Source: an optimization exercise on an open RTL-to-GDS flow (aim: small area and a short achievable clock period). Production flows keep margins and buffers that such runs may drop. Where RTL was checked, it was by simulation tests only, not by an equivalence proof against the original. Not every run is shown, and edits may drop behaviour that the tests do not exercise. For runs 3 to 8, 12 and 13, only the layout was checked, not whether the RTL still works.

==> flow/design.v, too long to show whole: its modules and the start of the top module <==
// module fa: 9 lines
// module fir_direct_nom: 6106 lines
module fir_direct_nom (
    input              clk,
    input              rst,
    input  signed [4:0] in,
    output signed [4:0] out,
    input  [249:0]     tap_coeffs
);
  // ...
==> flow/flow/run.sh <==
#!/bin/bash
# Standard ORFS layout; only the port buffers are plain buf cells instead of
# the default delay buffers.
set -e
export BUFFER_PORTS_ARGS="-buffer_cell sky130_fd_sc_hd__buf_2"
bash standard.sh > standard.log 2>&1
==> flow/standard.sh <==
#!/bin/bash
# synth_recipe.tcl (not shown) runs the flow's synth.tcl, then flattens the netlist and writes it again
# the make line also repeats each setting of config.mk as NAME=value (left out here)
make -C /OpenROAD-flow-scripts/flow DESIGN_CONFIG=/design/flow/config.mk WORK_HOME=/design/flow/orfs CLKGATE_MAP_FILE= SYNTH_SCRIPT=/design/flow/synth_recipe.tcl "${@:-finish}"
==> flow/config.mk <==
export PLATFORM = sky130hd
export DESIGN_NAME = fir_direct_nom
export DESIGN_NICKNAME = fir_direct_nom
export VERILOG_FILES = /design/flow/design.v
export SDC_FILE = /design/flow/constraint.sdc
export NUM_CORES = 4
export LEC_CHECK = 0
export CAP_MARGIN = 20
export CORE_MARGIN = 2
export CORE_UTILIZATION = 40
export SLEW_MARGIN = 20
export SYNTH_HIERARCHICAL = 1
export SYNTH_MINIMUM_KEEP_SIZE = 0
==> flow/constraint.sdc <==
create_clock -name core_clock -period 12.0 [get_ports {clk}]
set_input_delay 2.4000 -clock core_clock [delete_from_list [all_inputs] [get_ports {clk}]]
set_output_delay 2.4000 -clock core_clock [all_outputs]
set_load 0.01 [all_outputs]
run_1/m3.png
The bar under the picture is 100 um long.
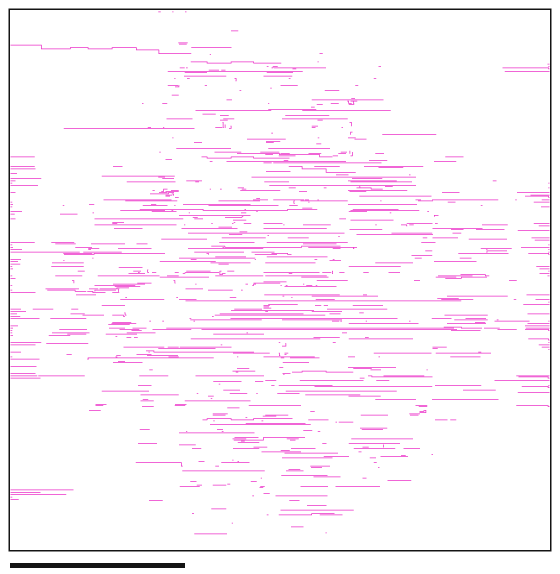
577 nets have wire on it. The layer holds 7.7% of the routed length. The layer carries 10000 um of wire. The longest straight run is 164 um.

run_1/pinout.png
The bar under the picture is 100 um long. Pins as bars across the die edge, other pins in gray.
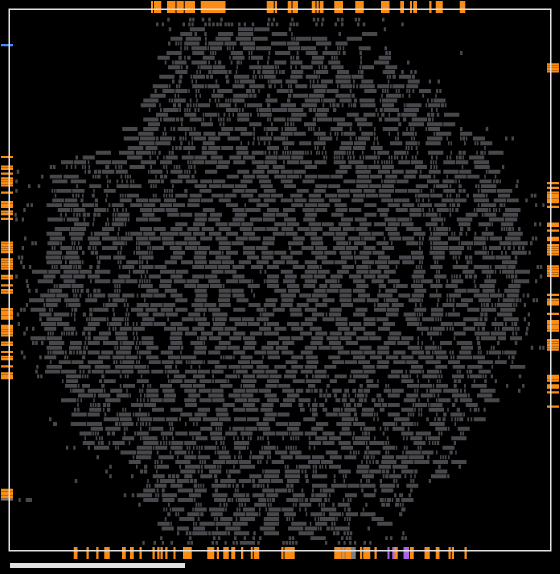
Purple is out, pins 5, direction output, edge bottom. Blue is clk, pins 1, direction input, edge left. Orange is tap_coeffs, pins 250, direction input, edge 78 top, 70 bottom, 53 left, 49 right.
All pins by edge: 80 bottom, 78 top, 55 left, 49 right.

run_1/layers.png
Only two layers are drawn.
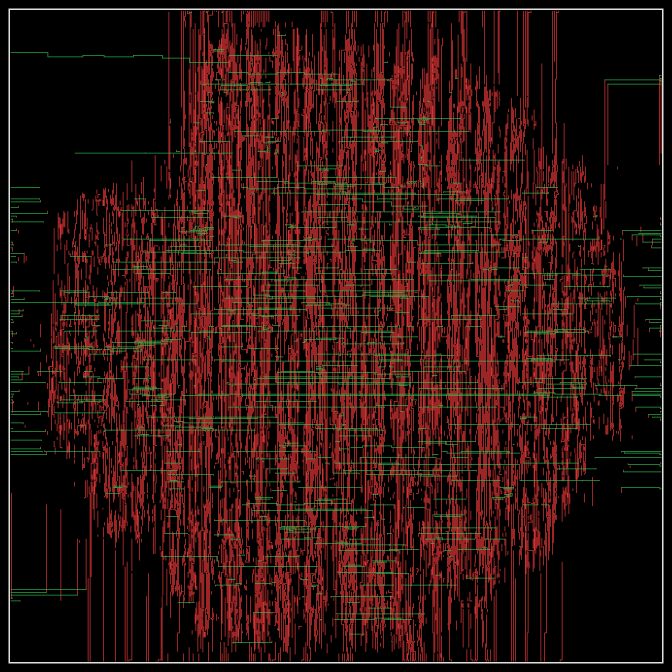
Green is M3, wire length 10000 um. Red is M2, wire length 62.3 mm.

run_1/clock_wires.png
The bar under the picture is 100 um long.
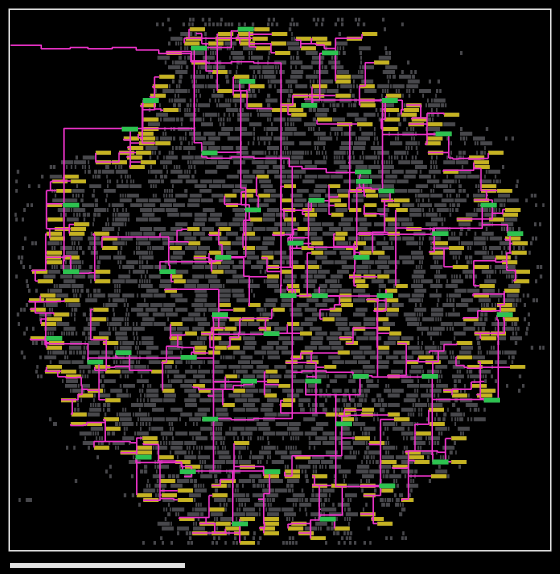
Green is clock-net drivers, count 48. Yellow is flip-flops, count 392. Magenta is clock wires, length 6390 um.
Position of the flops: spread over the die.

==> results.cfg, run 1 <==
[floorplan]
rows = 111
die_h_um = 308.8
pin_count = 262
start_util_pct = 40.48
die-area_um2 = 95350
die_x_um = 308.8
core_um2 = 91800

[grt]
grt_pass1_vias = 28361
grt_pass1_wl_um = 193400
antenna_found_initial = 3
gr-total-overflow = 0
grt_max_degree = 68
grt.total_usage_pct = 28.74

[worst_hold_path]
holdPathStages = 0
hold_path.class = reg2reg

[logic_synthesis]
ys_async_sr_fraction_pct = 63.01
synth_top_area_share_pct = 58.18
syn_avg_cell_area_um2 = 12.52
synth_edf_count = 0
synth_top_area_cell = fa_1
syn_area_um2 = 37160
synth-seq-cells = 392
synth_cell_types = 39
ys_seq_area_share_pct = 24.45
syn-instance-count = 2968
synth_nets = 4319
synth_ff_type = dfrtp_1
synth-warning-count = 7
synth_area_leaders = fa_1 58%, dfrtp_1 17%, nand2_1 12%, dfxtp_1 7.8%, nor4_1 2.5%

[sta]
final.setup.tns_ns = 0
clock_skew_ns = 0.01656
finalHoldViolCount = 0
maxSlewViolCount = 0
worst_slack_ns = 6.575
setup_viol = 0
worst_pin_slew_ns = 0.8900
fin_crit_ns = 5.425
fin_crit_sh_pct = 45.21
relSlewSlack_pct = 40.67
rsz0062_at_grt = no
fmaxAchievable_ghz = 0.1843

[drt]
routed_wl_um = 130400
vias_per_cell = 5.544
drcViolationCount = 0
post_drt_wl_per_cell_um = 28.56
ant_nets = 0
first_pass_iters = 5
vias = 25301
first_iter_violations = 2677

[flow_run]
drv_cap = 0

[setup_path]
path_max_fanout = 6
cpMostUsedCell = fa_1
crit_required_ns = 12.49
path_cells = buf_2 > nand2_1 > fa_1 > fa_1 > nor4_1 > fa_1 > fa_1 > fa_1
max_stage_delay_ns = 0.64
crit_type = in2reg
reg2regPathDepth = 14
critPathArrivalTime_ns = 5.91
crit_slowest_cell = nor4_1
critPathCaptureType = register
start_kind = input port
reg2reg_slack_ns = 6.89

[clock_tree]
cts_sinks = 392
cts_buffer_depth = 3
cts_setup_buffers = 0
cts-root-buf = clkbuf_16
insertion_delay_ns = 0.62
ctsHoldBuffers = 0
h-tree-depth = 2
ctsResizeCount = 0
cts_tree = yes
clk_pin_slew_worst_paths_ns = 0.06
cts_buffers = 48

[finish]
final_cell_mix = 1160 x nand2_1, 1080 x fa_1, 261 x buf_2
register_area_um2 = 9084
final_area_um2 = 41660
nets = 4632
final_layout_size_suffix_gt1_share_pct = 10.52
multi_input_area_um2 = 27820
num-fill-cells = 8429
area_growth_pct = 12.12
largest_reg_flops = 245
fin_util_pct = 45.38
final_common_cell = nand2_1

[placed_design]
pre_cts_ws_ns = 5.989
dp_hpwl_um = 114400
dpl-instance-area_um2 = 40040
gp_congestion = 1.001
portBuffers = 261

[outcome]
status = finished clean
-- run 1: worst max-delay path: cells and delay by family --
kind	cells	cell delay, ns
fa+ha+maj	5	2.60
buf+inv	1	0.16
simple gates	2	0.74
-- run 1: routing by layer --
metal / share of wire [%] / vias to the layer above / wire [um] / track usage (%)
met3: 7.7 / 252 / 10010 / 4.871
met4: 5.5 / 0 / 7207 / 13.14
met1: 39 / 13793 / 50860 / 38.68
met5: 0 / - / 0 / 0
met2: 48 / 1236 / 62280 / 45.98
li1: - / 10020 / - / -
-- run 1: through the flow --
| stage | instances | hold slack, ns |
|---|---|---|
| floorplan | 2968 | 0.3312 |
| global placement | 4474 | 0.3331 |
| detailed placement | 4474 | 0.3434 |
| CTS | 4561 | 0.3572 |
| global route | 4563 | 0.3589 |
| finish | 4564 | 0.3531 |
-- run 1: layout make-up --
| class | count | area share, % |
|---|---|---|
| Antenna cell | 3 | 0.01802 |
| Clock buffer | 69 | 3.520 |
| Clock inverter | 18 | 0.3604 |
| Inverter | 65 | 0.6036 |
| Multi-Input combinational cell | 2510 | 66.77 |
| Sequential cell | 392 | 21.80 |
| Tap cell | 1243 | 3.733 |
| Timing Repair Buffer | 264 | 3.189 |
-- run 1: cell families (layout without fill, tap and decap cells) --
family                     Yosys count  after routing  share of synthesized area, %
AOI/OAI and AO/OA                   24             24                        0.5118
buffers and inverters               66            416                        0.6869
xor gates and xnor gates             9              9                        0.2121
muxes                                1              1                       0.02694
adders and majority gates         1094           1094                         58.66
DFF                                392            392                         24.45
and+or+nand+nor                   1381           1381                         15.45
other                                1              4                       0.01009
-- run 1: cell usage after synthesis, types with 2 or more instances --
cell type / n
ha_1: 14
nand2b_1: 2
dfrtp_1: 247
inv_1: 65
fa_1: 1080
a21oi_1: 3
a21o_1: 2
a21boi_0: 4
nor2_1: 5
xnor2_1: 7
and2_1: 2
xor2_1: 2
nand3_1: 2
o21bai_1: 4
nand2_1: 1160
nor4_1: 151
dfxtp_1: 145
a31o_2: 2
nand4_1: 51
--- run 2 (diff from run 1) ---
==> flow/run.sh (new file) <==
#!/bin/bash
# synth_recipe.tcl (not shown) runs the flow's synth.tcl, then flattens the netlist and writes it again
# the make line also repeats each setting of config.mk as NAME=value (left out here)
make -C /OpenROAD-flow-scripts/flow DESIGN_CONFIG=/design/flow/config.mk WORK_HOME=/design/flow/orfs CLKGATE_MAP_FILE= SYNTH_SCRIPT=/design/flow/synth_recipe.tcl finish
removed: flow/flow/run.sh
removed: flow/standard.sh
==> results.cfg, run 2 <==
[outcome]
status = finished clean

[finish]
final_cell_mix = 1160 x nand2_1, 1080 x fa_1, 261 x clkdlybuf4s50_1
register_area_um2 = 9084
layout.cells.non_filler = 4567
largest_reg_flops = 245
num-fill-cells = 8335
area_growth_pct = 15.91
multi_input_area_um2 = 27820
fin_util_pct = 46.92
final_common_cell = nand2_1
final_layout_size_suffix_gt1_share_pct = 2.769
nets = 4634

[drt]
post_drt_wl_per_cell_um = 28.61
vias_per_cell = 5.543
first_pass_iters = 7
vias = 25315
first_iter_violations = 2776
ant_nets = 0
routed_wl_um = 130700
drcViolationCount = 0

[logic_synthesis]
synth_nets = 4319
synth-warning-count = 7
synth_edf_count = 0
syn_avg_cell_area_um2 = 12.52
synth_top_area_cell = fa_1
synth_ff_type = dfrtp_1
syn_area_um2 = 37160
synth-seq-cells = 392
synth_top_area_share_pct = 58.18
yosysMostFrequentCell = nand2_1
ys_seq_area_share_pct = 24.45
synth_area_leaders = fa_1 58%, dfrtp_1 17%, nand2_1 12%, dfxtp_1 7.8%, nor4_1 2.5%
ys_top_cells_by_count = 1160 x nand2_1, 1080 x fa_1, 247 x dfrtp_1, 151 x nor4_1, 145 x dfxtp_1
syn-instance-count = 2968
ys_async_sr_fraction_pct = 63.01
synth_cell_types = 39

[clock_tree]
ctsHoldBuffers = 0
insertion_delay_ns = 0.63
h-tree-depth = 2
clk_pin_slew_worst_paths_ns = 0.06
cts_buffer_depth = 3
ctsResizeCount = 0
cts_buffers = 50
cts_sinks = 392
cts-root-buf = clkbuf_16
cts_setup_buffers = 0
cts_tree = yes

[grt]
grt_max_degree = 69
grt_pass1_vias = 27978
gr-total-overflow = 0
grt_pass1_wl_um = 193300
grt.total_usage_pct = 28.76
antenna_found_initial = 1

[sta]
finalHoldViolCount = 0
final.setup.tns_ns = 0
relSlewSlack_pct = 41.76
fin_crit_sh_pct = 49.02
clock_skew_ns = 0.02987
fin_crit_ns = 5.883
fmaxAchievable_ghz = 0.1700
worst_pin_slew_ns = 0.8736
rsz0062_at_grt = no
worst_slack_ns = 6.117
setup_viol = 0
maxSlewViolCount = 0

[setup_path]
critPathCaptureType = register
crit_type = in2reg
start_kind = input port
crit_required_ns = 12.49
path_max_fanout = 7
reg2reg_slack_ns = 6.82
critPathArrivalTime_ns = 6.37
reg2regPathDepth = 15

[flow_run]
drv_cap = 0

[floorplan]
die_x_um = 308.8
start_util_pct = 40.48
core_um2 = 91800
die_h_um = 308.8
rows = 111
pin_count = 262
die-area_um2 = 95350

[worst_hold_path]
holdPathStages = 0
hold_path.class = reg2reg

[placed_design]
gp_congestion = 1.009
pre_cts_ws_ns = 5.494
placed_cells = 4474
dp_hpwl_um = 114900
portBuffers = 261
## run 2: logic make-up after synthesis
kind of cell    Yosys count  share of synthesized area [%]
buf+inv                  66                         0.6869
other cells               1                        0.01009
flops                   392                          24.45
compound gates           24                         0.5118
fa+ha+maj              1094                          58.66
mux                       1                        0.02694
simple gates           1381                          15.45
xor+xnor                  9                         0.2121
## run 2: final cells by class
cell class / count / share of cell area (%)
diodes: 1 / 0.005810
clock buffers: 77 / 3.619
clock inverters: 15 / 0.3834
inverters: 65 / 0.5839
multi-input cells: 2510 / 64.59
flip-flops and latches: 392 / 21.09
well taps: 1243 / 3.611
repair buffers: 264 / 6.118
## run 2: stage by stage
step           area, um2  hold WS [ns]
2_1_floorplan      37160        0.3312
4_1_cts            43070        0.3497
3_3_place_gp       41350        0.3334
3_5_place_dp       41350        0.3365
6_report           43070        0.3484
5_1_grt            43070        0.3668
## run 2: per-layer routing
metal | vias up | GRT usage [%] | part of all wire (%)
li1 | 10039 | - | -
met1 | 13734 | 39.35 | 39
met2 | 1315 | 46.17 | 48
met3 | 227 | 5.022 | 8.7
met4 | 0 | 11.04 | 4.5
met5 | - | 0 | 0
## run 2: worst max-delay path: stages
cell	delay [ns]
clkdlybuf4s50_1	0.57
nor4_1	0.32
nand4_1	0.22
fa_1	0.62
fa_1	0.73
fa_1	0.50
fa_1	0.59
fa_1	0.42
run_2/m3.png
The bar under the picture is 100 um long.
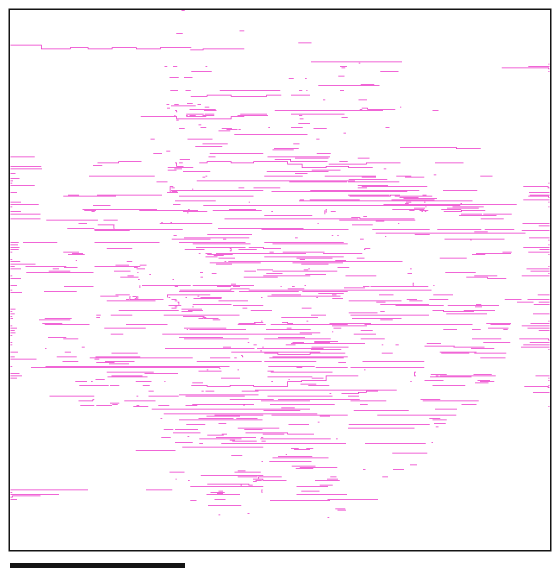
The wires run mostly horizontal. The layer carries 11400 um of wire. The layer holds 8.7% of the routed length.

run_2/clock_wires.png
The bar under the picture is 100 um long.
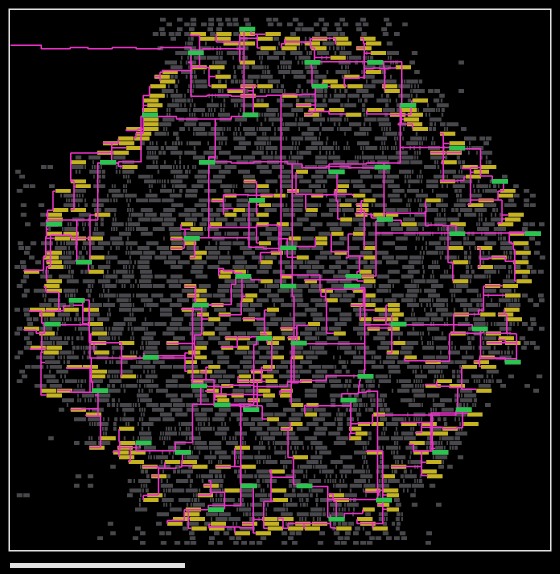
Yellow is flip-flops, count 392. Magenta is clock wires, length 6430 um. Green is clock-net drivers, count 50.
Position of the flops: spread over the die.

run_2/layers.png
Only two layers are drawn.
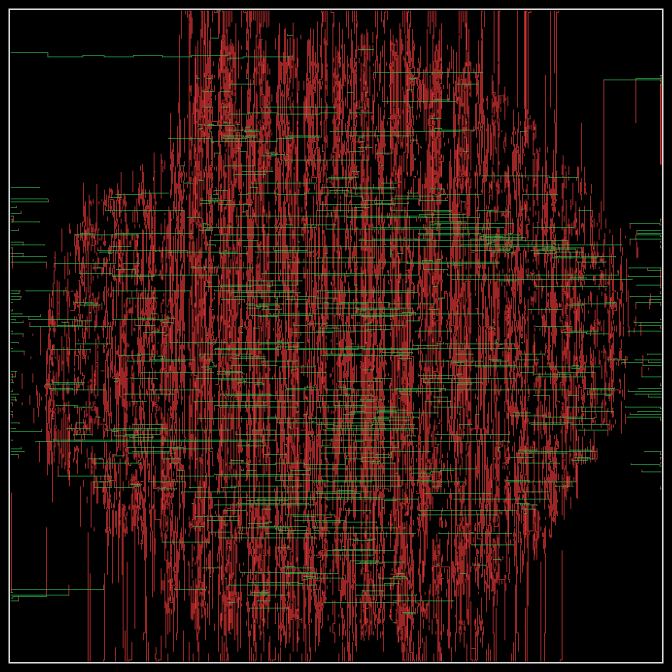
Red is M2, wire length 62.8 mm. Green is M3, wire length 11400 um.

## Run 3: large edit since run 2, in outline
flow/design.v: 6115 -> 6149 lines; modules unchanged: 1
  fir_direct_nom: edited, 6106 -> 6140 lines
==> flow/flow/run.sh (new file) <==
#!/bin/bash
# Standard ORFS layout; only the port buffers are plain buf cells instead of
# the default delay buffers.
set -e
export BUFFER_PORTS_ARGS="-buffer_cell sky130_fd_sc_hd__buf_2"
bash standard.sh > standard.log 2>&1
==> flow/standard.sh (new file) <==
#!/bin/bash
# synth_recipe.tcl (not shown) runs the flow's synth.tcl, then flattens the netlist and writes it again
# the make line also repeats each setting of config.mk as NAME=value (left out here)
make -C /OpenROAD-flow-scripts/flow DESIGN_CONFIG=/design/flow/config.mk WORK_HOME=/design/flow/orfs CLKGATE_MAP_FILE= SYNTH_SCRIPT=/design/flow/synth_recipe.tcl "${@:-finish}"
removed: flow/run.sh
==> results.cfg, run 3 <==
[outcome]
status = finished clean

[sta]
worst_slack_ns = 6.534
fin_crit_sh_pct = 45.55
fin_crit_ns = 5.466
fmaxAchievable_ghz = 0.1829
finalHoldViolCount = 0
maxSlewViolCount = 0
clock_skew_ns = 0.02404
relSlewSlack_pct = 41.75
setup_viol = 0
final.setup.tns_ns = 0
worst_pin_slew_ns = 0.8738
rsz0062_at_grt = no

[finish]
final_layout_size_suffix_gt1_share_pct = 10.57
final_area_um2 = 42290
largest_reg_flops = 245
final_common_cell = nand2_1
area_growth_pct = 12.22
nets = 4669
final_cell_mix = 1158 x nand2_1, 1080 x fa_1, 261 x buf_2

[grt]
grt_max_degree = 65
grt.total_usage_pct = 28.14
grt_pass1_vias = 28332
antenna_found_initial = 9
grt_pass1_wl_um = 194800
gr-total-overflow = 0

[drt]
first_iter_violations = 2901
vias_per_cell = 5.492
vias = 25364
ant_nets = 0
first_pass_iters = 7
drcViolationCount = 0
post_drt_wl_per_cell_um = 28.48
routed_wl_um = 131500

[clock_tree]
cts_setup_buffers = 0
h-tree-depth = 2
cts_buffer_depth = 3
insertion_delay_ns = 0.63
ctsResizeCount = 0
cts_buffers = 52
cts_tree = yes
cts_sinks = 418
ctsHoldBuffers = 0
clk_pin_slew_worst_paths_ns = 0.06
cts-root-buf = clkbuf_16

[logic_synthesis]
ys_async_sr_fraction_pct = 59.09
ys_seq_area_share_pct = 25.49
syn_avg_cell_area_um2 = 12.56
synth_top_area_share_pct = 57.38
synth_nets = 4352
synth_edf_count = 0
synth-warning-count = 7
syn-instance-count = 3001
synth_ff_type = dfrtp_1
synth_area_leaders = fa_1 57%, dfrtp_1 16%, nand2_1 12%, dfxtp_1 9.1%, nor4_1 2.5%
synth-seq-cells = 418
syn_area_um2 = 37680
yosysMostFrequentCell = nand2_1
synth_top_area_cell = fa_1
ys_top_cells_by_count = 1158 x nand2_1, 1080 x fa_1, 247 x dfrtp_1, 171 x dfxtp_1, 149 x nor4_1
synth_cell_types = 35

[placed_design]
dp_hpwl_um = 115100
dpl-instance-area_um2 = 40580
gp_congestion = 1.004
pre_cts_ws_ns = 6.274
portBuffers = 261

[setup_path]
critPathCaptureType = register
critPathArrivalTime_ns = 5.97
reg2reg_slack_ns = 6.53
reg2regPathDepth = 13
start_kind = register
path_max_fanout = 5
crit_type = reg2reg
crit_required_ns = 12.51

[floorplan]
pin_count = 262
start_util_pct = 40.38
core_um2 = 93330
rows = 112
die_h_um = 310.9
die-area_um2 = 96680
die_x_um = 310.9

[flow_run]
drv_cap = 0

[worst_hold_path]
holdPathStages = 0
hold_path.class = reg2reg
-- run 3: cell types whose count changed after synthesis, sizes merged, moves of 2 or more --
cell / delta
nand2b: -2
dfxtp: +26
o211ai: +2
a21o: -2
nand2: -2
nor3: +3
nor4: -2
inv: +10
nand3: +4
xnor2: -2
-- run 3: final cells by class --
cell class | count | area (um2)
well taps | 1254 | 1569
fillers | 8676 | 51040
flip-flops and latches | 418 | 9604
repair buffers | 264 | 1329
inverters | 75 | 289.0
multi-input cells | 2507 | 27790
clock buffers | 76 | 1565
diodes | 4 | 10.01
clock inverters | 20 | 133.9
-- run 3: logic make-up after synthesis --
family	synth area share (%)
compound gates	0.5014
mux	0.03983
other cells	0.009952
buf+inv	0.7770
simple gates	15.16
flops	25.49
xor+xnor	0.1859
fa+ha+maj	57.84
-- run 3: per-layer routing --
layer	vias up	part of all wire [%]	GRT usage (%)
met3	219	8.3	5.165
met2	1257	49	45.64
li1	10134	-	-
met1	13752	38	37.44
met4	2	5.0	11.89
met5	-	0.0099	0
-- run 3: per-stage QoR --
step | utilization [%] | std cells | hold WS, ns
2_1_floorplan | - | 3001 | 0.3312
3_3_place_gp | 43.48 | 4518 | 0.3366
3_5_place_dp | 43.48 | 4518 | 0.3419
4_1_cts | 45.30 | 4614 | 0.3544
5_1_grt | 45.31 | 4617 | 0.3744
6_report | 45.31 | 4618 | 0.3507
-- run 3: worst max-delay path: stages, from the launching register on --
cell and delay, ns:
dfxtp_1 0.32, fa_1 0.49, fa_1 0.44, fa_1 0.46
fa_1 0.50, inv_1 0.06, fa_1 0.39, fa_1 0.49
fa_1 0.41, fa_1 0.39, xnor2_1 0.69, nor3_1 0.10
mux2_4 0.29, a211oi_2 0.32
run_3/clock_wires.png
The bar under the picture is 100 um long.
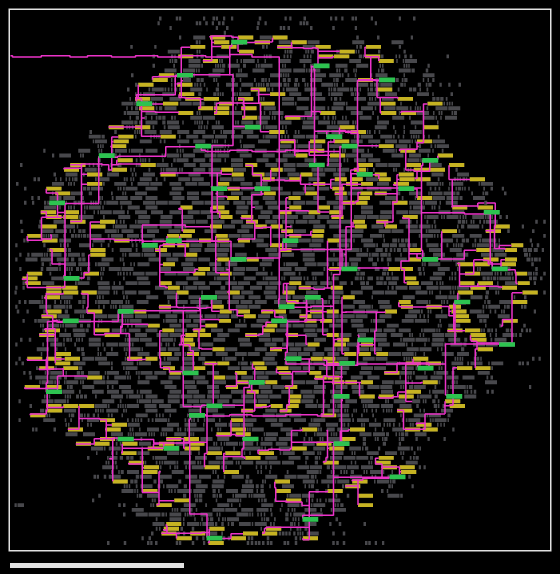
Green is clock-net drivers, count 52. Magenta is clock wires, length 6930 um. Yellow is flip-flops, count 418.
Position of the flops: spread over the die.

run_3/pinout.png
The bar under the picture is 100 um long. Pins as bars across the die edge, other pins in gray.
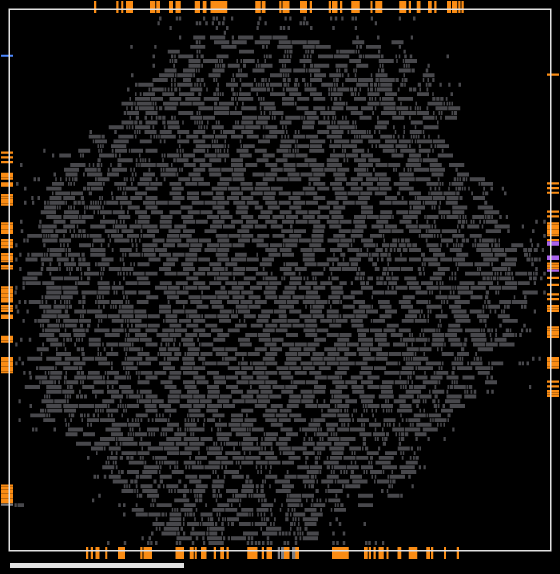
Blue is clk, pins 1, direction input, edge left. Purple is out, pins 5, direction output, edge right. Orange is tap_coeffs, pins 250, direction input, edge 79 top, 75 bottom, 58 left, 38 right.
All pins by edge: 80 bottom, 79 top, 60 left, 43 right.

run_3/layers.png
Only two layers are drawn.
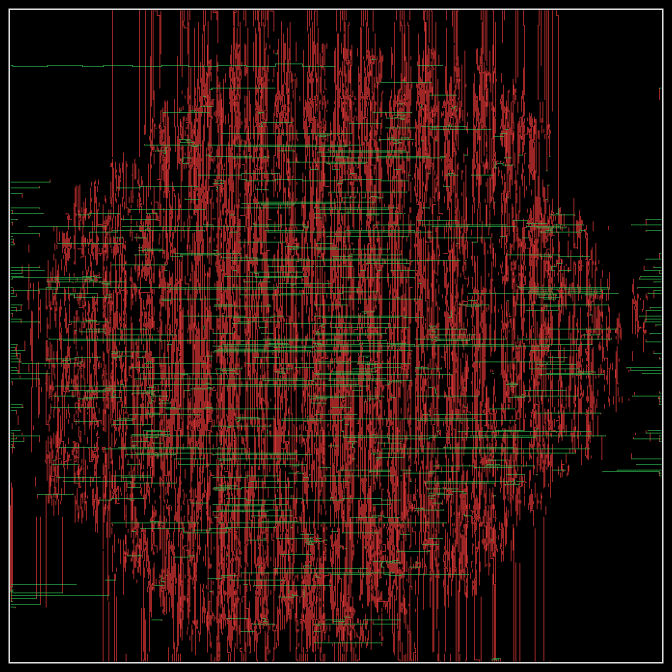
Green is M3, wire length 10900 um. Red is M2, wire length 63.9 mm.

--- run 4 (diff from run 3) ---
==> flow/flow/run.sh (replaced) <==
#!/bin/bash
# Standard ORFS layout with plain buf_2 port buffers; timing repair aims at
# a setup slack margin so the resizer works on the critical paths.
set -e
export BUFFER_PORTS_ARGS="-buffer_cell sky130_fd_sc_hd__buf_2"
export SETUP_SLACK_MARGIN=${MARGIN:-6.9}
bash standard.sh > standard.log 2>&1
==> results.cfg, run 4 <==
[outcome]
status = finished clean

[drt]
vias_per_cell = 5.501
ant_nets = 0
post_drt_wl_per_cell_um = 29.20
drcViolationCount = 0
first_iter_violations = 2755
vias = 25433
first_pass_iters = 7
routed_wl_um = 135000

[setup_path]
crit_required_ns = 12.52
reg2regPathDepth = 13
critPathCaptureType = register
reg2reg_slack_ns = 6.94
path_max_fanout = 6
crit_type = reg2reg
start_kind = register
critPathArrivalTime_ns = 5.58

[floorplan]
die_h_um = 310.9
start_util_pct = 40.38
rows = 112
die-area_um2 = 96680
pin_count = 262
core_um2 = 93330
die_x_um = 310.9

[clock_tree]
ctsHoldBuffers = 0
cts_tree = yes
cts_sinks = 418
cts_buffer_depth = 3
cts_buffers = 53
insertion_delay_ns = 0.64
h-tree-depth = 2
cts-root-buf = clkbuf_16
clk_pin_slew_worst_paths_ns = 0.06

[grt]
grt_pass1_wl_um = 198700
grt.total_usage_pct = 28.83
grt_pass1_vias = 28277
grt_max_degree = 73
gr-total-overflow = 0
antenna_found_initial = 7

[finish]
final_cell_mix = 1157 x nand2_1, 1056 x fa_1, 261 x buf_2
num-fill-cells = 8696
nets = 4674
largest_reg_flops = 245
final_common_cell = nand2_1
layout.cells.non_filler = 4623
final_layout_size_suffix_gt1_share_pct = 11.79
final_area_um2 = 42590
area_growth_pct = 13.03

[logic_synthesis]
syn_avg_cell_area_um2 = 12.56
ys_seq_area_share_pct = 25.49
synth_compound_area_share_pct = 0.5014
ys_top_cells_by_count = 1158 x nand2_1, 1080 x fa_1, 247 x dfrtp_1, 171 x dfxtp_1, 149 x nor4_1
synth-xor-area-share_pct = 0.1859
synth_area_leaders = fa_1 57%, dfrtp_1 16%, nand2_1 12%, dfxtp_1 9.1%, nor4_1 2.5%
synth_simple_gate_area_share_pct = 15.16
synth_nets = 4352
synth-warning-count = 7
yosysMostFrequentCell = nand2_1
synth_cell_types = 35
synth_fa_ha_area_share_pct = 57.84
synth_top_family_by_area = adder cells
syn_area_um2 = 37680
synth_top_area_cell = fa_1
synth_top_area_share_pct = 57.38
synth_edf_count = 0
synth-seq-cells = 418
synth.area.mux_share_pct = 0.03984
syn-instance-count = 3001
synth_ff_type = dfrtp_1
ys_async_sr_fraction_pct = 59.09

[sta]
setup_viol = 0
worst_slack_ns = 6.938
worst_pin_slew_ns = 0.7833
fin_crit_ns = 5.062
maxSlewViolCount = 0
rsz0062_at_grt = yes
relSlewSlack_pct = 47.78
finalHoldViolCount = 0
clock_skew_ns = 0.03468
fin_crit_sh_pct = 42.18
fmaxAchievable_ghz = 0.1976
final.setup.tns_ns = 0

[placed_design]
pre_cts_ws_ns = 6.352
portBuffers = 261
placed_cells = 4519
dpl-instance-area_um2 = 40620
dp_hpwl_um = 118000
gp_congestion = 0.9937

[flow_run]
drv_cap = 0

[worst_hold_path]
hold_path.class = reg2reg
holdPathStages = 0
run 4: cell counts after synthesis:
No cell type changed its count.
run 4: cells by family (layout without fill, tap and decap cells):
group                      after synthesis  in the layout
and+or+nand+nor                       1379           1379
DFF                                    418            418
adders and majority gates             1094           1094
AOI/OAI and AO/OA                       24             24
other                                    1              2
buffers and inverters                   76            443
muxes                                    1              1
xor gates and xnor gates                 8              8
run 4: worst max-delay path, stage by stage (launching register included):
cell and delay, ns:
dfxtp_1 0.32, fa_1 0.59, fa_2 0.46, fa_2 0.53
inv_1 0.08, fa_1 0.53, fa_1 0.43, fa_1 0.40
fa_1 0.51, inv_1 0.04, ha_2 0.40, nand3_2 0.13
a41o_2 0.30, a211oi_2 0.22
run 4: per-stage QoR:
| step | utilization (%) | hold slack [ns] |
|---|---|---|
| 3_3_place_gp | 43.52 | 0.3484 |
| 6_report | 45.64 | 0.3613 |
| 5_1_grt | 45.63 | 0.3605 |
| 2_1_floorplan | - | 0.3312 |
| 3_5_place_dp | 43.52 | 0.3497 |
| 4_1_cts | 45.57 | 0.3584 |
run 4: layout make-up:
class                   count  area (um2)  share of cell area (%)
clock inverters            23       264.0                  0.6198
multi-input cells        2507       27890                   65.47
flip-flops and latches    418        9605                   22.55
clock buffers              77        1600                   3.757
diodes                      1       2.502                0.005875
inverters                  75       285.3                  0.6698
repair buffers            268        1379                   3.237
well taps                1254        1569                   3.684
run 4: repair_timing:
item	CTS	global route
resized for setup	11	10
gates cloned	0	0
buffers inserted	1	1
pin swaps	3	4
endpoints found under the setup margin	2	4
run 4: layer usage:
layer / vias to the layer above / GRT usage (%) / share of wire, % / routed length (um)
met1: 13812 / 38.91 / 39 / 52860
met2: 1258 / 47.93 / 49 / 66480
met5: - / 0 / 0.041 / 56
met3: 215 / 4.619 / 7.6 / 10280
met4: 10 / 9.464 / 3.9 / 5332
li1: 10138 / - / - / -
run_4/clock_wires.png
The bar under the picture is 100 um long.
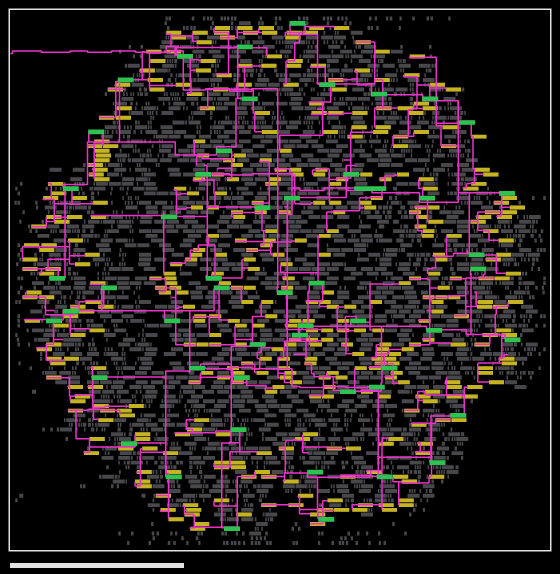
Yellow is flip-flops, count 418. Green is clock-net drivers, count 53. Magenta is clock wires, length 7070 um.
Position of the flops: spread over the die.

run_4/m3.png
The bar under the picture is 100 um long.
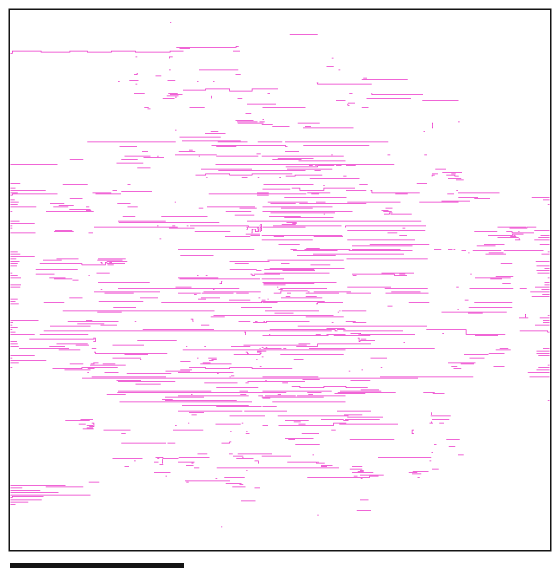
The layer carries 10300 um of wire. 582 nets have wire on it. The wires run mostly horizontal.

run_4/pinout.png
The bar under the picture is 100 um long. Pins as bars across the die edge, other pins in gray.
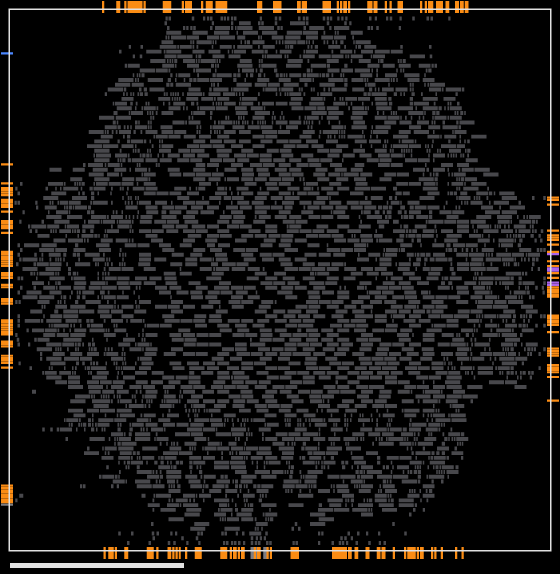
Purple is out, pins 5, direction output, edge right. Orange is tap_coeffs, pins 250, direction input, edge 86 top, 76 bottom, 54 left, 34 right. Blue is clk, pins 1, direction input, edge left.

--- run 5 (diff from run 4) ---
==> flow/flow/run.sh (replaced) <==
#!/bin/bash
# Standard ORFS layout with plain buf_2 port buffers; timing repair aims at
# a setup slack margin so the resizer works on the critical paths.
set -e
export BUFFER_PORTS_ARGS="-buffer_cell sky130_fd_sc_hd__buf_2"
export SETUP_SLACK_MARGIN=7.4
bash standard.sh > standard.log 2>&1
==> results.cfg, run 5 <==
[outcome]
status = finished clean

[worst_hold_path]
holdPathStages = 0
hold_path.class = reg2reg

[sta]
rsz0062_at_grt = yes
worst_slack_ns = 6.960
fin_crit_sh_pct = 42.00
fmaxAchievable_ghz = 0.1984
clock_skew_ns = 0.03020
relSlewSlack_pct = 38.83
maxSlewViolCount = 0
setup_viol = 0
worst_pin_slew_ns = 0.9176
finalHoldViolCount = 0
fin_crit_ns = 5.040
final.setup.tns_ns = 0

[drt]
ant_nets = 0
post_drt_wl_per_cell_um = 31.62
first_iter_violations = 2310
vias = 25767
first_pass_iters = 7
drcViolationCount = 0
vias_per_cell = 5.554
routed_wl_um = 146700

[setup_path]
reg2reg_slack_ns = 6.96
path_max_fanout = 6
start_kind = register
path_cells = fa_1 > fa_2 > fa_1 > fa_2 > fa_2 > fa_1 > inv_1 > fa_1 > inv_1 > ha_4 > nand3_2 > and3_1 > mux2_4 > a211oi_2
critPathCaptureType = register
reg2regPathDepth = 14
cpMostUsedCell = fa_1
crit_required_ns = 12.54
max_stage_delay_ns = 0.61
critPathArrivalTime_ns = 5.58
crit_type = reg2reg

[floorplan]
start_util_pct = 40.38
rows = 112
die_x_um = 310.9
core_um2 = 93330
die-area_um2 = 96680
pin_count = 262
die_h_um = 310.9

[logic_synthesis]
synth-warning-count = 7
ys_seq_area_share_pct = 25.49
synth_cell_types = 35
syn_avg_cell_area_um2 = 12.56
synth-seq-cells = 418
synth_area_leaders = fa_1 57%, dfrtp_1 16%, nand2_1 12%, dfxtp_1 9.1%, nor4_1 2.5%
syn-instance-count = 3001
synth_nets = 4352
ys_top_cells_by_count = 1158 x nand2_1, 1080 x fa_1, 247 x dfrtp_1, 171 x dfxtp_1, 149 x nor4_1
ys_async_sr_fraction_pct = 59.09
synth_top_area_cell = fa_1
yosysMostFrequentCell = nand2_1
synth_top_area_share_pct = 57.38
synth_ff_type = dfrtp_1
synth_edf_count = 0
syn_area_um2 = 37680

[grt]
grt_pass1_vias = 28822
antenna_found_initial = 5
grt.total_usage_pct = 31.12
grt_max_degree = 64
gr-total-overflow = 0

[finish]
final_common_cell = fa_2
final_cell_mix = 808 x fa_2, 732 x nand2_1, 290 x nand2_2
final_layout_size_suffix_gt1_share_pct = 51.69
layout.cells.non_filler = 4639
largest_reg_flops = 245
nets = 4689
area_growth_pct = 30.40

[clock_tree]
cts_tree = yes
clk_pin_slew_worst_paths_ns = 0.06
insertion_delay_ns = 0.64
h-tree-depth = 2
ctsHoldBuffers = 0
cts-root-buf = clkbuf_16
cts_buffer_depth = 3
cts_buffers = 52

[placed_design]
pre_cts_ws_ns = 6.331
gp_congestion = 1.025
portBuffers = 261
placed_cells = 4519
dp_hpwl_um = 128000

[flow_run]
drv_cap = 0
-- run 5: cell counts after synthesis --
No cell type changed its count.
-- run 5: cells by family (layout without fill, tap and decap cells) --
family	after synthesis	count (layout)	share of synthesized area, %
compound gates	24	24	0.5014
xor+xnor	8	8	0.1859
fa+ha+maj	1094	1094	57.84
buf+inv	76	457	0.7770
flops	418	418	25.49
mux	1	1	0.03983
other cells	1	4	0.009952
simple gates	1379	1379	15.16
-- run 5: final cells by class --
type / count / area (um2)
Clock inverter: 25 / 319.1
Clock buffer: 73 / 1504
Antenna cell: 3 / 7.507
Timing Repair Buffer: 284 / 3126
Fill cell: 7847 / 44190
Sequential cell: 418 / 9614
Tap cell: 1254 / 1569
Multi-Input combinational cell: 2507 / 32720
Inverter: 75 / 285.3
-- run 5: worst max-delay path, delay by kind of cell, from the launching register on --
kind	cells	cell delay [ns]
buffers and inverters	2	0.16
AND/OR/NAND/NOR	2	0.26
adder cells (fa/ha/maj)	8	3.68
flip-flops	1	0.38
AO/OA/AOI/OAI	1	0.18
multiplexers	1	0.26
-- run 5: routing by layer --
| metal | part of all wire (%) | vias up | GRT usage (%) |
|---|---|---|---|
| li1 | - | 10187 | - |
| met1 | 38 | 14119 | 40.88 |
| met2 | 47 | 1201 | 49.23 |
| met3 | 8.9 | 254 | 7.718 |
| met4 | 5.8 | 6 | 13.77 |
| met5 | 0.029 | - | 0 |
-- run 5: stage by stage --
stage	area (um2)	utilization (%)	hold WS, ns
final	49140	52.65	0.3698
after global routing	49130	52.65	0.3793
after CTS	47820	51.24	0.3642
after detailed placement	43640	46.76	0.3464
after global placement	43640	46.76	0.3342
after floorplan	40750	-	0.3312
-- run 5: repair_timing --
item,CTS,global route
gates resized for setup,723,344
setup endpoints to repair,83,51
buffers inserted,9,10
pin swaps,389,313
run_5/clock_wires.png
The bar under the picture is 100 um long.
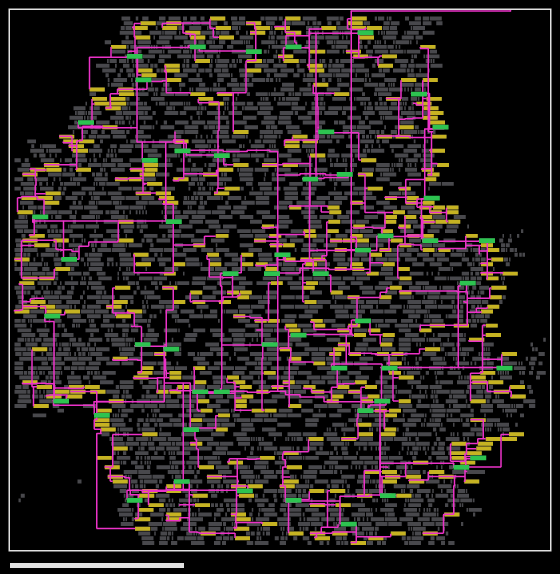
Green is clock-net drivers, count 52. Yellow is flip-flops, count 418. Magenta is clock wires, length 7160 um.
Position of the flops: spread over the die.

run_5/pinout.png
The bar under the picture is 100 um long. Pins as bars across the die edge, other pins in gray.
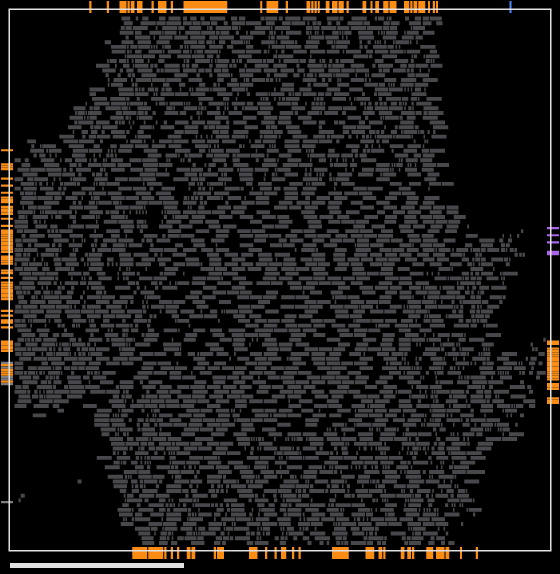
Purple is out, pins 5, direction output, edge right. Orange is tap_coeffs, pins 250, direction input, edge 94 top, 78 bottom, 56 left, 22 right. Blue is clk, pins 1, direction input, edge top.
All pins by edge: 95 top, 78 bottom, 62 left, 27 right.

run_5/m3.png
The bar under the picture is 100 um long.
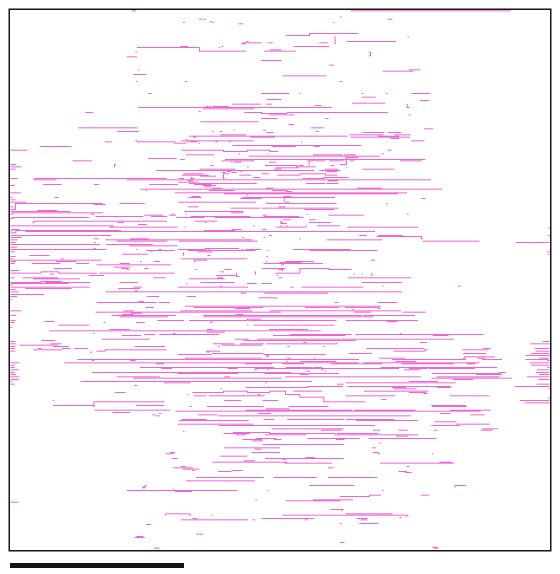
558 nets have wire on it. The wires run mostly horizontal. The layer holds 8.9% of the routed length. The longest straight run is 201 um.

--- run 6 (diff from run 5) ---
==> flow/flow/run.sh (replaced) <==
#!/bin/bash
# Standard ORFS layout with plain buf_2 port buffers; timing repair aims at
# a setup slack margin so the resizer works on the critical paths.
set -e
export BUFFER_PORTS_ARGS="-buffer_cell sky130_fd_sc_hd__buf_2"
export SETUP_SLACK_MARGIN=7.9
bash standard.sh > standard.log 2>&1
==> results.cfg, run 6 <==
[clock_tree]
insertion_delay_ns = 0.65
cts_tree = yes
cts_buffer_depth = 3
cts_buffers = 54
cts-root-buf = clkbuf_16
clk_pin_slew_worst_paths_ns = 0.06
cts_sinks = 418
ctsHoldBuffers = 0
h-tree-depth = 2

[grt]
gr-total-overflow = 0
grt_max_degree = 129
grt_pass1_wl_um = 212900
grt.total_usage_pct = 31.38
antenna_found_initial = 10
grt_pass1_vias = 29585

[drt]
post_drt_wl_per_cell_um = 31.63
met3_length_um = 13540
first_iter_violations = 2313
drcViolationCount = 0
vias_per_cell = 5.543
m1WireLength_um = 55210
ant_nets = 0
vias = 25848
first_pass_iters = 7
routed_wl_um = 147500

[placed_design]
portBuffers = 261
dp_hpwl_um = 128400
gp_congestion = 1.043
pre_cts_ws_ns = 6.279

[finish]
final_cell_mix = 883 x fa_2, 670 x nand2_1, 309 x nand2_2
num-fill-cells = 7781
multi_input_area_um2 = 33310
final_layout_size_suffix_gt1_share_pct = 55.48
largest_reg_flops = 245
final_common_cell = fa_2
area_growth_pct = 33.55
register_area_um2 = 9614
nets = 4713

[outcome]
status = finished clean

[logic_synthesis]
synth-seq-cells = 418
synth_edf_count = 0
synth_top_area_cell = fa_1
synth_ff_type = dfrtp_1
syn_area_um2 = 37680
yosysMostFrequentCell = nand2_1
ys_seq_area_share_pct = 25.49
synth-warning-count = 7
synth_area_leaders = fa_1 57%, dfrtp_1 16%, nand2_1 12%, dfxtp_1 9.1%, nor4_1 2.5%
syn_avg_cell_area_um2 = 12.56
ys_async_sr_fraction_pct = 59.09
synth_top_area_share_pct = 57.38
syn-instance-count = 3001
synth_cell_types = 35
synth_nets = 4352
ys_top_cells_by_count = 1158 x nand2_1, 1080 x fa_1, 247 x dfrtp_1, 171 x dfxtp_1, 149 x nor4_1

[floorplan]
pin_count = 262
die_h_um = 310.9
die-area_um2 = 96680
rows = 112
core_um2 = 93330
start_util_pct = 40.38
die_x_um = 310.9

[sta]
final.setup.tns_ns = 0
rsz0062_at_grt = yes
fmaxAchievable_ghz = 0.2014
clock_skew_ns = 0.03058
fin_crit_ns = 4.966
relSlewSlack_pct = 37.12
worst_pin_slew_ns = 0.9433
finalHoldViolCount = 0
maxSlewViolCount = 0
worst_slack_ns = 7.034
setup_viol = 0
fin_crit_sh_pct = 41.39
whs_ns = 0.3474

[setup_path]
max_stage_delay_ns = 0.57
start_kind = register
critPathArrivalTime_ns = 5.52
reg2regPathDepth = 13
critPathCaptureType = register
cpMostUsedCell = fa_2
crit_slowest_cell = fa_1
crit_type = reg2reg
path_cells = fa_1 > fa_2 > fa_1 > inv_2 > fa_1 > fa_2 > fa_2 > inv_2 > fa_2 > nand3_2 > o211ai_4 > mux2_4 > a211oi_2
crit_required_ns = 12.56
reg2reg_slack_ns = 7.03
path_max_fanout = 4

[flow_run]
drv_cap = 0

[worst_hold_path]
hold_path.class = reg2reg
holdPathStages = 0
## run 6: cell counts after synthesis
Identical to the previous run, type by type.
## run 6: final cells by class
class	instances	area share, %
Clock buffer	82	3.386
Tap cell	1254	3.118
Inverter	75	0.5743
Timing Repair Buffer	306	7.265
Clock inverter	15	0.3257
Multi-Input combinational cell	2507	66.20
Antenna cell	6	0.02984
Sequential cell	418	19.10
## run 6: per-stage QoR
| stage | util [%] | std cells | instance area (um2) |
|---|---|---|---|
| 2_1_floorplan | - | 3001 | 41300 |
| 4_1_cts | 52.65 | 4635 | 49130 |
| 3_3_place_gp | 47.36 | 4518 | 44200 |
| 5_1_grt | 53.91 | 4661 | 50320 |
| 3_5_place_dp | 47.36 | 4518 | 44200 |
| 6_report | 53.92 | 4663 | 50320 |
## run 6: layer usage
layer / track usage [%] / vias up
li1: - / 10250
met1: 40.07 / 14063
met2: 49.73 / 1201
met3: 8.364 / 326
met4: 15.55 / 8
met5: 0 / -
## run 6: cell families after synthesis
group / Yosys count / synth area share (%)
AOI/OAI and AO/OA: 24 / 0.5014
xor gates and xnor gates: 8 / 0.1859
adders and majority gates: 1094 / 57.84
buffers and inverters: 76 / 0.7770
DFF: 418 / 25.49
muxes: 1 / 0.03983
other: 1 / 0.009952
and+or+nand+nor: 1379 / 15.16
## run 6: what timing repair did
action	CTS	global route
setup buffers	20	22
pin swaps	484	298
endpoints found under the setup margin	171	169
endpoints found under the hold margin	0	0
resized for setup	903	282
## run 6: worst max-delay path: cells and delay by family, from the launching register on
| family | cells | cell delay [ns] |
|---|---|---|
| adders and majority gates | 7 | 3.67 |
| AOI/OAI and AO/OA | 2 | 0.39 |
| buffers and inverters | 2 | 0.09 |
| and+or+nand+nor | 1 | 0.10 |
| muxes | 1 | 0.32 |
| DFF | 1 | 0.32 |
run_6/routed.png
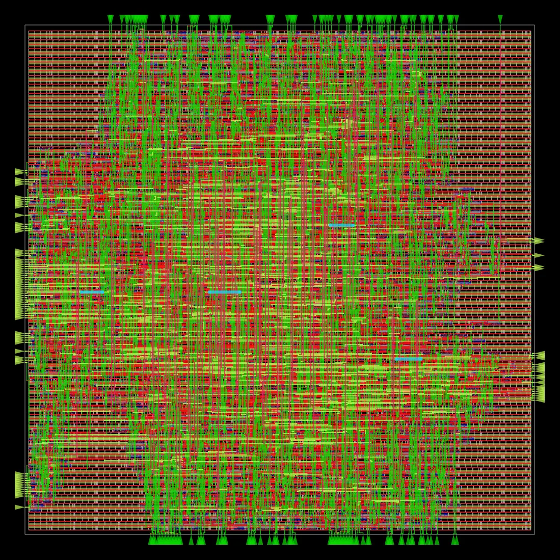
top layer in use: met5
metal2 WL: 69080 um

run_6/clock_wires.png
The bar under the picture is 100 um long.
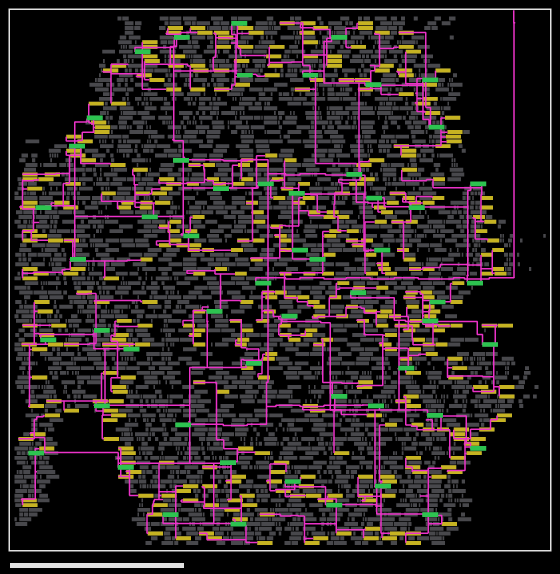
Green is clock-net drivers, count 54. Magenta is clock wires, length 7380 um. Yellow is flip-flops, count 418.
Position of the flops: spread over the die.

run_6/layers.png
Only two layers are drawn.
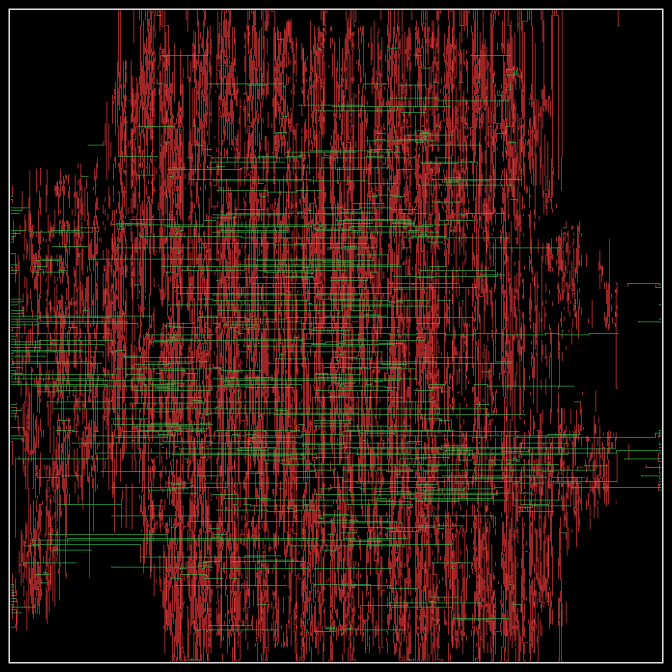
Red is M2, wire length 69.1 mm. Green is M3, wire length 13500 um.

--- run 7 (diff from run 6) ---
==> flow/flow/run.sh (replaced) <==
#!/bin/bash
# ORFS layout (standard.sh) in three calls:
#  1. synthesis to placement as standard, with plain buf_2 port buffers;
#  2. CTS and 3. routing to finish, with timing repair aimed at a setup
#     slack margin and at the worst paths only.
set -e
export BUFFER_PORTS_ARGS="-buffer_cell sky130_fd_sc_hd__buf_2"
bash standard.sh synth floorplan place > standard_place.log 2>&1
export SETUP_SLACK_MARGIN=7.4
export TNS_END_PERCENT=0
bash standard.sh cts > standard_cts.log 2>&1
bash standard.sh > standard_finish.log 2>&1
==> results.cfg, run 7 <==
[outcome]
status = finished clean

[floorplan]
die_h_um = 310.9
die-area_um2 = 96680
pin_count = 262
core_um2 = 93330
rows = 112
die_x_um = 310.9

[finish]
nets = 4673
final_area_um2 = 42470
largest_reg_flops = 245
area_growth_pct = 12.71
num-fill-cells = 8658
final_common_cell = nand2_1

[sta]
fmaxAchievable_ghz = 0.1977
clock_skew_ns = 0.02115
setup_viol = 0
rsz0062_at_grt = yes
fin_crit_ns = 5.057
final.setup.tns_ns = 0
maxSlewViolCount = 0
whs_ns = 0.3506
worst_pin_slew_ns = 0.8805
finalHoldViolCount = 0

[logic_synthesis]
synth-warning-count = 7
synth_nets = 4352
synth_area_leaders = fa_1 57%, dfrtp_1 16%, nand2_1 12%, dfxtp_1 9.1%, nor4_1 2.5%
syn_area_um2 = 37680
synth_ff_type = dfrtp_1
ys_top_cells_by_count = 1158 x nand2_1, 1080 x fa_1, 247 x dfrtp_1, 171 x dfxtp_1, 149 x nor4_1
synth_top_area_cell = fa_1
yosysMostFrequentCell = nand2_1
synth-seq-cells = 418
synth_edf_count = 0
synth_cell_types = 35

[clock_tree]
h-tree-depth = 2
clk_pin_slew_worst_paths_ns = 0.06
ctsHoldBuffers = 0
cts-root-buf = clkbuf_16
insertion_delay_ns = 0.63
cts_buffers = 52
cts_tree = yes
cts_buffer_depth = 3

[worst_hold_path]
hold_path.class = reg2reg

[setup_path]
crit_required_ns = 12.50
path_cells = buf_2 > nand2_1 > fa_1 > fa_1 > fa_1 > fa_1 > fa_1
path_max_fanout = 6
cpMostUsedCell = fa_1
critPathArrivalTime_ns = 5.55
critPathCaptureType = register
reg2regPathDepth = 13
crit_slowest_cell = fa_1
reg2reg_slack_ns = 6.96

[drt]
ant_nets = 0
routed_wl_um = 132000
first_iter_violations = 2765
drcViolationCount = 0

[grt]
grt_pass1_wl_um = 195200
gr-total-overflow = 0
antenna_found_initial = 9
grt_pass1_vias = 28394

[placed_design]
portBuffers = 261
gp_congestion = 1.004
dp_hpwl_um = 115100
dpl-instance-area_um2 = 40580

[flow_run]
drv_cap = 0
## run 7: cell count changes in the layout (fill, tap and decap cells not counted), sizes merged
cell      delta
clkbuf      -15
diode        -1
bufinv       -2
inv          +4
clkinvlp     -1
clkinv       +4
buf         -29
## run 7: critical path, delay by kind of cell
kind / cells / cell delay, ns
and+or+nand+nor: 1 / 0.10
buffers and inverters: 1 / 0.15
adders and majority gates: 5 / 2.88
## run 7: timing repair
item	in CTS	in global routing
pin swaps	8	12
gates resized for setup	22	15
endpoints found under the setup margin	144	150
cloned	0	0
setup buffers	4	0
endpoints found under the hold margin	0	0
## run 7: metrics by stage
stage / utilization, % / setup WS [ns] / instances
3_5_place_dp: 43.48 / 6.274 / 4518
4_1_cts: 45.44 / 6.996 / 4618
5_1_grt: 45.50 / 6.840 / 4621
3_3_place_gp: 43.48 / 6.282 / 4518
6_report: 45.51 / 6.943 / 4623
2_1_floorplan: - / 2.813 / 3001
## run 7: per-layer routing
layer	part of all wire (%)	vias to the layer above	GRT usage (%)
met5	0.024	-	0
met4	5.3	4	12.33
met3	7.9	251	4.919
met2	48	1281	45.54
met1	39	13805	37.72
li1	-	10139	-
## run 7: cell families after synthesis
kind of cell    share of synthesized area, %
mux                                  0.03983
other cells                         0.009952
fa+ha+maj                              57.84
flops                                  25.49
buf+inv                               0.7770
xor+xnor                              0.1859
compound gates                        0.5014
simple gates                           15.16
## run 7: layout make-up
cell class              instances  share of cell area, %
clock inverters                20                 0.3152
well taps                    1254                  3.694
flip-flops and latches        418                  22.62
repair buffers                268                  3.199
clock buffers                  76                  3.685
inverters                      75                 0.6805
diodes                          5                0.02946
multi-input cells            2507                  65.78
run_7/routed.png
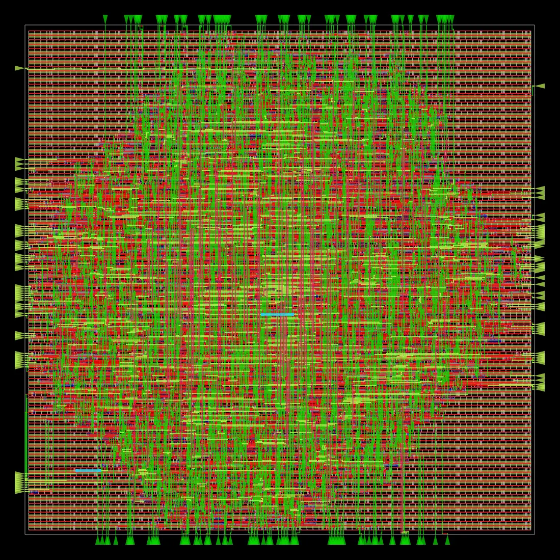
metal2 WL: 63510 um
Vias: 25480

run_7/pinout.png
The bar under the picture is 100 um long. Pins as bars across the die edge, other pins in gray.
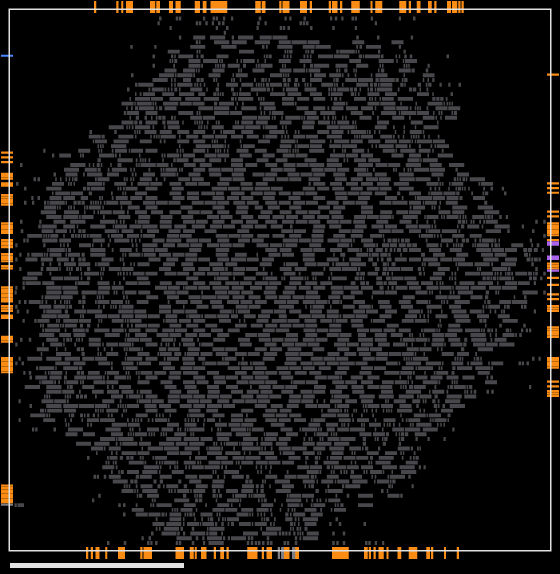
Orange is tap_coeffs, pins 250, direction input, edge 79 top, 75 bottom, 58 left, 38 right. Purple is out, pins 5, direction output, edge right. Blue is clk, pins 1, direction input, edge left.

run_7/clock_wires.png
The bar under the picture is 100 um long.
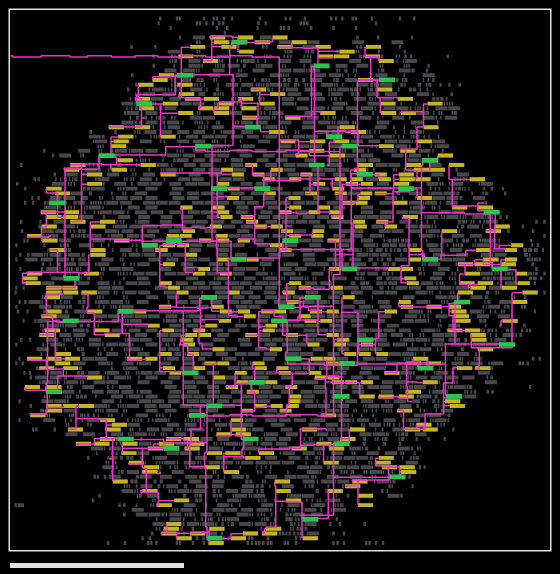
Green is clock-net drivers, count 52. Yellow is flip-flops, count 418. Magenta is clock wires, length 6920 um.
There are 53 routed clock nets.

--- run 8 (diff from run 7) ---
--- a/flow/config.mk
+++ b/flow/config.mk
@@ -8,6 +8,9 @@
 export CAP_MARGIN = 20
 export CORE_MARGIN = 2
 export CORE_UTILIZATION = 40
+export CTS_BUF_LIST = sky130_fd_sc_hd__clkbuf_4 sky130_fd_sc_hd__clkbuf_8
+export CTS_CLUSTER_DIAMETER = 60
+export CTS_CLUSTER_SIZE = 20
 export SLEW_MARGIN = 20
 export SYNTH_HIERARCHICAL = 1
 export SYNTH_MINIMUM_KEEP_SIZE = 0
==> results.cfg, run 8 <==
[logic_synthesis]
synth_edf_count = 0
yosysMostFrequentCell = nand2_1
synth_ff_type = dfrtp_1
syn-instance-count = 3001
synth-xor-area-share_pct = 0.1859
synth_area_leaders = fa_1 57%, dfrtp_1 16%, nand2_1 12%, dfxtp_1 9.1%, nor4_1 2.5%
synth.area.mux_share_pct = 0.03984
synth_top_family_by_area = adder cells
synth_compound_area_share_pct = 0.5014
synth_top_area_cell = fa_1
synth_cell_types = 35
synth-warning-count = 7
ys_seq_area_share_pct = 25.49
synth_nets = 4352
synth_fa_ha_area_share_pct = 57.84
syn_area_um2 = 37680
syn_avg_cell_area_um2 = 12.56
synth-seq-cells = 418
synth_top_area_share_pct = 57.38
ys_top_cells_by_count = 1158 x nand2_1, 1080 x fa_1, 247 x dfrtp_1, 171 x dfxtp_1, 149 x nor4_1
ys_async_sr_fraction_pct = 59.09
synth_simple_gate_area_share_pct = 15.16

[setup_path]
start_kind = register
crit_required_ns = 12.60
reg2regPathDepth = 13
crit_slowest_cell = fa_2
path_cells = fa_1 > fa_2 > fa_2 > inv_1 > fa_1 > fa_1 > fa_1 > inv_1 > fa_2 > nand3_1 > o211ai_2 > mux2_4 > a211oi_4
reg2reg_slack_ns = 6.91
path_max_fanout = 5
critPathCaptureType = register
critPathArrivalTime_ns = 5.70
crit_type = reg2reg
max_stage_delay_ns = 0.59
cpMostUsedCell = fa_1

[clock_tree]
insertion_delay_ns = 0.72
cts_buffers = 49
cts_tree = yes
cts-root-buf = clkbuf_8
clk_pin_slew_worst_paths_ns = 0.10
h-tree-depth = 2
cts_buffer_depth = 3
cts_sinks = 418

[outcome]
status = finished clean

[sta]
relSlewSlack_pct = 42.19
final.setup.tns_ns = 0
maxSlewViolCount = 0
finalHoldViolCount = 0
setup_viol = 0
worst_pin_slew_ns = 0.8672
fmaxAchievable_ghz = 0.1963
rsz0062_at_grt = yes
whs_ns = 0.3557
fin_crit_ns = 5.095
fin_crit_sh_pct = 42.46
clock_skew_ns = 0.04552

[finish]
area_growth_pct = 11.29
final_common_cell = nand2_1
nets = 4669
final_layout_size_suffix_gt1_share_pct = 11.61
num-fill-cells = 8734
final_cell_mix = 1158 x nand2_1, 1062 x fa_1, 261 x buf_2
largest_reg_flops = 245
layout.cells.non_filler = 4618

[placed_design]
dp_hpwl_um = 115100
portBuffers = 261
placed_cells = 4518
gp_congestion = 1.004

[floorplan]
pin_count = 262
start_util_pct = 40.38
die-area_um2 = 96680
die_x_um = 310.9
rows = 112
core_um2 = 93330
die_h_um = 310.9

[drt]
drcViolationCount = 0
vias_per_cell = 5.506
first_pass_iters = 5
ant_nets = 0
first_iter_violations = 2662

[worst_hold_path]
holdPathStages = 0
hold_path.class = reg2reg

[grt]
grt_max_degree = 65
grt_pass1_vias = 28185
grt_pass1_wl_um = 194400
antenna_found_initial = 7
grt.total_usage_pct = 28.07
gr-total-overflow = 0

[flow_run]
drv_cap = 0
[run 8: cell counts after synthesis]
Identical to the previous run, type by type.
[run 8: cell families (layout without fill, tap and decap cells)]
| group | after synthesis | in the layout |
|---|---|---|
| mux | 1 | 1 |
| compound gates | 24 | 24 |
| other cells | 1 | 6 |
| buf+inv | 76 | 434 |
| xor+xnor | 8 | 8 |
| flops | 418 | 418 |
| fa+ha+maj | 1094 | 1094 |
| simple gates | 1379 | 1379 |
[run 8: critical path, delay by kind of cell, from the launching register on]
family,cells,cell delay [ns]
fa+ha+maj,7,3.64
flops,1,0.33
simple gates,1,0.11
mux,1,0.33
compound gates,2,0.48
buf+inv,2,0.11
[run 8: through the flow]
step	worst slack [ns]	utilization, %	area [um2]
floorplan	2.813	-	37680
global placement	6.282	43.48	40580
detailed placement	6.274	43.48	40580
CTS	6.961	44.88	41890
global route	6.847	44.92	41930
finish	6.905	44.93	41940
[run 8: final cells by class]
| cell class | instances | area, um2 | share of cell area (%) |
|---|---|---|---|
| multi-input cells | 2507 | 27910 | 66.56 |
| inverters | 75 | 289.0 | 0.6892 |
| clock buffers | 56 | 764.5 | 1.823 |
| clock inverters | 36 | 434.2 | 1.035 |
| diodes | 5 | 12.51 | 0.02984 |
| well taps | 1254 | 1569 | 3.741 |
| flip-flops and latches | 418 | 9604 | 22.90 |
| repair buffers | 267 | 1351 | 3.222 |
[run 8: timing repair]
item,in CTS,in global routing
pin swaps,5,11
hold buffers,0,0
setup buffers,3,0
resized for setup,18,11
setup endpoints to repair,107,144
[run 8: layer usage]
metal / part of all wire [%] / track usage (%) / up-vias
li1: - / - / 10146
met1: 38 / 37.36 / 13862
met2: 49 / 45.65 / 1201
met3: 8.2 / 5.159 / 218
met4: 4.9 / 11.53 / 2
met5: 0.0099 / 0 / -
run_8/routed.png
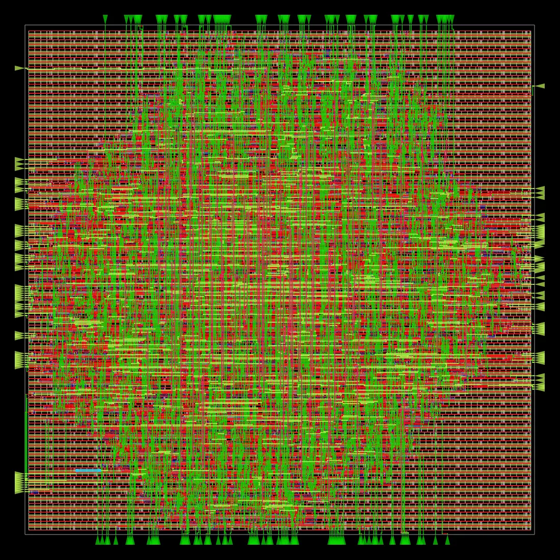
Vias: 25429
detailed-route wire length: 131500 um
met3 wire length: 10720 um
WL/cell: 28.47 um
metal2 WL: 63780 um

run_8/m3.png
The bar under the picture is 100 um long.
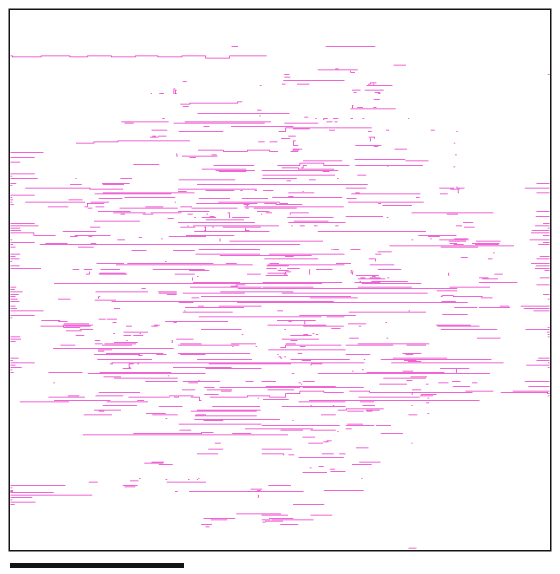
The wires run mostly horizontal. The longest straight run is 154 um. The layer carries 10700 um of wire. 563 nets have wire on it.

run_8/layers.png
Only two layers are drawn.
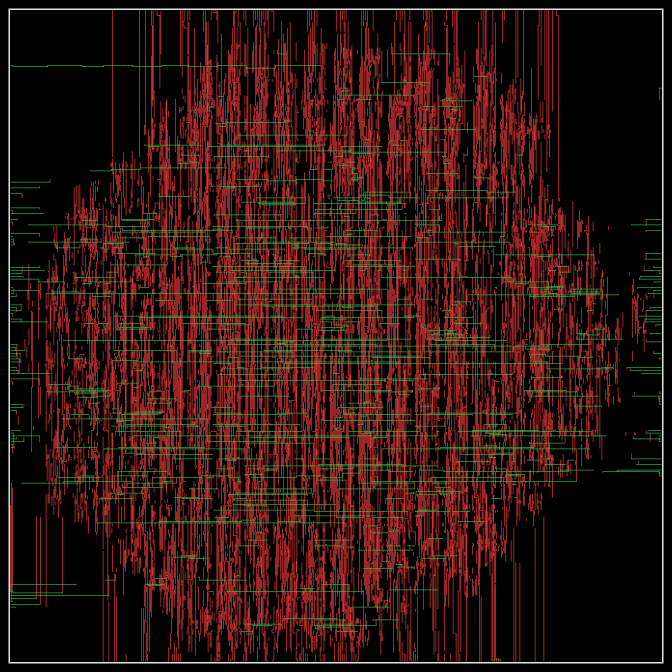
Red is M2, wire length 63.8 mm. Green is M3, wire length 10700 um.

--- run 9: outline of the changes from run 8 ---
flow/design.v: 6149 -> 5968 lines; modules unchanged: 1
  fir_direct_nom: edited, 6140 -> 5959 lines
--- a/flow/config.mk
+++ b/flow/config.mk
@@ -10,6 +10,6 @@
 export CORE_UTILIZATION = 40
 export CTS_BUF_LIST = sky130_fd_sc_hd__clkbuf_4 sky130_fd_sc_hd__clkbuf_8
-export CTS_CLUSTER_DIAMETER = 60
-export CTS_CLUSTER_SIZE = 20
+export CTS_CLUSTER_DIAMETER = 50
+export CTS_CLUSTER_SIZE = 16
 export SLEW_MARGIN = 20
 export SYNTH_HIERARCHICAL = 1
==> results.cfg, run 9 <==
[logic_synthesis]
synth_edf_count = 0
syn_area_um2 = 36430
synth_top_area_cell = fa_1
synth_compound_area_share_pct = 1.909
syn-instance-count = 2900
yosysMostFrequentCell = fa_1
ys_top_cells_by_count = 1031 x fa_1, 1006 x nand2_1, 247 x dfrtp_1, 151 x nor4_1, 141 x dfxtp_1
synth-xor-area-share_pct = 0.1923
synth_area_leaders = fa_1 57%, dfrtp_1 17%, nand2_1 10%, dfxtp_1 7.7%, nor4_1 2.6%
syn_avg_cell_area_um2 = 12.56
synth_ff_type = dfrtp_1
synth_top_family_by_area = adder cells
synth_nets = 4199
synth-seq-cells = 388
synth.area.mux_share_pct = 0.02747
ys_seq_area_share_pct = 24.71
synth_simple_gate_area_share_pct = 15.50
ys_async_sr_fraction_pct = 63.66
synth_top_area_share_pct = 56.65

[sta]
clock_skew_ns = 0.04016
finalHoldViolCount = 0
fmaxAchievable_ghz = 0.1909
fin_crit_ns = 5.237
rsz0062_at_grt = yes
fin_crit_sh_pct = 43.64
relSlewSlack_pct = 38.59
maxSlewViolCount = 0
worst_pin_slew_ns = 0.9211
setup_viol = 0
final.setup.tns_ns = 0

[drt]
ant_nets = 0
vias = 24796
vias_per_cell = 5.560
first_pass_iters = 6
first_iter_violations = 2343
drcViolationCount = 0
routed_wl_um = 126500

[setup_path]
cpMostUsedCell = fa_2
critPathCaptureType = register
critical_path_buf_inv_count = 1
path_cells = buf_2 > nor4_1 > and4_1 > nand3b_1 > fa_2 > fa_2 > fa_2 > fa_1 > fa_1
max_stage_delay_ns = 0.66
crit_required_ns = 12.61
start_kind = input port
path_max_fanout = 6
crit_family = adder cells
crit_type = in2reg
reg2regPathDepth = 13

[grt]
grt_pass1_wl_um = 186100
gr-total-overflow = 0
antenna_found_initial = 5
grt_max_degree = 68

[finish]
final_layout_size_suffix_gt1_share_pct = 14.69
largest_reg_flops = 245
final_common_cell = nand2_1
final_cell_mix = 1006 x nand2_1, 994 x fa_1, 247 x dfrtp_1
nets = 4533
layout.cells.non_filler = 4460
area_growth_pct = 13.68

[clock_tree]
cts_buffer_depth = 3
clk_pin_slew_worst_paths_ns = 0.08
cts_buffers = 57
h-tree-depth = 2
cts-root-buf = clkbuf_8
ctsHoldBuffers = 0

[floorplan]
pin_count = 262
start_util_pct = 40.41
core_um2 = 90150
die-area_um2 = 93510
die_h_um = 305.8
rows = 110
die_x_um = 305.8

[placed_design]
portBuffers = 261
gp_congestion = 1.001

[worst_hold_path]
holdPathStages = 0

[outcome]
status = finished clean

[flow_run]
drv_cap = 0
run 9: cell types whose count changed in the layout (fill, tap and decap cells not counted), moves of 32 or more:
| cell | before | now |
|---|---|---|
| a21oi_1 | 3 | 102 |
| and4_1 | 0 | 41 |
| fa_1 | 1062 | 994 |
| nand2_1 | 1158 | 1006 |
| nand3b_1 | 0 | 51 |
| nand4_1 | 50 | 2 |
| nor4_1 | 149 | 105 |
| nor4_2 | 0 | 32 |
run 9: per-layer routing:
layer | track usage [%] | routed length (um) | vias to the layer above
li1 | - | - | 10026
met1 | 35.87 | 48490 | 13439
met2 | 45.97 | 62140 | 1085
met3 | 6.059 | 9829 | 242
met4 | 11.44 | 6054 | 4
met5 | 0 | 23 | -
run 9: worst register-to-register path: stages, from the launching register on:
cell and delay [ns]:
dfxtp_1 0.33, fa_1 0.53, fa_1 0.47, fa_1 0.47, fa_1 0.50, fa_1 0.41, fa_1 0.47, fa_1 0.49
inv_1 0.04, ha_1 0.39, and3_2 0.27, a2111oi_2 0.06, a211oi_1 0.30, o311ai_2 0.21
run 9: what timing repair did:
action,in CTS,in global routing
gates resized for setup,41,140
setup endpoints to repair,118,133
setup buffers,5,7
pin swaps,23,88
gates cloned,0,0
run 9: kinds of logic (layout without fill, tap and decap cells):
| logic type | Yosys count | in the layout |
|---|---|---|
| and+or+nand+nor | 1274 | 1274 |
| adders and majority gates | 1042 | 1042 |
| DFF | 388 | 388 |
| AOI/OAI and AO/OA | 126 | 126 |
| buffers and inverters | 60 | 442 |
| xor gates and xnor gates | 8 | 8 |
| other | 1 | 3 |
| muxes | 1 | 1 |
run 9: area by class of cell:
type / count / area [um2]
clock inverter: 42 / 514.2
inverter: 59 / 229.0
fill: 8174 / 48730
sequential: 388 / 9004
tap: 1176 / 1471
timing repair buffer: 276 / 1593
clock buffer: 65 / 857.1
multi-input combinational: 2452 / 27740
antenna: 2 / 5.005
run 9: metrics by stage:
| step | hold slack, ns | instance area, um2 | utilization [%] | setup WS (ns) |
|---|---|---|---|---|
| 3_3_place_gp | 0.3334 | 39240 | 43.52 | 5.815 |
| 4_1_cts | 0.3661 | 40790 | 45.24 | 6.830 |
| 2_1_floorplan | 0.3312 | 36430 | - | 2.813 |
| 5_1_grt | 0.3762 | 41410 | 45.94 | 6.734 |
| 3_5_place_dp | 0.3471 | 39240 | 43.52 | 5.847 |
| 6_report | 0.3611 | 41410 | 45.94 | 6.763 |
run_9/routed.png
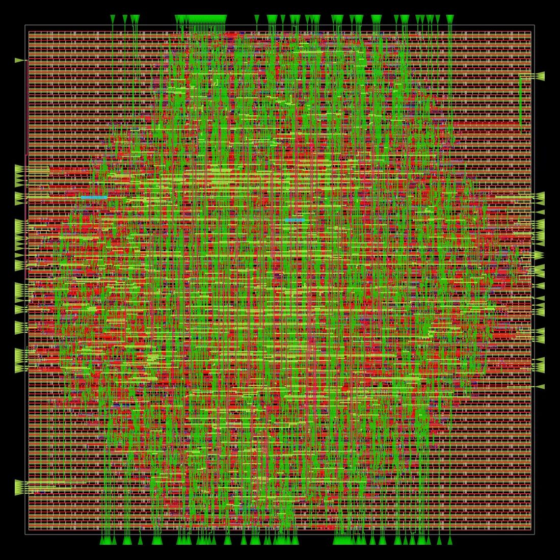
Metal-1 WL: 48490 um
GRT Total Usage: 27.87%
WL/cell: 28.37 um
met3 wire length: 9829 um

run_9/clock_wires.png
The bar under the picture is 100 um long.
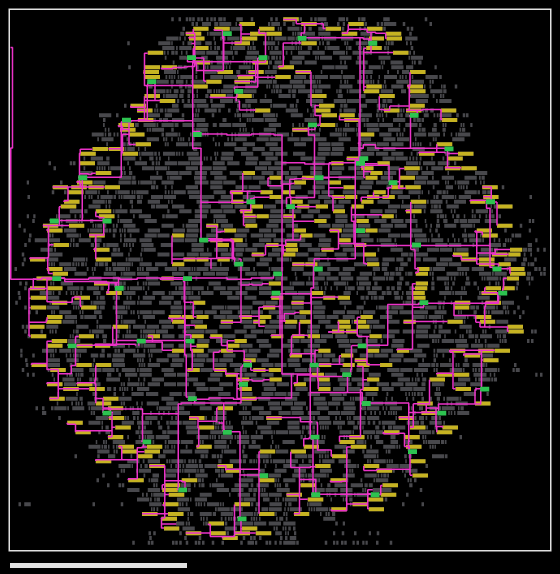
Yellow is flip-flops, count 388. Green is clock-net drivers, count 57. Magenta is clock wires, length 6560 um.
Position of the flops: spread over the die. There are 58 routed clock nets.

run_9/layers.png
Only two layers are drawn.
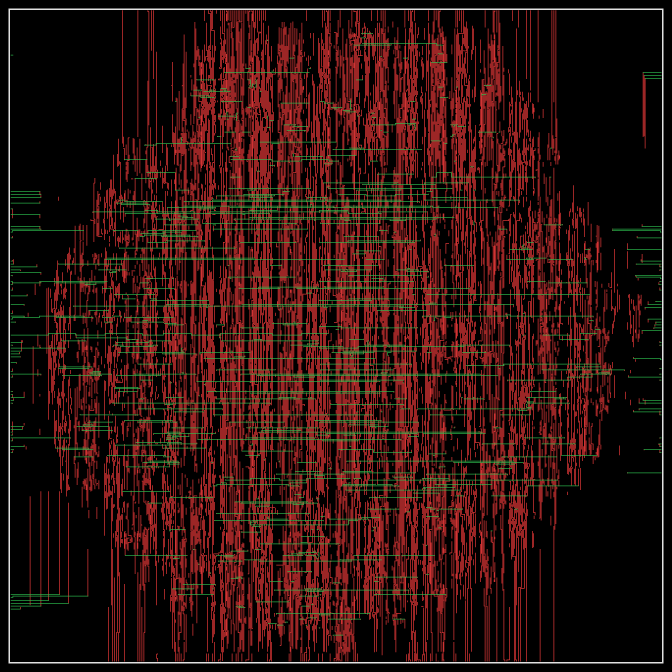
Red is M2, wire length 62.1 mm. Green is M3, wire length 9830 um.

--- run 10 (diff from run 9) ---
==> flow/config.mk (replaced) <==
export PLATFORM = sky130hd
export DESIGN_NAME = fir_direct_nom
export DESIGN_NICKNAME = fir_direct_nom
export VERILOG_FILES = /design/flow/design.v
export SDC_FILE = /design/flow/constraint.sdc
export NUM_CORES = 4
export LEC_CHECK = 0
export CAP_MARGIN = 20
export CORE_MARGIN = 2
export CORE_UTILIZATION = 65
export CTS_BUF_LIST = sky130_fd_sc_hd__clkbuf_8
export CTS_CLUSTER_DIAMETER = 60
export CTS_CLUSTER_SIZE = 20
export SLEW_MARGIN = 20
export SYNTH_HIERARCHICAL = 1
export SYNTH_MINIMUM_KEEP_SIZE = 0
==> results.cfg, run 10 <==
[outcome]
status = finished clean

[finish]
register_area_um2 = 9004
final_cell_mix = 1006 x nand2_1, 955 x fa_1, 247 x dfrtp_1
area_growth_pct = 10.87
nets = 4509
multi_input_area_um2 = 27740
final_layout_size_suffix_gt1_share_pct = 14.65
final_common_cell = nand2_1
num-fill-cells = 3827
largest_reg_flops = 245
fin_util_pct = 73.03

[logic_synthesis]
syn_avg_cell_area_um2 = 12.56
synth_area_leaders = fa_1 57%, dfrtp_1 17%, nand2_1 10%, dfxtp_1 7.7%, nor4_1 2.6%
synth_cell_types = 35
ys_top_cells_by_count = 1031 x fa_1, 1006 x nand2_1, 247 x dfrtp_1, 151 x nor4_1, 141 x dfxtp_1
syn-instance-count = 2900
synth_ff_type = dfrtp_1
synth-warning-count = 7
synth_nets = 4199
syn_area_um2 = 36430
ys_seq_area_share_pct = 24.71
ys_async_sr_fraction_pct = 63.66
yosysMostFrequentCell = fa_1
synth_top_area_cell = fa_1
synth-seq-cells = 388
synth_edf_count = 0
synth_top_area_share_pct = 56.65

[setup_path]
start_kind = input port
crit_required_ns = 12.60
reg2regPathDepth = 13
critPathArrivalTime_ns = 5.80
reg2reg_slack_ns = 6.88
critPathCaptureType = register
crit_type = in2reg
path_max_fanout = 5

[flow_run]
drv_cap = 0

[sta]
worst_pin_slew_ns = 1.010
finalHoldViolCount = 0
fin_crit_sh_pct = 43.41
fmaxAchievable_ghz = 0.1920
rsz0062_at_grt = yes
worst_slack_ns = 6.791
whs_ns = 0.3699
setup_viol = 0
fin_crit_ns = 5.209
final.setup.tns_ns = 0
clock_skew_ns = 0.06032
maxSlewViolCount = 0
relSlewSlack_pct = 32.45

[floorplan]
die_x_um = 240.8
start_util_pct = 65.87
die_h_um = 240.8
pin_count = 262
rows = 86
core_um2 = 55310
die-area_um2 = 57960

[clock_tree]
cts-root-buf = clkbuf_8
insertion_delay_ns = 0.70
cts_buffer_depth = 3
cts_buffers = 43
cts_tree = yes
ctsHoldBuffers = 0
cts_sinks = 388
clk_pin_slew_worst_paths_ns = 0.12
h-tree-depth = 2

[placed_design]
portBuffers = 261
pre_cts_ws_ns = 5.876
gp_congestion = 1.051
dp_hpwl_um = 104800

[grt]
grt_pass1_vias = 27701
gr-total-overflow = 0
grt_max_degree = 72
grt.total_usage_pct = 44.48
antenna_found_initial = 3
grt_pass1_wl_um = 179200

[drt]
first_iter_violations = 3475
vias_per_cell = 6.467
routed_wl_um = 120400
first_pass_iters = 6
vias = 25824
post_drt_wl_per_cell_um = 30.14
ant_nets = 0
drcViolationCount = 0

[worst_hold_path]
hold_path.class = reg2reg
holdPathStages = 0
## run 10: changes by cell type in the layout (fill, tap and decap cells not counted), moves of 10 or more
cell,before,now
buf_2,235,246
buf_4,20,6
clkbuf_8,59,46
fa_1,994,955
fa_2,37,76
nor4_4,14,4
## run 10: layer usage
metal	GRT usage (%)	vias to the layer above	share of wire, %
met1	61.24	13597	36
li1	-	9977	-
met4	21.96	2	6.3
met2	69.16	1888	47
met5	0	-	0.011
met3	9.242	360	11
## run 10: layout make-up
| class | count | area share (%) |
|---|---|---|
| flip-flops and latches | 388 | 22.29 |
| repair buffers | 266 | 3.578 |
| clock inverters | 32 | 0.9850 |
| clock buffers | 46 | 1.567 |
| inverters | 59 | 0.5668 |
| well taps | 748 | 2.317 |
| diodes | 2 | 0.01239 |
| multi-input cells | 2452 | 68.68 |
## run 10: cells by family after synthesis
group	count (synthesis)	synth area share, %
simple gates	1274	15.50
buf+inv	60	0.6216
mux	1	0.02748
other cells	1	0.01029
compound gates	126	1.910
fa+ha+maj	1042	57.03
xor+xnor	8	0.1923
flops	388	24.71
## run 10: through the flow
stage	std cells	area, um2
after floorplan	2900	36430
after detailed placement	3911	38700
after CTS	3991	40300
after global placement	3911	38700
after global routing	3993	40390
final	3993	40390
## run 10: repair_timing
action / 4_1_cts / 5_1_grt
endpoints found under the setup margin: 130 / 133
resized for setup: 155 / 15
pin swaps: 95 / 14
endpoints found under the hold margin: 0 / 0
gates cloned: 0 / 0
setup buffers: 2 / 0
## run 10: worst max-delay path: stages
cell and delay [ns]:
buf_2 0.13, nor4_1 0.24, and4_1 0.28, nand3b_1 0.14, fa_1 0.46, fa_2 0.69, fa_2 0.48, fa_1 0.57
fa_1 0.41
run_10/pinout.png
The bar under the picture is 50 um long. Pins as bars across the die edge, other pins in gray.
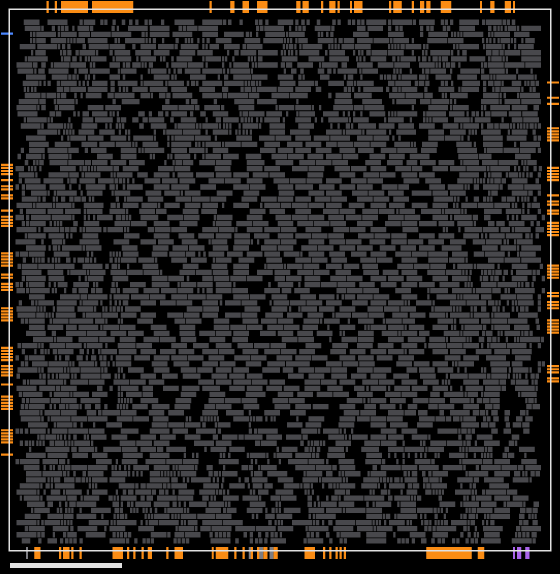
Purple is out, pins 5, direction output, edge bottom. Orange is tap_coeffs, pins 250, direction input, edge 83 top, 74 bottom, 50 left, 43 right. Blue is clk, pins 1, direction input, edge left.
All pins by edge: 85 bottom, 83 top, 51 left, 43 right.

run_10/layers.png
Only two layers are drawn.
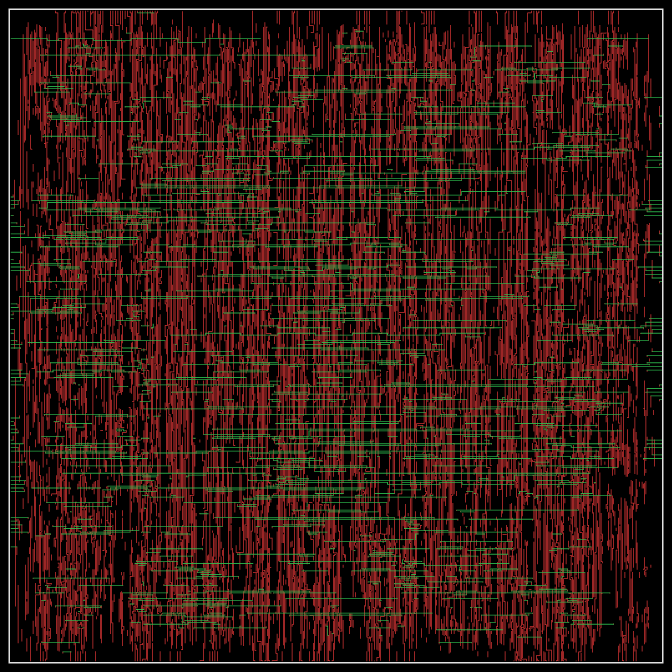
Green is M3, wire length 13300 um. Red is M2, wire length 56.5 mm.

run_10/clock_wires.png
The bar under the picture is 50 um long.
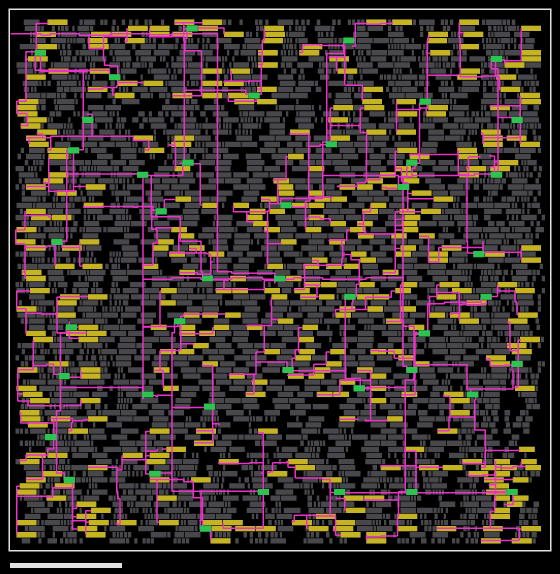
Green is clock-net drivers, count 43. Magenta is clock wires, length 5730 um. Yellow is flip-flops, count 388.
Position of the flops: spread over the die.

--- run 11 (diff from run 10) ---
--- a/flow/config.mk
+++ b/flow/config.mk
@@ -7,7 +7,7 @@
 export LEC_CHECK = 0
 export CAP_MARGIN = 20
 export CORE_MARGIN = 2
-export CORE_UTILIZATION = 65
+export CORE_UTILIZATION = 40
 export CTS_BUF_LIST = sky130_fd_sc_hd__clkbuf_8
 export CTS_CLUSTER_DIAMETER = 60
 export CTS_CLUSTER_SIZE = 20
==> results.cfg, run 11 <==
[floorplan]
die-area_um2 = 93510
rows = 110
pin_count = 262
die_h_um = 305.8
die_x_um = 305.8
core_um2 = 90150
start_util_pct = 40.41

[finish]
final_cell_mix = 1010 x fa_1, 1006 x nand2_1, 253 x buf_2
nets = 4514
final_common_cell = fa_1
fin_util_pct = 45.12
area_growth_pct = 11.65
final_layout_size_suffix_gt1_share_pct = 12.30
num-fill-cells = 8275
largest_reg_flops = 245

[setup_path]
crit_type = in2reg
path_max_fanout = 5
reg2reg_slack_ns = 6.84
start_kind = input port
critPathArrivalTime_ns = 5.84
critPathCaptureType = register
reg2regPathDepth = 12
crit_required_ns = 12.57

[logic_synthesis]
ys_seq_area_share_pct = 24.71
synth_top_area_cell = fa_1
synth_top_area_share_pct = 56.65
synth-warning-count = 7
synth_nets = 4199
ys_top_cells_by_count = 1031 x fa_1, 1006 x nand2_1, 247 x dfrtp_1, 151 x nor4_1, 141 x dfxtp_1
syn-instance-count = 2900
yosysMostFrequentCell = fa_1
ys_async_sr_fraction_pct = 63.66
synth_edf_count = 0
synth_cell_types = 35
syn_area_um2 = 36430
synth_ff_type = dfrtp_1
synth_area_leaders = fa_1 57%, dfrtp_1 17%, nand2_1 10%, dfxtp_1 7.7%, nor4_1 2.6%
synth-seq-cells = 388
syn_avg_cell_area_um2 = 12.56

[sta]
finalHoldViolCount = 0
final.setup.tns_ns = 0
clock_skew_ns = 0.03674
rsz0062_at_grt = yes
fin_crit_sh_pct = 43.96
setup_viol = 0
fmaxAchievable_ghz = 0.1895
maxSlewViolCount = 0
fin_crit_ns = 5.276
relSlewSlack_pct = 38.30
worst_pin_slew_ns = 0.9255

[clock_tree]
cts_buffers = 45
cts_sinks = 388
cts_buffer_depth = 3
ctsHoldBuffers = 0
cts_tree = yes
h-tree-depth = 2
clk_pin_slew_worst_paths_ns = 0.09
cts-root-buf = clkbuf_8
insertion_delay_ns = 0.70

[worst_hold_path]
holdPathStages = 0
hold_path.class = reg2reg

[flow_run]
drv_cap = 0

[grt]
grt_max_degree = 68
grt.total_usage_pct = 27.78
grt_pass1_vias = 27398
grt_pass1_wl_um = 185400
antenna_found_initial = 4
grtUsageMet3_pct = 6.212
grt.busiest_layer = met2
use_met2_pct = 46.10
use_met1_pct = 35.75
gr-total-overflow = 0

[placed_design]
portBuffers = 261
dp_hpwl_um = 110400
gp_congestion = 1.001

[drt]
first_pass_iters = 7
drcViolationCount = 0
ant_nets = 0
first_iter_violations = 2551
vias_per_cell = 5.578
routed_wl_um = 125700

[outcome]
status = finished clean
## run 11: cell counts after synthesis
Identical to the previous run, type by type.
## run 11: per-layer routing
layer | vias to the layer above | part of all wire (%) | wire (um)
met3 | 210 | 8.3 | 10470
met5 | - | 0.010 | 13
met1 | 13395 | 38 | 47610
met4 | 2 | 4.4 | 5540
met2 | 1134 | 49 | 62050
li1 | 9971 | - | -
## run 11: critical path, cell delays in order
cell and delay, ns:
buf_2 0.15, nor4_4 0.27, and4_4 0.27, nand3b_1 0.12, fa_1 0.45, fa_2 0.69
fa_2 0.53, fa_1 0.55, fa_1 0.41
## run 11: logic make-up after synthesis
family                     after synthesis  synth area share [%]
adders and majority gates             1042                 57.03
xor gates and xnor gates                 8                0.1923
and+or+nand+nor                       1274                 15.50
other                                    1               0.01029
muxes                                    1               0.02748
AOI/OAI and AO/OA                      126                 1.910
buffers and inverters                   60                0.6216
DFF                                    388                 24.71
## run 11: through the flow
| step | cell area, um2 | setup slack [ns] | hold WS [ns] | cells |
|---|---|---|---|---|
| 6_report | 40680 | 6.724 | 0.3622 | 4430 |
| 5_1_grt | 40680 | 6.668 | 0.3784 | 4430 |
| 4_1_cts | 40500 | 6.777 | 0.3678 | 4428 |
| 3_5_place_dp | 39240 | 5.847 | 0.3471 | 4339 |
| 3_3_place_gp | 39240 | 5.815 | 0.3334 | 4339 |
| 2_1_floorplan | 36430 | 2.813 | 0.3312 | 2900 |
## run 11: what timing repair did
| item | in CTS | in global routing |
|---|---|---|
| endpoints found under the setup margin | 122 | 133 |
| resized for setup | 32 | 39 |
| setup buffers | 5 | 0 |
| pin swaps | 23 | 27 |
## run 11: final cells by class
| type | count | area (um2) | area share [%] |
|---|---|---|---|
| Tap cell | 1176 | 1471 | 3.617 |
| Inverter | 59 | 229.0 | 0.5629 |
| Multi-Input combinational cell | 2452 | 27440 | 67.47 |
| Sequential cell | 388 | 9004 | 22.13 |
| Antenna cell | 2 | 5.005 | 0.01230 |
| Clock buffer | 54 | 743.2 | 1.827 |
| Timing Repair Buffer | 269 | 1421 | 3.494 |
| Clock inverter | 30 | 360.3 | 0.8859 |
run_11/clock_wires.png
The bar under the picture is 100 um long.
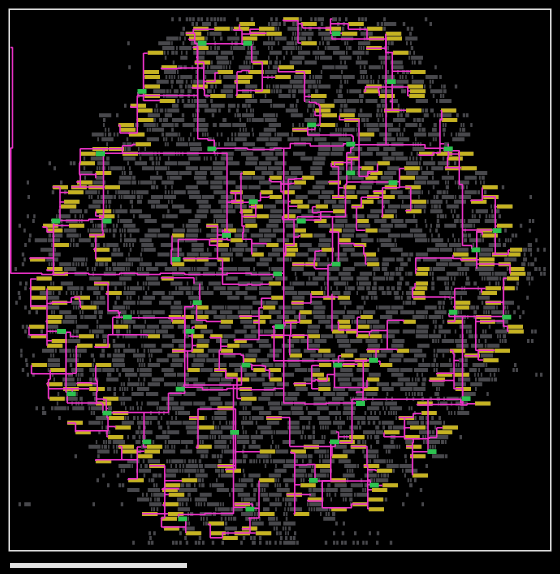
Magenta is clock wires, length 6180 um. Green is clock-net drivers, count 45. Yellow is flip-flops, count 388.
There are 46 routed clock nets.

run_11/routed.png
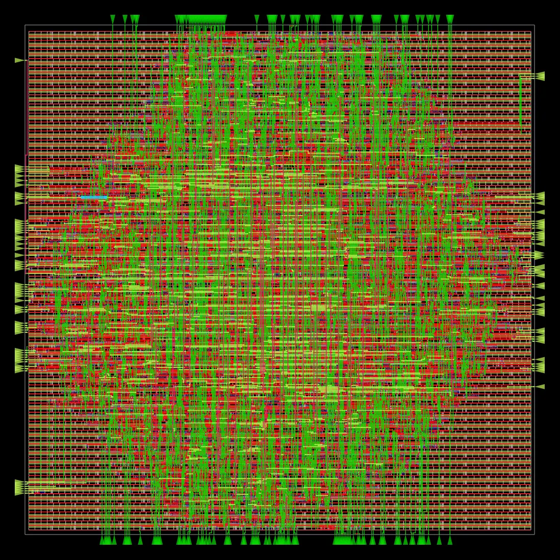
WL/cell: 28.37 um
Vias: 24712
met3 wire length: 10470 um

run_11/layers.png
Only two layers are drawn.
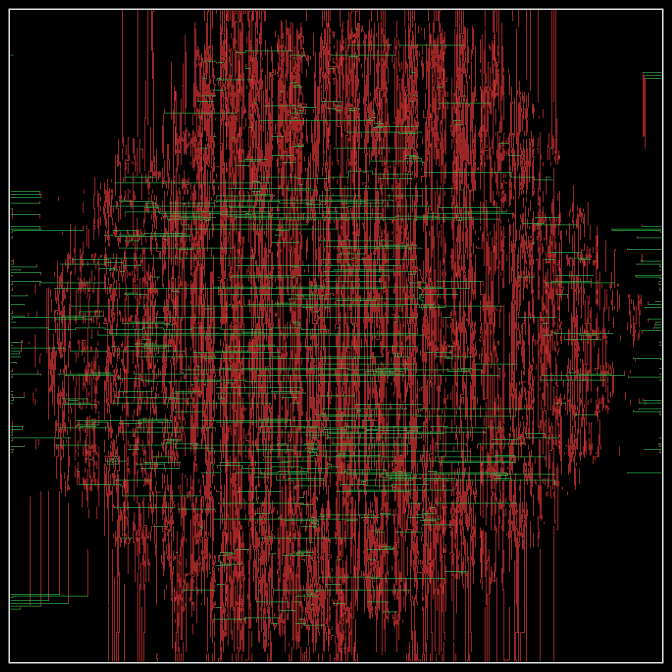
Red is M2, wire length 62.1 mm. Green is M3, wire length 10500 um.

==> run 12: too many edits to list; what changed since run 11 <==
flow/design.v: 5968 -> 6015 lines; modules unchanged: 1
  fir_direct_nom: edited, 5959 -> 6006 lines
--- a/flow/config.mk
+++ b/flow/config.mk
@@ -9,7 +9,4 @@
 export CORE_MARGIN = 2
 export CORE_UTILIZATION = 40
-export CTS_BUF_LIST = sky130_fd_sc_hd__clkbuf_8
-export CTS_CLUSTER_DIAMETER = 60
-export CTS_CLUSTER_SIZE = 20
 export SLEW_MARGIN = 20
 export SYNTH_HIERARCHICAL = 1
==> results.cfg, run 12 <==
[sta]
finalHoldViolCount = 0
maxSlewViolCount = 0
fmaxAchievable_ghz = 0.1921
setup_viol = 0
rsz0062_at_grt = yes
final.setup.tns_ns = 0
relSlewSlack_pct = 41.92
clock_skew_ns = 0.01838
fin_crit_sh_pct = 43.38
fin_crit_ns = 5.206
worst_pin_slew_ns = 0.8712
whs_ns = 0.3590

[clock_tree]
h-tree-depth = 2
cts_tree = yes
insertion_delay_ns = 0.62
ctsHoldBuffers = 0
clk_pin_slew_worst_paths_ns = 0.06
cts_sinks = 418
cts_buffers = 54
cts_buffer_depth = 3
cts-root-buf = clkbuf_16

[logic_synthesis]
synth_edf_count = 0
syn_avg_cell_area_um2 = 12.64
synth_top_area_cell = fa_1
ys_seq_area_share_pct = 25.94
synth_ff_type = dfrtp_1
synth-seq-cells = 418
synth_cell_types = 30
yosysMostFrequentCell = fa_1
syn-instance-count = 2930
synth-warning-count = 7
ys_async_sr_fraction_pct = 59.09
synth_area_leaders = fa_1 56%, dfrtp_1 17%, nand2_1 10%, dfxtp_1 9.2%, nor4_1 2.5%
ys_top_cells_by_count = 1031 x fa_1, 1004 x nand2_1, 247 x dfrtp_1, 171 x dfxtp_1, 150 x nor4_1
syn_area_um2 = 37020
synth_nets = 4233
synth_top_area_share_pct = 55.75

[grt]
grt_max_degree = 65
gr-total-overflow = 0
antenna_found_initial = 8
grt_pass1_vias = 27491
grt_pass1_wl_um = 187500

[floorplan]
die-area_um2 = 95000
core_um2 = 91660
start_util_pct = 40.39
pin_count = 262
rows = 111
die_x_um = 308.2
die_h_um = 308.2

[drt]
first_iter_violations = 2527
ant_nets = 0
vias_per_cell = 5.570
post_drt_wl_per_cell_um = 28.26
drcViolationCount = 0
first_pass_iters = 6

[setup_path]
reg2reg_slack_ns = 7.45
reg2regPathDepth = 9
path_max_fanout = 5
start_kind = input port
crit_type = in2reg
crit_required_ns = 12.49
critPathArrivalTime_ns = 5.70
critPathCaptureType = register

[finish]
largest_reg_flops = 245
area_growth_pct = 13.90
final_cell_mix = 1004 x nand2_1, 999 x fa_1, 258 x buf_2
layout.cells.non_filler = 4489
final_layout_size_suffix_gt1_share_pct = 13.41
nets = 4556
final_common_cell = nand2_1

[placed_design]
portBuffers = 261
gp_congestion = 0.9740
dp_hpwl_um = 110700
placed_cells = 4379

[worst_hold_path]
holdPathStages = 0
hold_path.class = reg2reg

[flow_run]
drv_cap = 0

[outcome]
status = finished clean
-- run 12: cell types whose count changed in the layout (fill, tap and decap cells not counted), sizes merged, moves of 3 or more --
cell / before / now
dfxtp: 141 / 171
clkbuf: 54 / 76
clkinv: 7 / 15
nand3: 0 / 6
nor2: 5 / 0
o21bai: 5 / 0
a21boi: 4 / 0
diode: 2 / 6
ha: 11 / 15
o221ai: 0 / 4
a21o: 4 / 1
xor2: 3 / 6
-- run 12: worst max-delay path, stage by stage --
cell,delay (ns)
buf_2,0.14
nor4_4,0.26
and4_1,0.27
nand3b_1,0.16
fa_2,0.48
fa_2,0.71
fa_2,0.47
fa_2,0.37
fa_1,0.44
-- run 12: cell families after synthesis --
group,share of synthesized area [%]
AND/OR/NAND/NOR,15.15
XOR/XNOR,0.2602
AO/OA/AOI/OAI,1.642
buffers and inverters,0.7401
adder cells (fa/ha/maj),56.26
other,0.01013
flip-flops,25.94
-- run 12: cell type report --
| cell class | instances | area (um2) |
|---|---|---|
| fill | 8417 | 49500 |
| clock inverter | 24 | 255.2 |
| sequential | 418 | 9604 |
| multi-input combinational | 2439 | 27550 |
| inverter | 72 | 277.8 |
| antenna | 6 | 15.01 |
| tap | 1186 | 1484 |
| clock buffer | 76 | 1608 |
| timing repair buffer | 268 | 1374 |
-- run 12: timing repair --
action                                 4_1_cts  5_1_grt
buffers inserted                             1        3
resized for setup                           43       53
pin swaps                                   36       63
endpoints found under the hold margin        0        0
setup endpoints to repair                  143      146
-- run 12: layer usage --
layer  track usage [%]  vias to the layer above  wire length, um
li1                  -                    10087                -
met1             36.77                    13437            48690
met2             45.42                     1226            61620
met3             5.140                      249            10180
met4             11.21                        4             6327
met5                 0                        -               34
-- run 12: metrics by stage --
stage	utilization (%)	setup WS [ns]	area (um2)
2_1_floorplan	-	2.813	37020
4_1_cts	45.66	6.842	41850
3_3_place_gp	43.46	5.923	39840
5_1_grt	46.00	6.719	42160
3_5_place_dp	43.46	5.923	39840
6_report	46.00	6.794	42170
run_12/clock_wires.png
The bar under the picture is 100 um long.
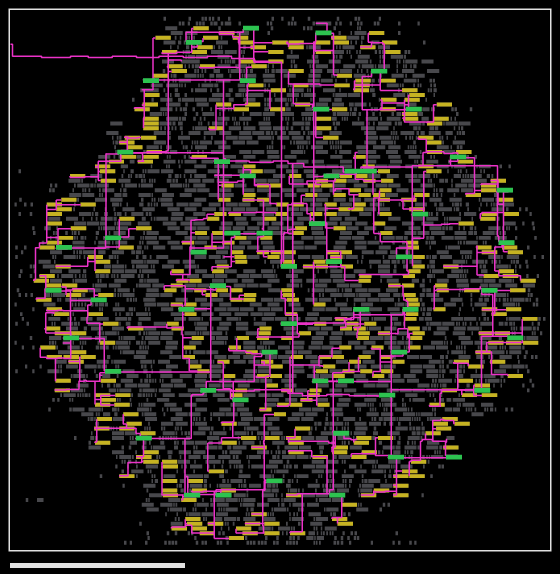
Yellow is flip-flops, count 418. Magenta is clock wires, length 6780 um. Green is clock-net drivers, count 54.
There are 55 routed clock nets. Position of the flops: spread over the die.

run_12/pinout.png
The bar under the picture is 100 um long. Pins as bars across the die edge, other pins in gray.
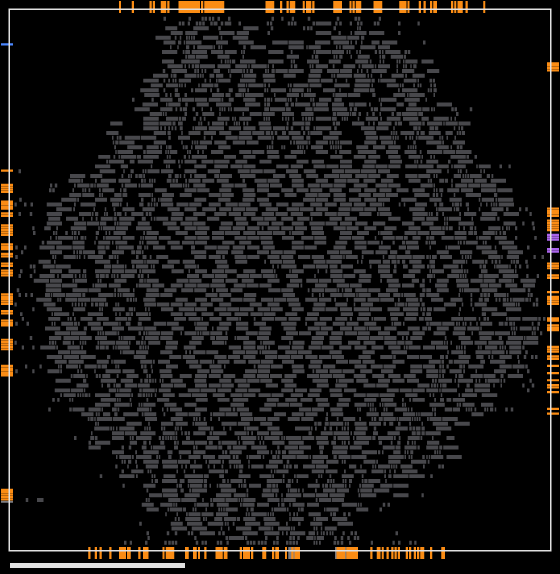
Blue is clk, pins 1, direction input, edge left. Purple is out, pins 5, direction output, edge right. Orange is tap_coeffs, pins 250, direction input, edge 81 top, 77 bottom, 51 left, 41 right.
All pins by edge: 82 bottom, 81 top, 53 left, 46 right.

run_12/routed.png
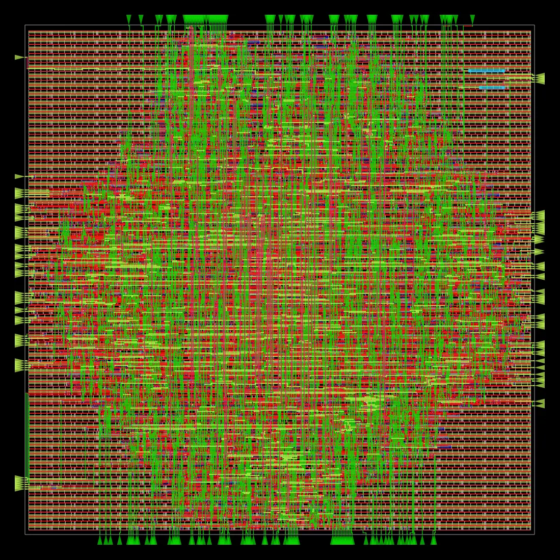
Vias: 25003
detailed-route wire length: 126800 um
GRT Total Usage: 27.77%
Metal-1 WL: 48690 um
metal2 WL: 61620 um

--- run 13 (diff from run 12) ---
--- a/flow/config.mk
+++ b/flow/config.mk
@@ -7,7 +7,10 @@
 export LEC_CHECK = 0
 export CAP_MARGIN = 20
 export CORE_MARGIN = 2
-export CORE_UTILIZATION = 40
+export CORE_UTILIZATION = 60
+export CTS_BUF_LIST = sky130_fd_sc_hd__clkbuf_8
+export CTS_CLUSTER_DIAMETER = 40
+export CTS_CLUSTER_SIZE = 12
 export SLEW_MARGIN = 20
 export SYNTH_HIERARCHICAL = 1
 export SYNTH_MINIMUM_KEEP_SIZE = 0
==> results.cfg, run 13 <==
[logic_synthesis]
synth_edf_count = 0
synth_area_leaders = fa_1 56%, dfrtp_1 17%, nand2_1 10%, dfxtp_1 9.2%, nor4_1 2.5%
ys_top_cells_by_count = 1031 x fa_1, 1004 x nand2_1, 247 x dfrtp_1, 171 x dfxtp_1, 150 x nor4_1
ys_async_sr_fraction_pct = 59.09
synth_nets = 4233
synth_top_area_share_pct = 55.75
ys_seq_area_share_pct = 25.94
syn_avg_cell_area_um2 = 12.64
synth_top_area_cell = fa_1
synth_ff_type = dfrtp_1
synth-seq-cells = 418
synth_cell_types = 30
synth-warning-count = 7
yosysMostFrequentCell = fa_1

[finish]
final_common_cell = nand2_1
final_area_um2 = 41520
final_cell_mix = 1004 x nand2_1, 1000 x fa_1, 257 x buf_2
nets = 4581
area_growth_pct = 12.16
largest_reg_flops = 245
fin_util_pct = 67.66
layout.cells.non_filler = 4138
num-fill-cells = 4509

[drt]
routed_wl_um = 125700
ant_nets = 0
first_pass_iters = 9
post_drt_wl_per_cell_um = 30.39
vias_per_cell = 6.211

[setup_path]
crit_family = adder cells
path_cells = buf_2 > nor4_1 > and4_1 > nand3b_1 > fa_2 > fa_2 > fa_1 > fa_1 > fa_1
critical_path_buf_inv_count = 1
crit_slowest_cell = fa_1
crit_required_ns = 12.58
cpMostUsedCell = fa_1
crit_type = in2reg
reg2reg_slack_ns = 7.61
path_max_fanout = 5

[clock_tree]
cts_sinks = 418
cts_tree = yes
cts_buffer_depth = 3
cts-root-buf = clkbuf_8
h-tree-depth = 3

[sta]
fin_crit_sh_pct = 42.79
final.setup.tns_ns = 0
clock_skew_ns = 0.04567
worst_pin_slew_ns = 0.9996
maxSlewViolCount = 0
rsz0062_at_grt = yes
fmaxAchievable_ghz = 0.1948
finalHoldViolCount = 0
setup_viol = 0

[grt]
use_met2_pct = 65.86
antenna_found_initial = 4
grt_pass1_vias = 28279
grtUsageMet3_pct = 7.703
grt.busiest_layer = met2
use_met1_pct = 59.56
grt.total_usage_pct = 42.14
grt_pass1_wl_um = 187600
gr-total-overflow = 0

[floorplan]
rows = 91
die_h_um = 252.4
start_util_pct = 60.33
die-area_um2 = 63710
pin_count = 262
die_x_um = 252.4
core_um2 = 61370

[placed_design]
placed_cells = 3982
gp_congestion = 1.023
portBuffers = 261
dp_hpwl_um = 108400
dpl-instance-area_um2 = 39340

[worst_hold_path]
holdPathStages = 0
hold_path.class = reg2reg

[flow_run]
drv_cap = 0

[outcome]
status = finished clean
-- run 13: cell counts after synthesis --
Identical to the previous run, type by type.
-- run 13: timing repair --
action / CTS / global route
setup endpoints to repair: 124 / 144
pin swaps: 50 / 12
cloned: 0 / 0
gates resized for setup: 57 / 10
buffers inserted: 0 / 2
-- run 13: routing by layer --
layer,part of all wire [%],routed length (um)
met1,37,47110
met5,0,0
met3,9.9,12390
met4,4.7,5919
met2,48,60310
-- run 13: cell type report --
| class | count | area (um2) | share of cell area (%) |
|---|---|---|---|
| Multi-Input combinational cell | 2439 | 27380 | 65.94 |
| Sequential cell | 418 | 9604 | 23.13 |
| Timing Repair Buffer | 265 | 1358 | 3.269 |
| Clock buffer | 92 | 1266 | 3.049 |
| Tap cell | 790 | 988.4 | 2.380 |
| Clock inverter | 59 | 643.1 | 1.549 |
| Inverter | 72 | 277.8 | 0.6689 |
| Antenna cell | 3 | 7.507 | 0.01808 |
-- run 13: through the flow --
| step | worst slack, ns | hold slack (ns) |
|---|---|---|
| floorplan | 2.813 | 0.3312 |
| global placement | 6.056 | 0.3430 |
| detailed placement | 5.992 | 0.3456 |
| CTS | 6.936 | 0.3703 |
| global route | 6.781 | 0.3738 |
| finish | 6.866 | 0.3622 |
-- run 13: kinds of logic after synthesis --
family | Yosys count | synth area share [%]
DFF | 418 | 25.94
AOI/OAI and AO/OA | 114 | 1.642
buffers and inverters | 73 | 0.7401
and+or+nand+nor | 1267 | 15.15
xor gates and xnor gates | 11 | 0.2602
other | 1 | 0.01013
adders and majority gates | 1046 | 56.26
run_13/clock_wires.png
The bar under the picture is 100 um long.
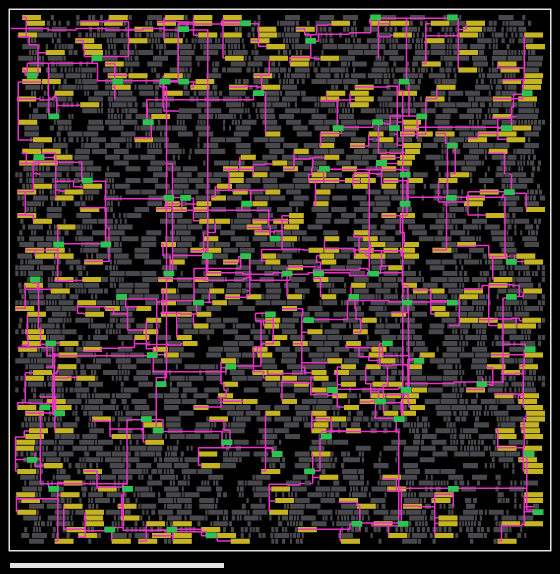
Green is clock-net drivers, count 82. Magenta is clock wires, length 6940 um. Yellow is flip-flops, count 418.
There are 83 routed clock nets.

run_13/pinout.png
The bar under the picture is 100 um long. Pins as bars across the die edge, other pins in gray.
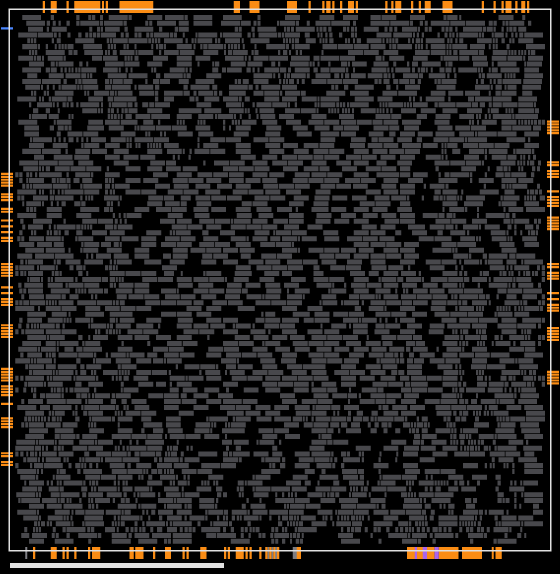
Purple is out, pins 5, direction output, edge bottom. Orange is tap_coeffs, pins 250, direction input, edge 85 top, 77 bottom, 48 left, 40 right. Blue is clk, pins 1, direction input, edge left.

run_13/layers.png
Only two layers are drawn.
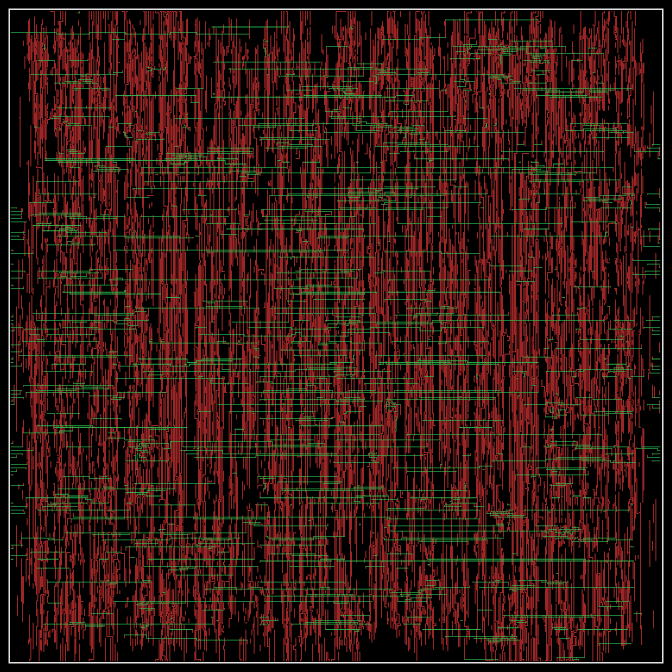
Red is M2, wire length 60.3 mm. Green is M3, wire length 12400 um.


## Gallery

Signal wires by layer.
Only two layers are drawn.
picture 1
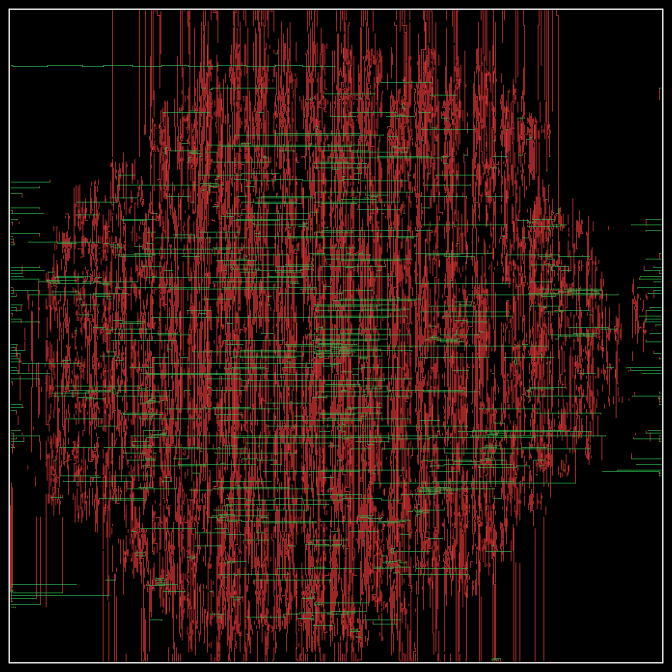
picture 2
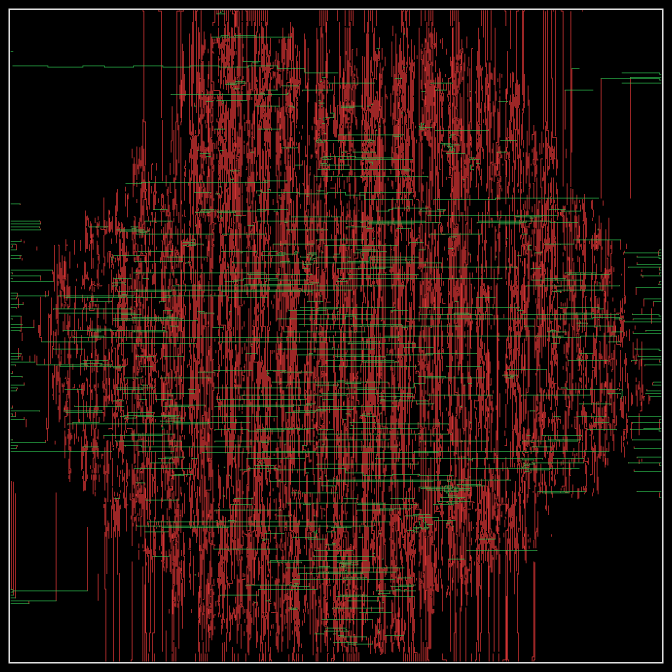
picture 3
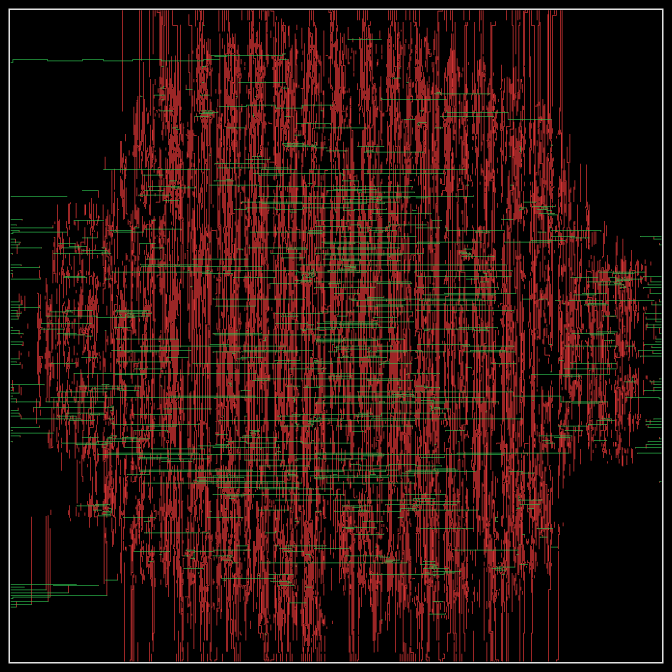
picture 4
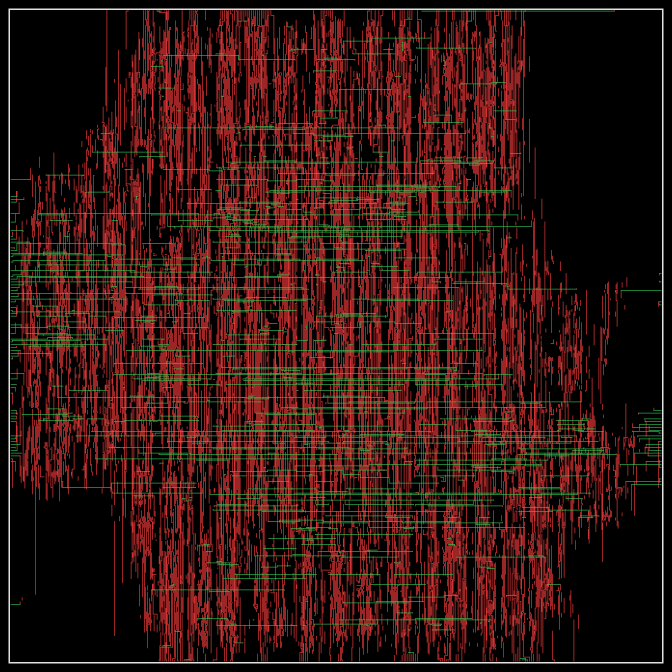
- picture 1 = run 7
- picture 4 = run 5
- picture 2 = run 12
- picture 3 = run 4

Key to picture 1:
Red is M2, wire length 63.5 mm. Green is M3, wire length 10400 um.


## Gallery

The metal 3 layer.
Plate I
The bar under the picture is 100 um long.
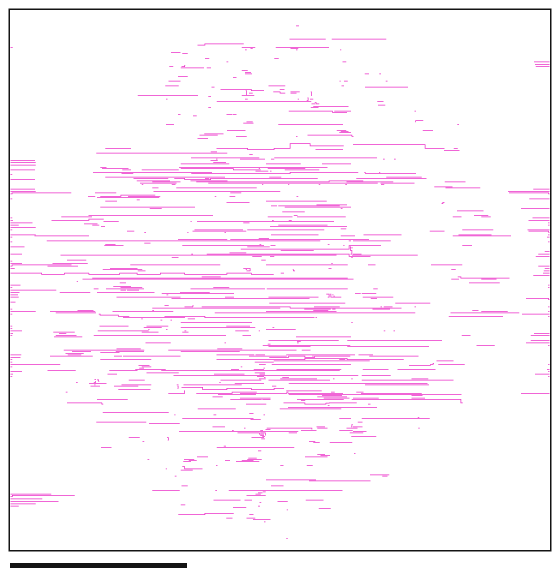
Plate II
The bar under the picture is 50 um long.
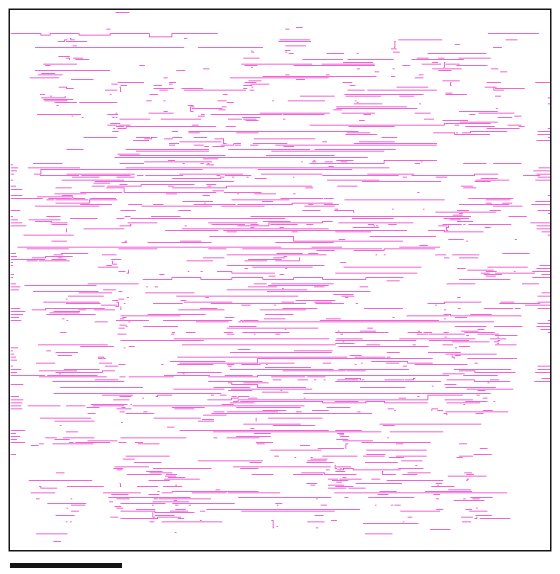
Plate III
The bar under the picture is 100 um long.
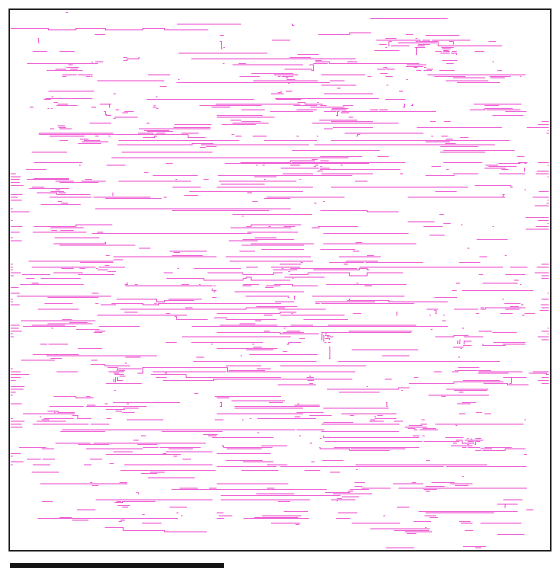
Plate IV
The bar under the picture is 100 um long.
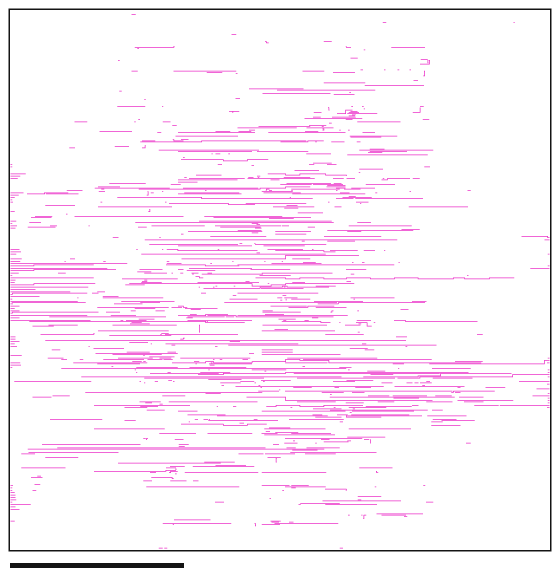
For run 10, see Plate II.
For run 11, see Plate I.
For run 13, see Plate III.
For run 6, see Plate IV.

Key to Plate II:
The longest straight run is 117 um. 806 nets have wire on it. The layer carries 13300 um of wire. The layer holds 11% of the routed length.

## static timing again, ports no longer ideal
The results above use ideal ports. As a check the final layouts listed here were re-extracted and re-timed, cells and wires unchanged.
Step 1: set_driving_cell puts a clkbuf_16 on clk and a buf_2 on each other input, an assumption about the parent block.
Step 2 also shifts input and output timing later by t, the mid clock arrival at the registers, as if the neighbouring blocks saw the same clock.
Slacks: no drivers / after step 1 / after step 2; pairs: no drivers / after step 1.
run	shift t [ns]	setup WS [ns]	hold WS [ns]	worst setup path at the end	cell pins on the clock port's net
run 1	0.681	6.575 / 6.627 / 5.946	0.353 / 0.353 / 0.353	input to register	1
run 2	0.693	6.117 / 6.171 / 5.478	0.348 / 0.348 / 0.348	input to register	1
run 3	0.686	6.534 / 6.534 / 6.201	0.351 / 0.351 / 0.351	input to register	1
run 4	0.700	6.938 / 6.938 / 6.317	0.361 / 0.361 / 0.361	input to register	1
run 5	0.695	6.960 / 6.960 / 6.452	0.370 / 0.370 / 0.370	input to register	1
run 6	0.704	7.034 / 7.034 / 6.383	0.347 / 0.347 / 0.347	input to register	1
run 7	0.689	6.943 / 6.959 / 6.305	0.351 / 0.351 / 0.351	input to register	1
run 8	0.757	6.905 / 6.905 / 6.275	0.356 / 0.356 / 0.356	input to register	1
run 9	0.780	6.763 / 6.804 / 6.024	0.361 / 0.361 / 0.361	input to register	1
run 10	0.734	6.791 / 6.825 / 6.091	0.370 / 0.370 / 0.370	input to register	1
run 11	0.740	6.724 / 6.761 / 6.020	0.362 / 0.362 / 0.362	input to register	1
run 12	0.683	6.794 / 6.823 / 6.139	0.359 / 0.359 / 0.359	input to register	1
run 13	0.754	6.866 / 6.910 / 6.156	0.362 / 0.362 / 0.362	input to register	1
After both steps every run listed still meets setup and hold. The setup slack of run 9, which loses most, moves by +0.041 ns with the drivers and by -0.739 ns with both steps.
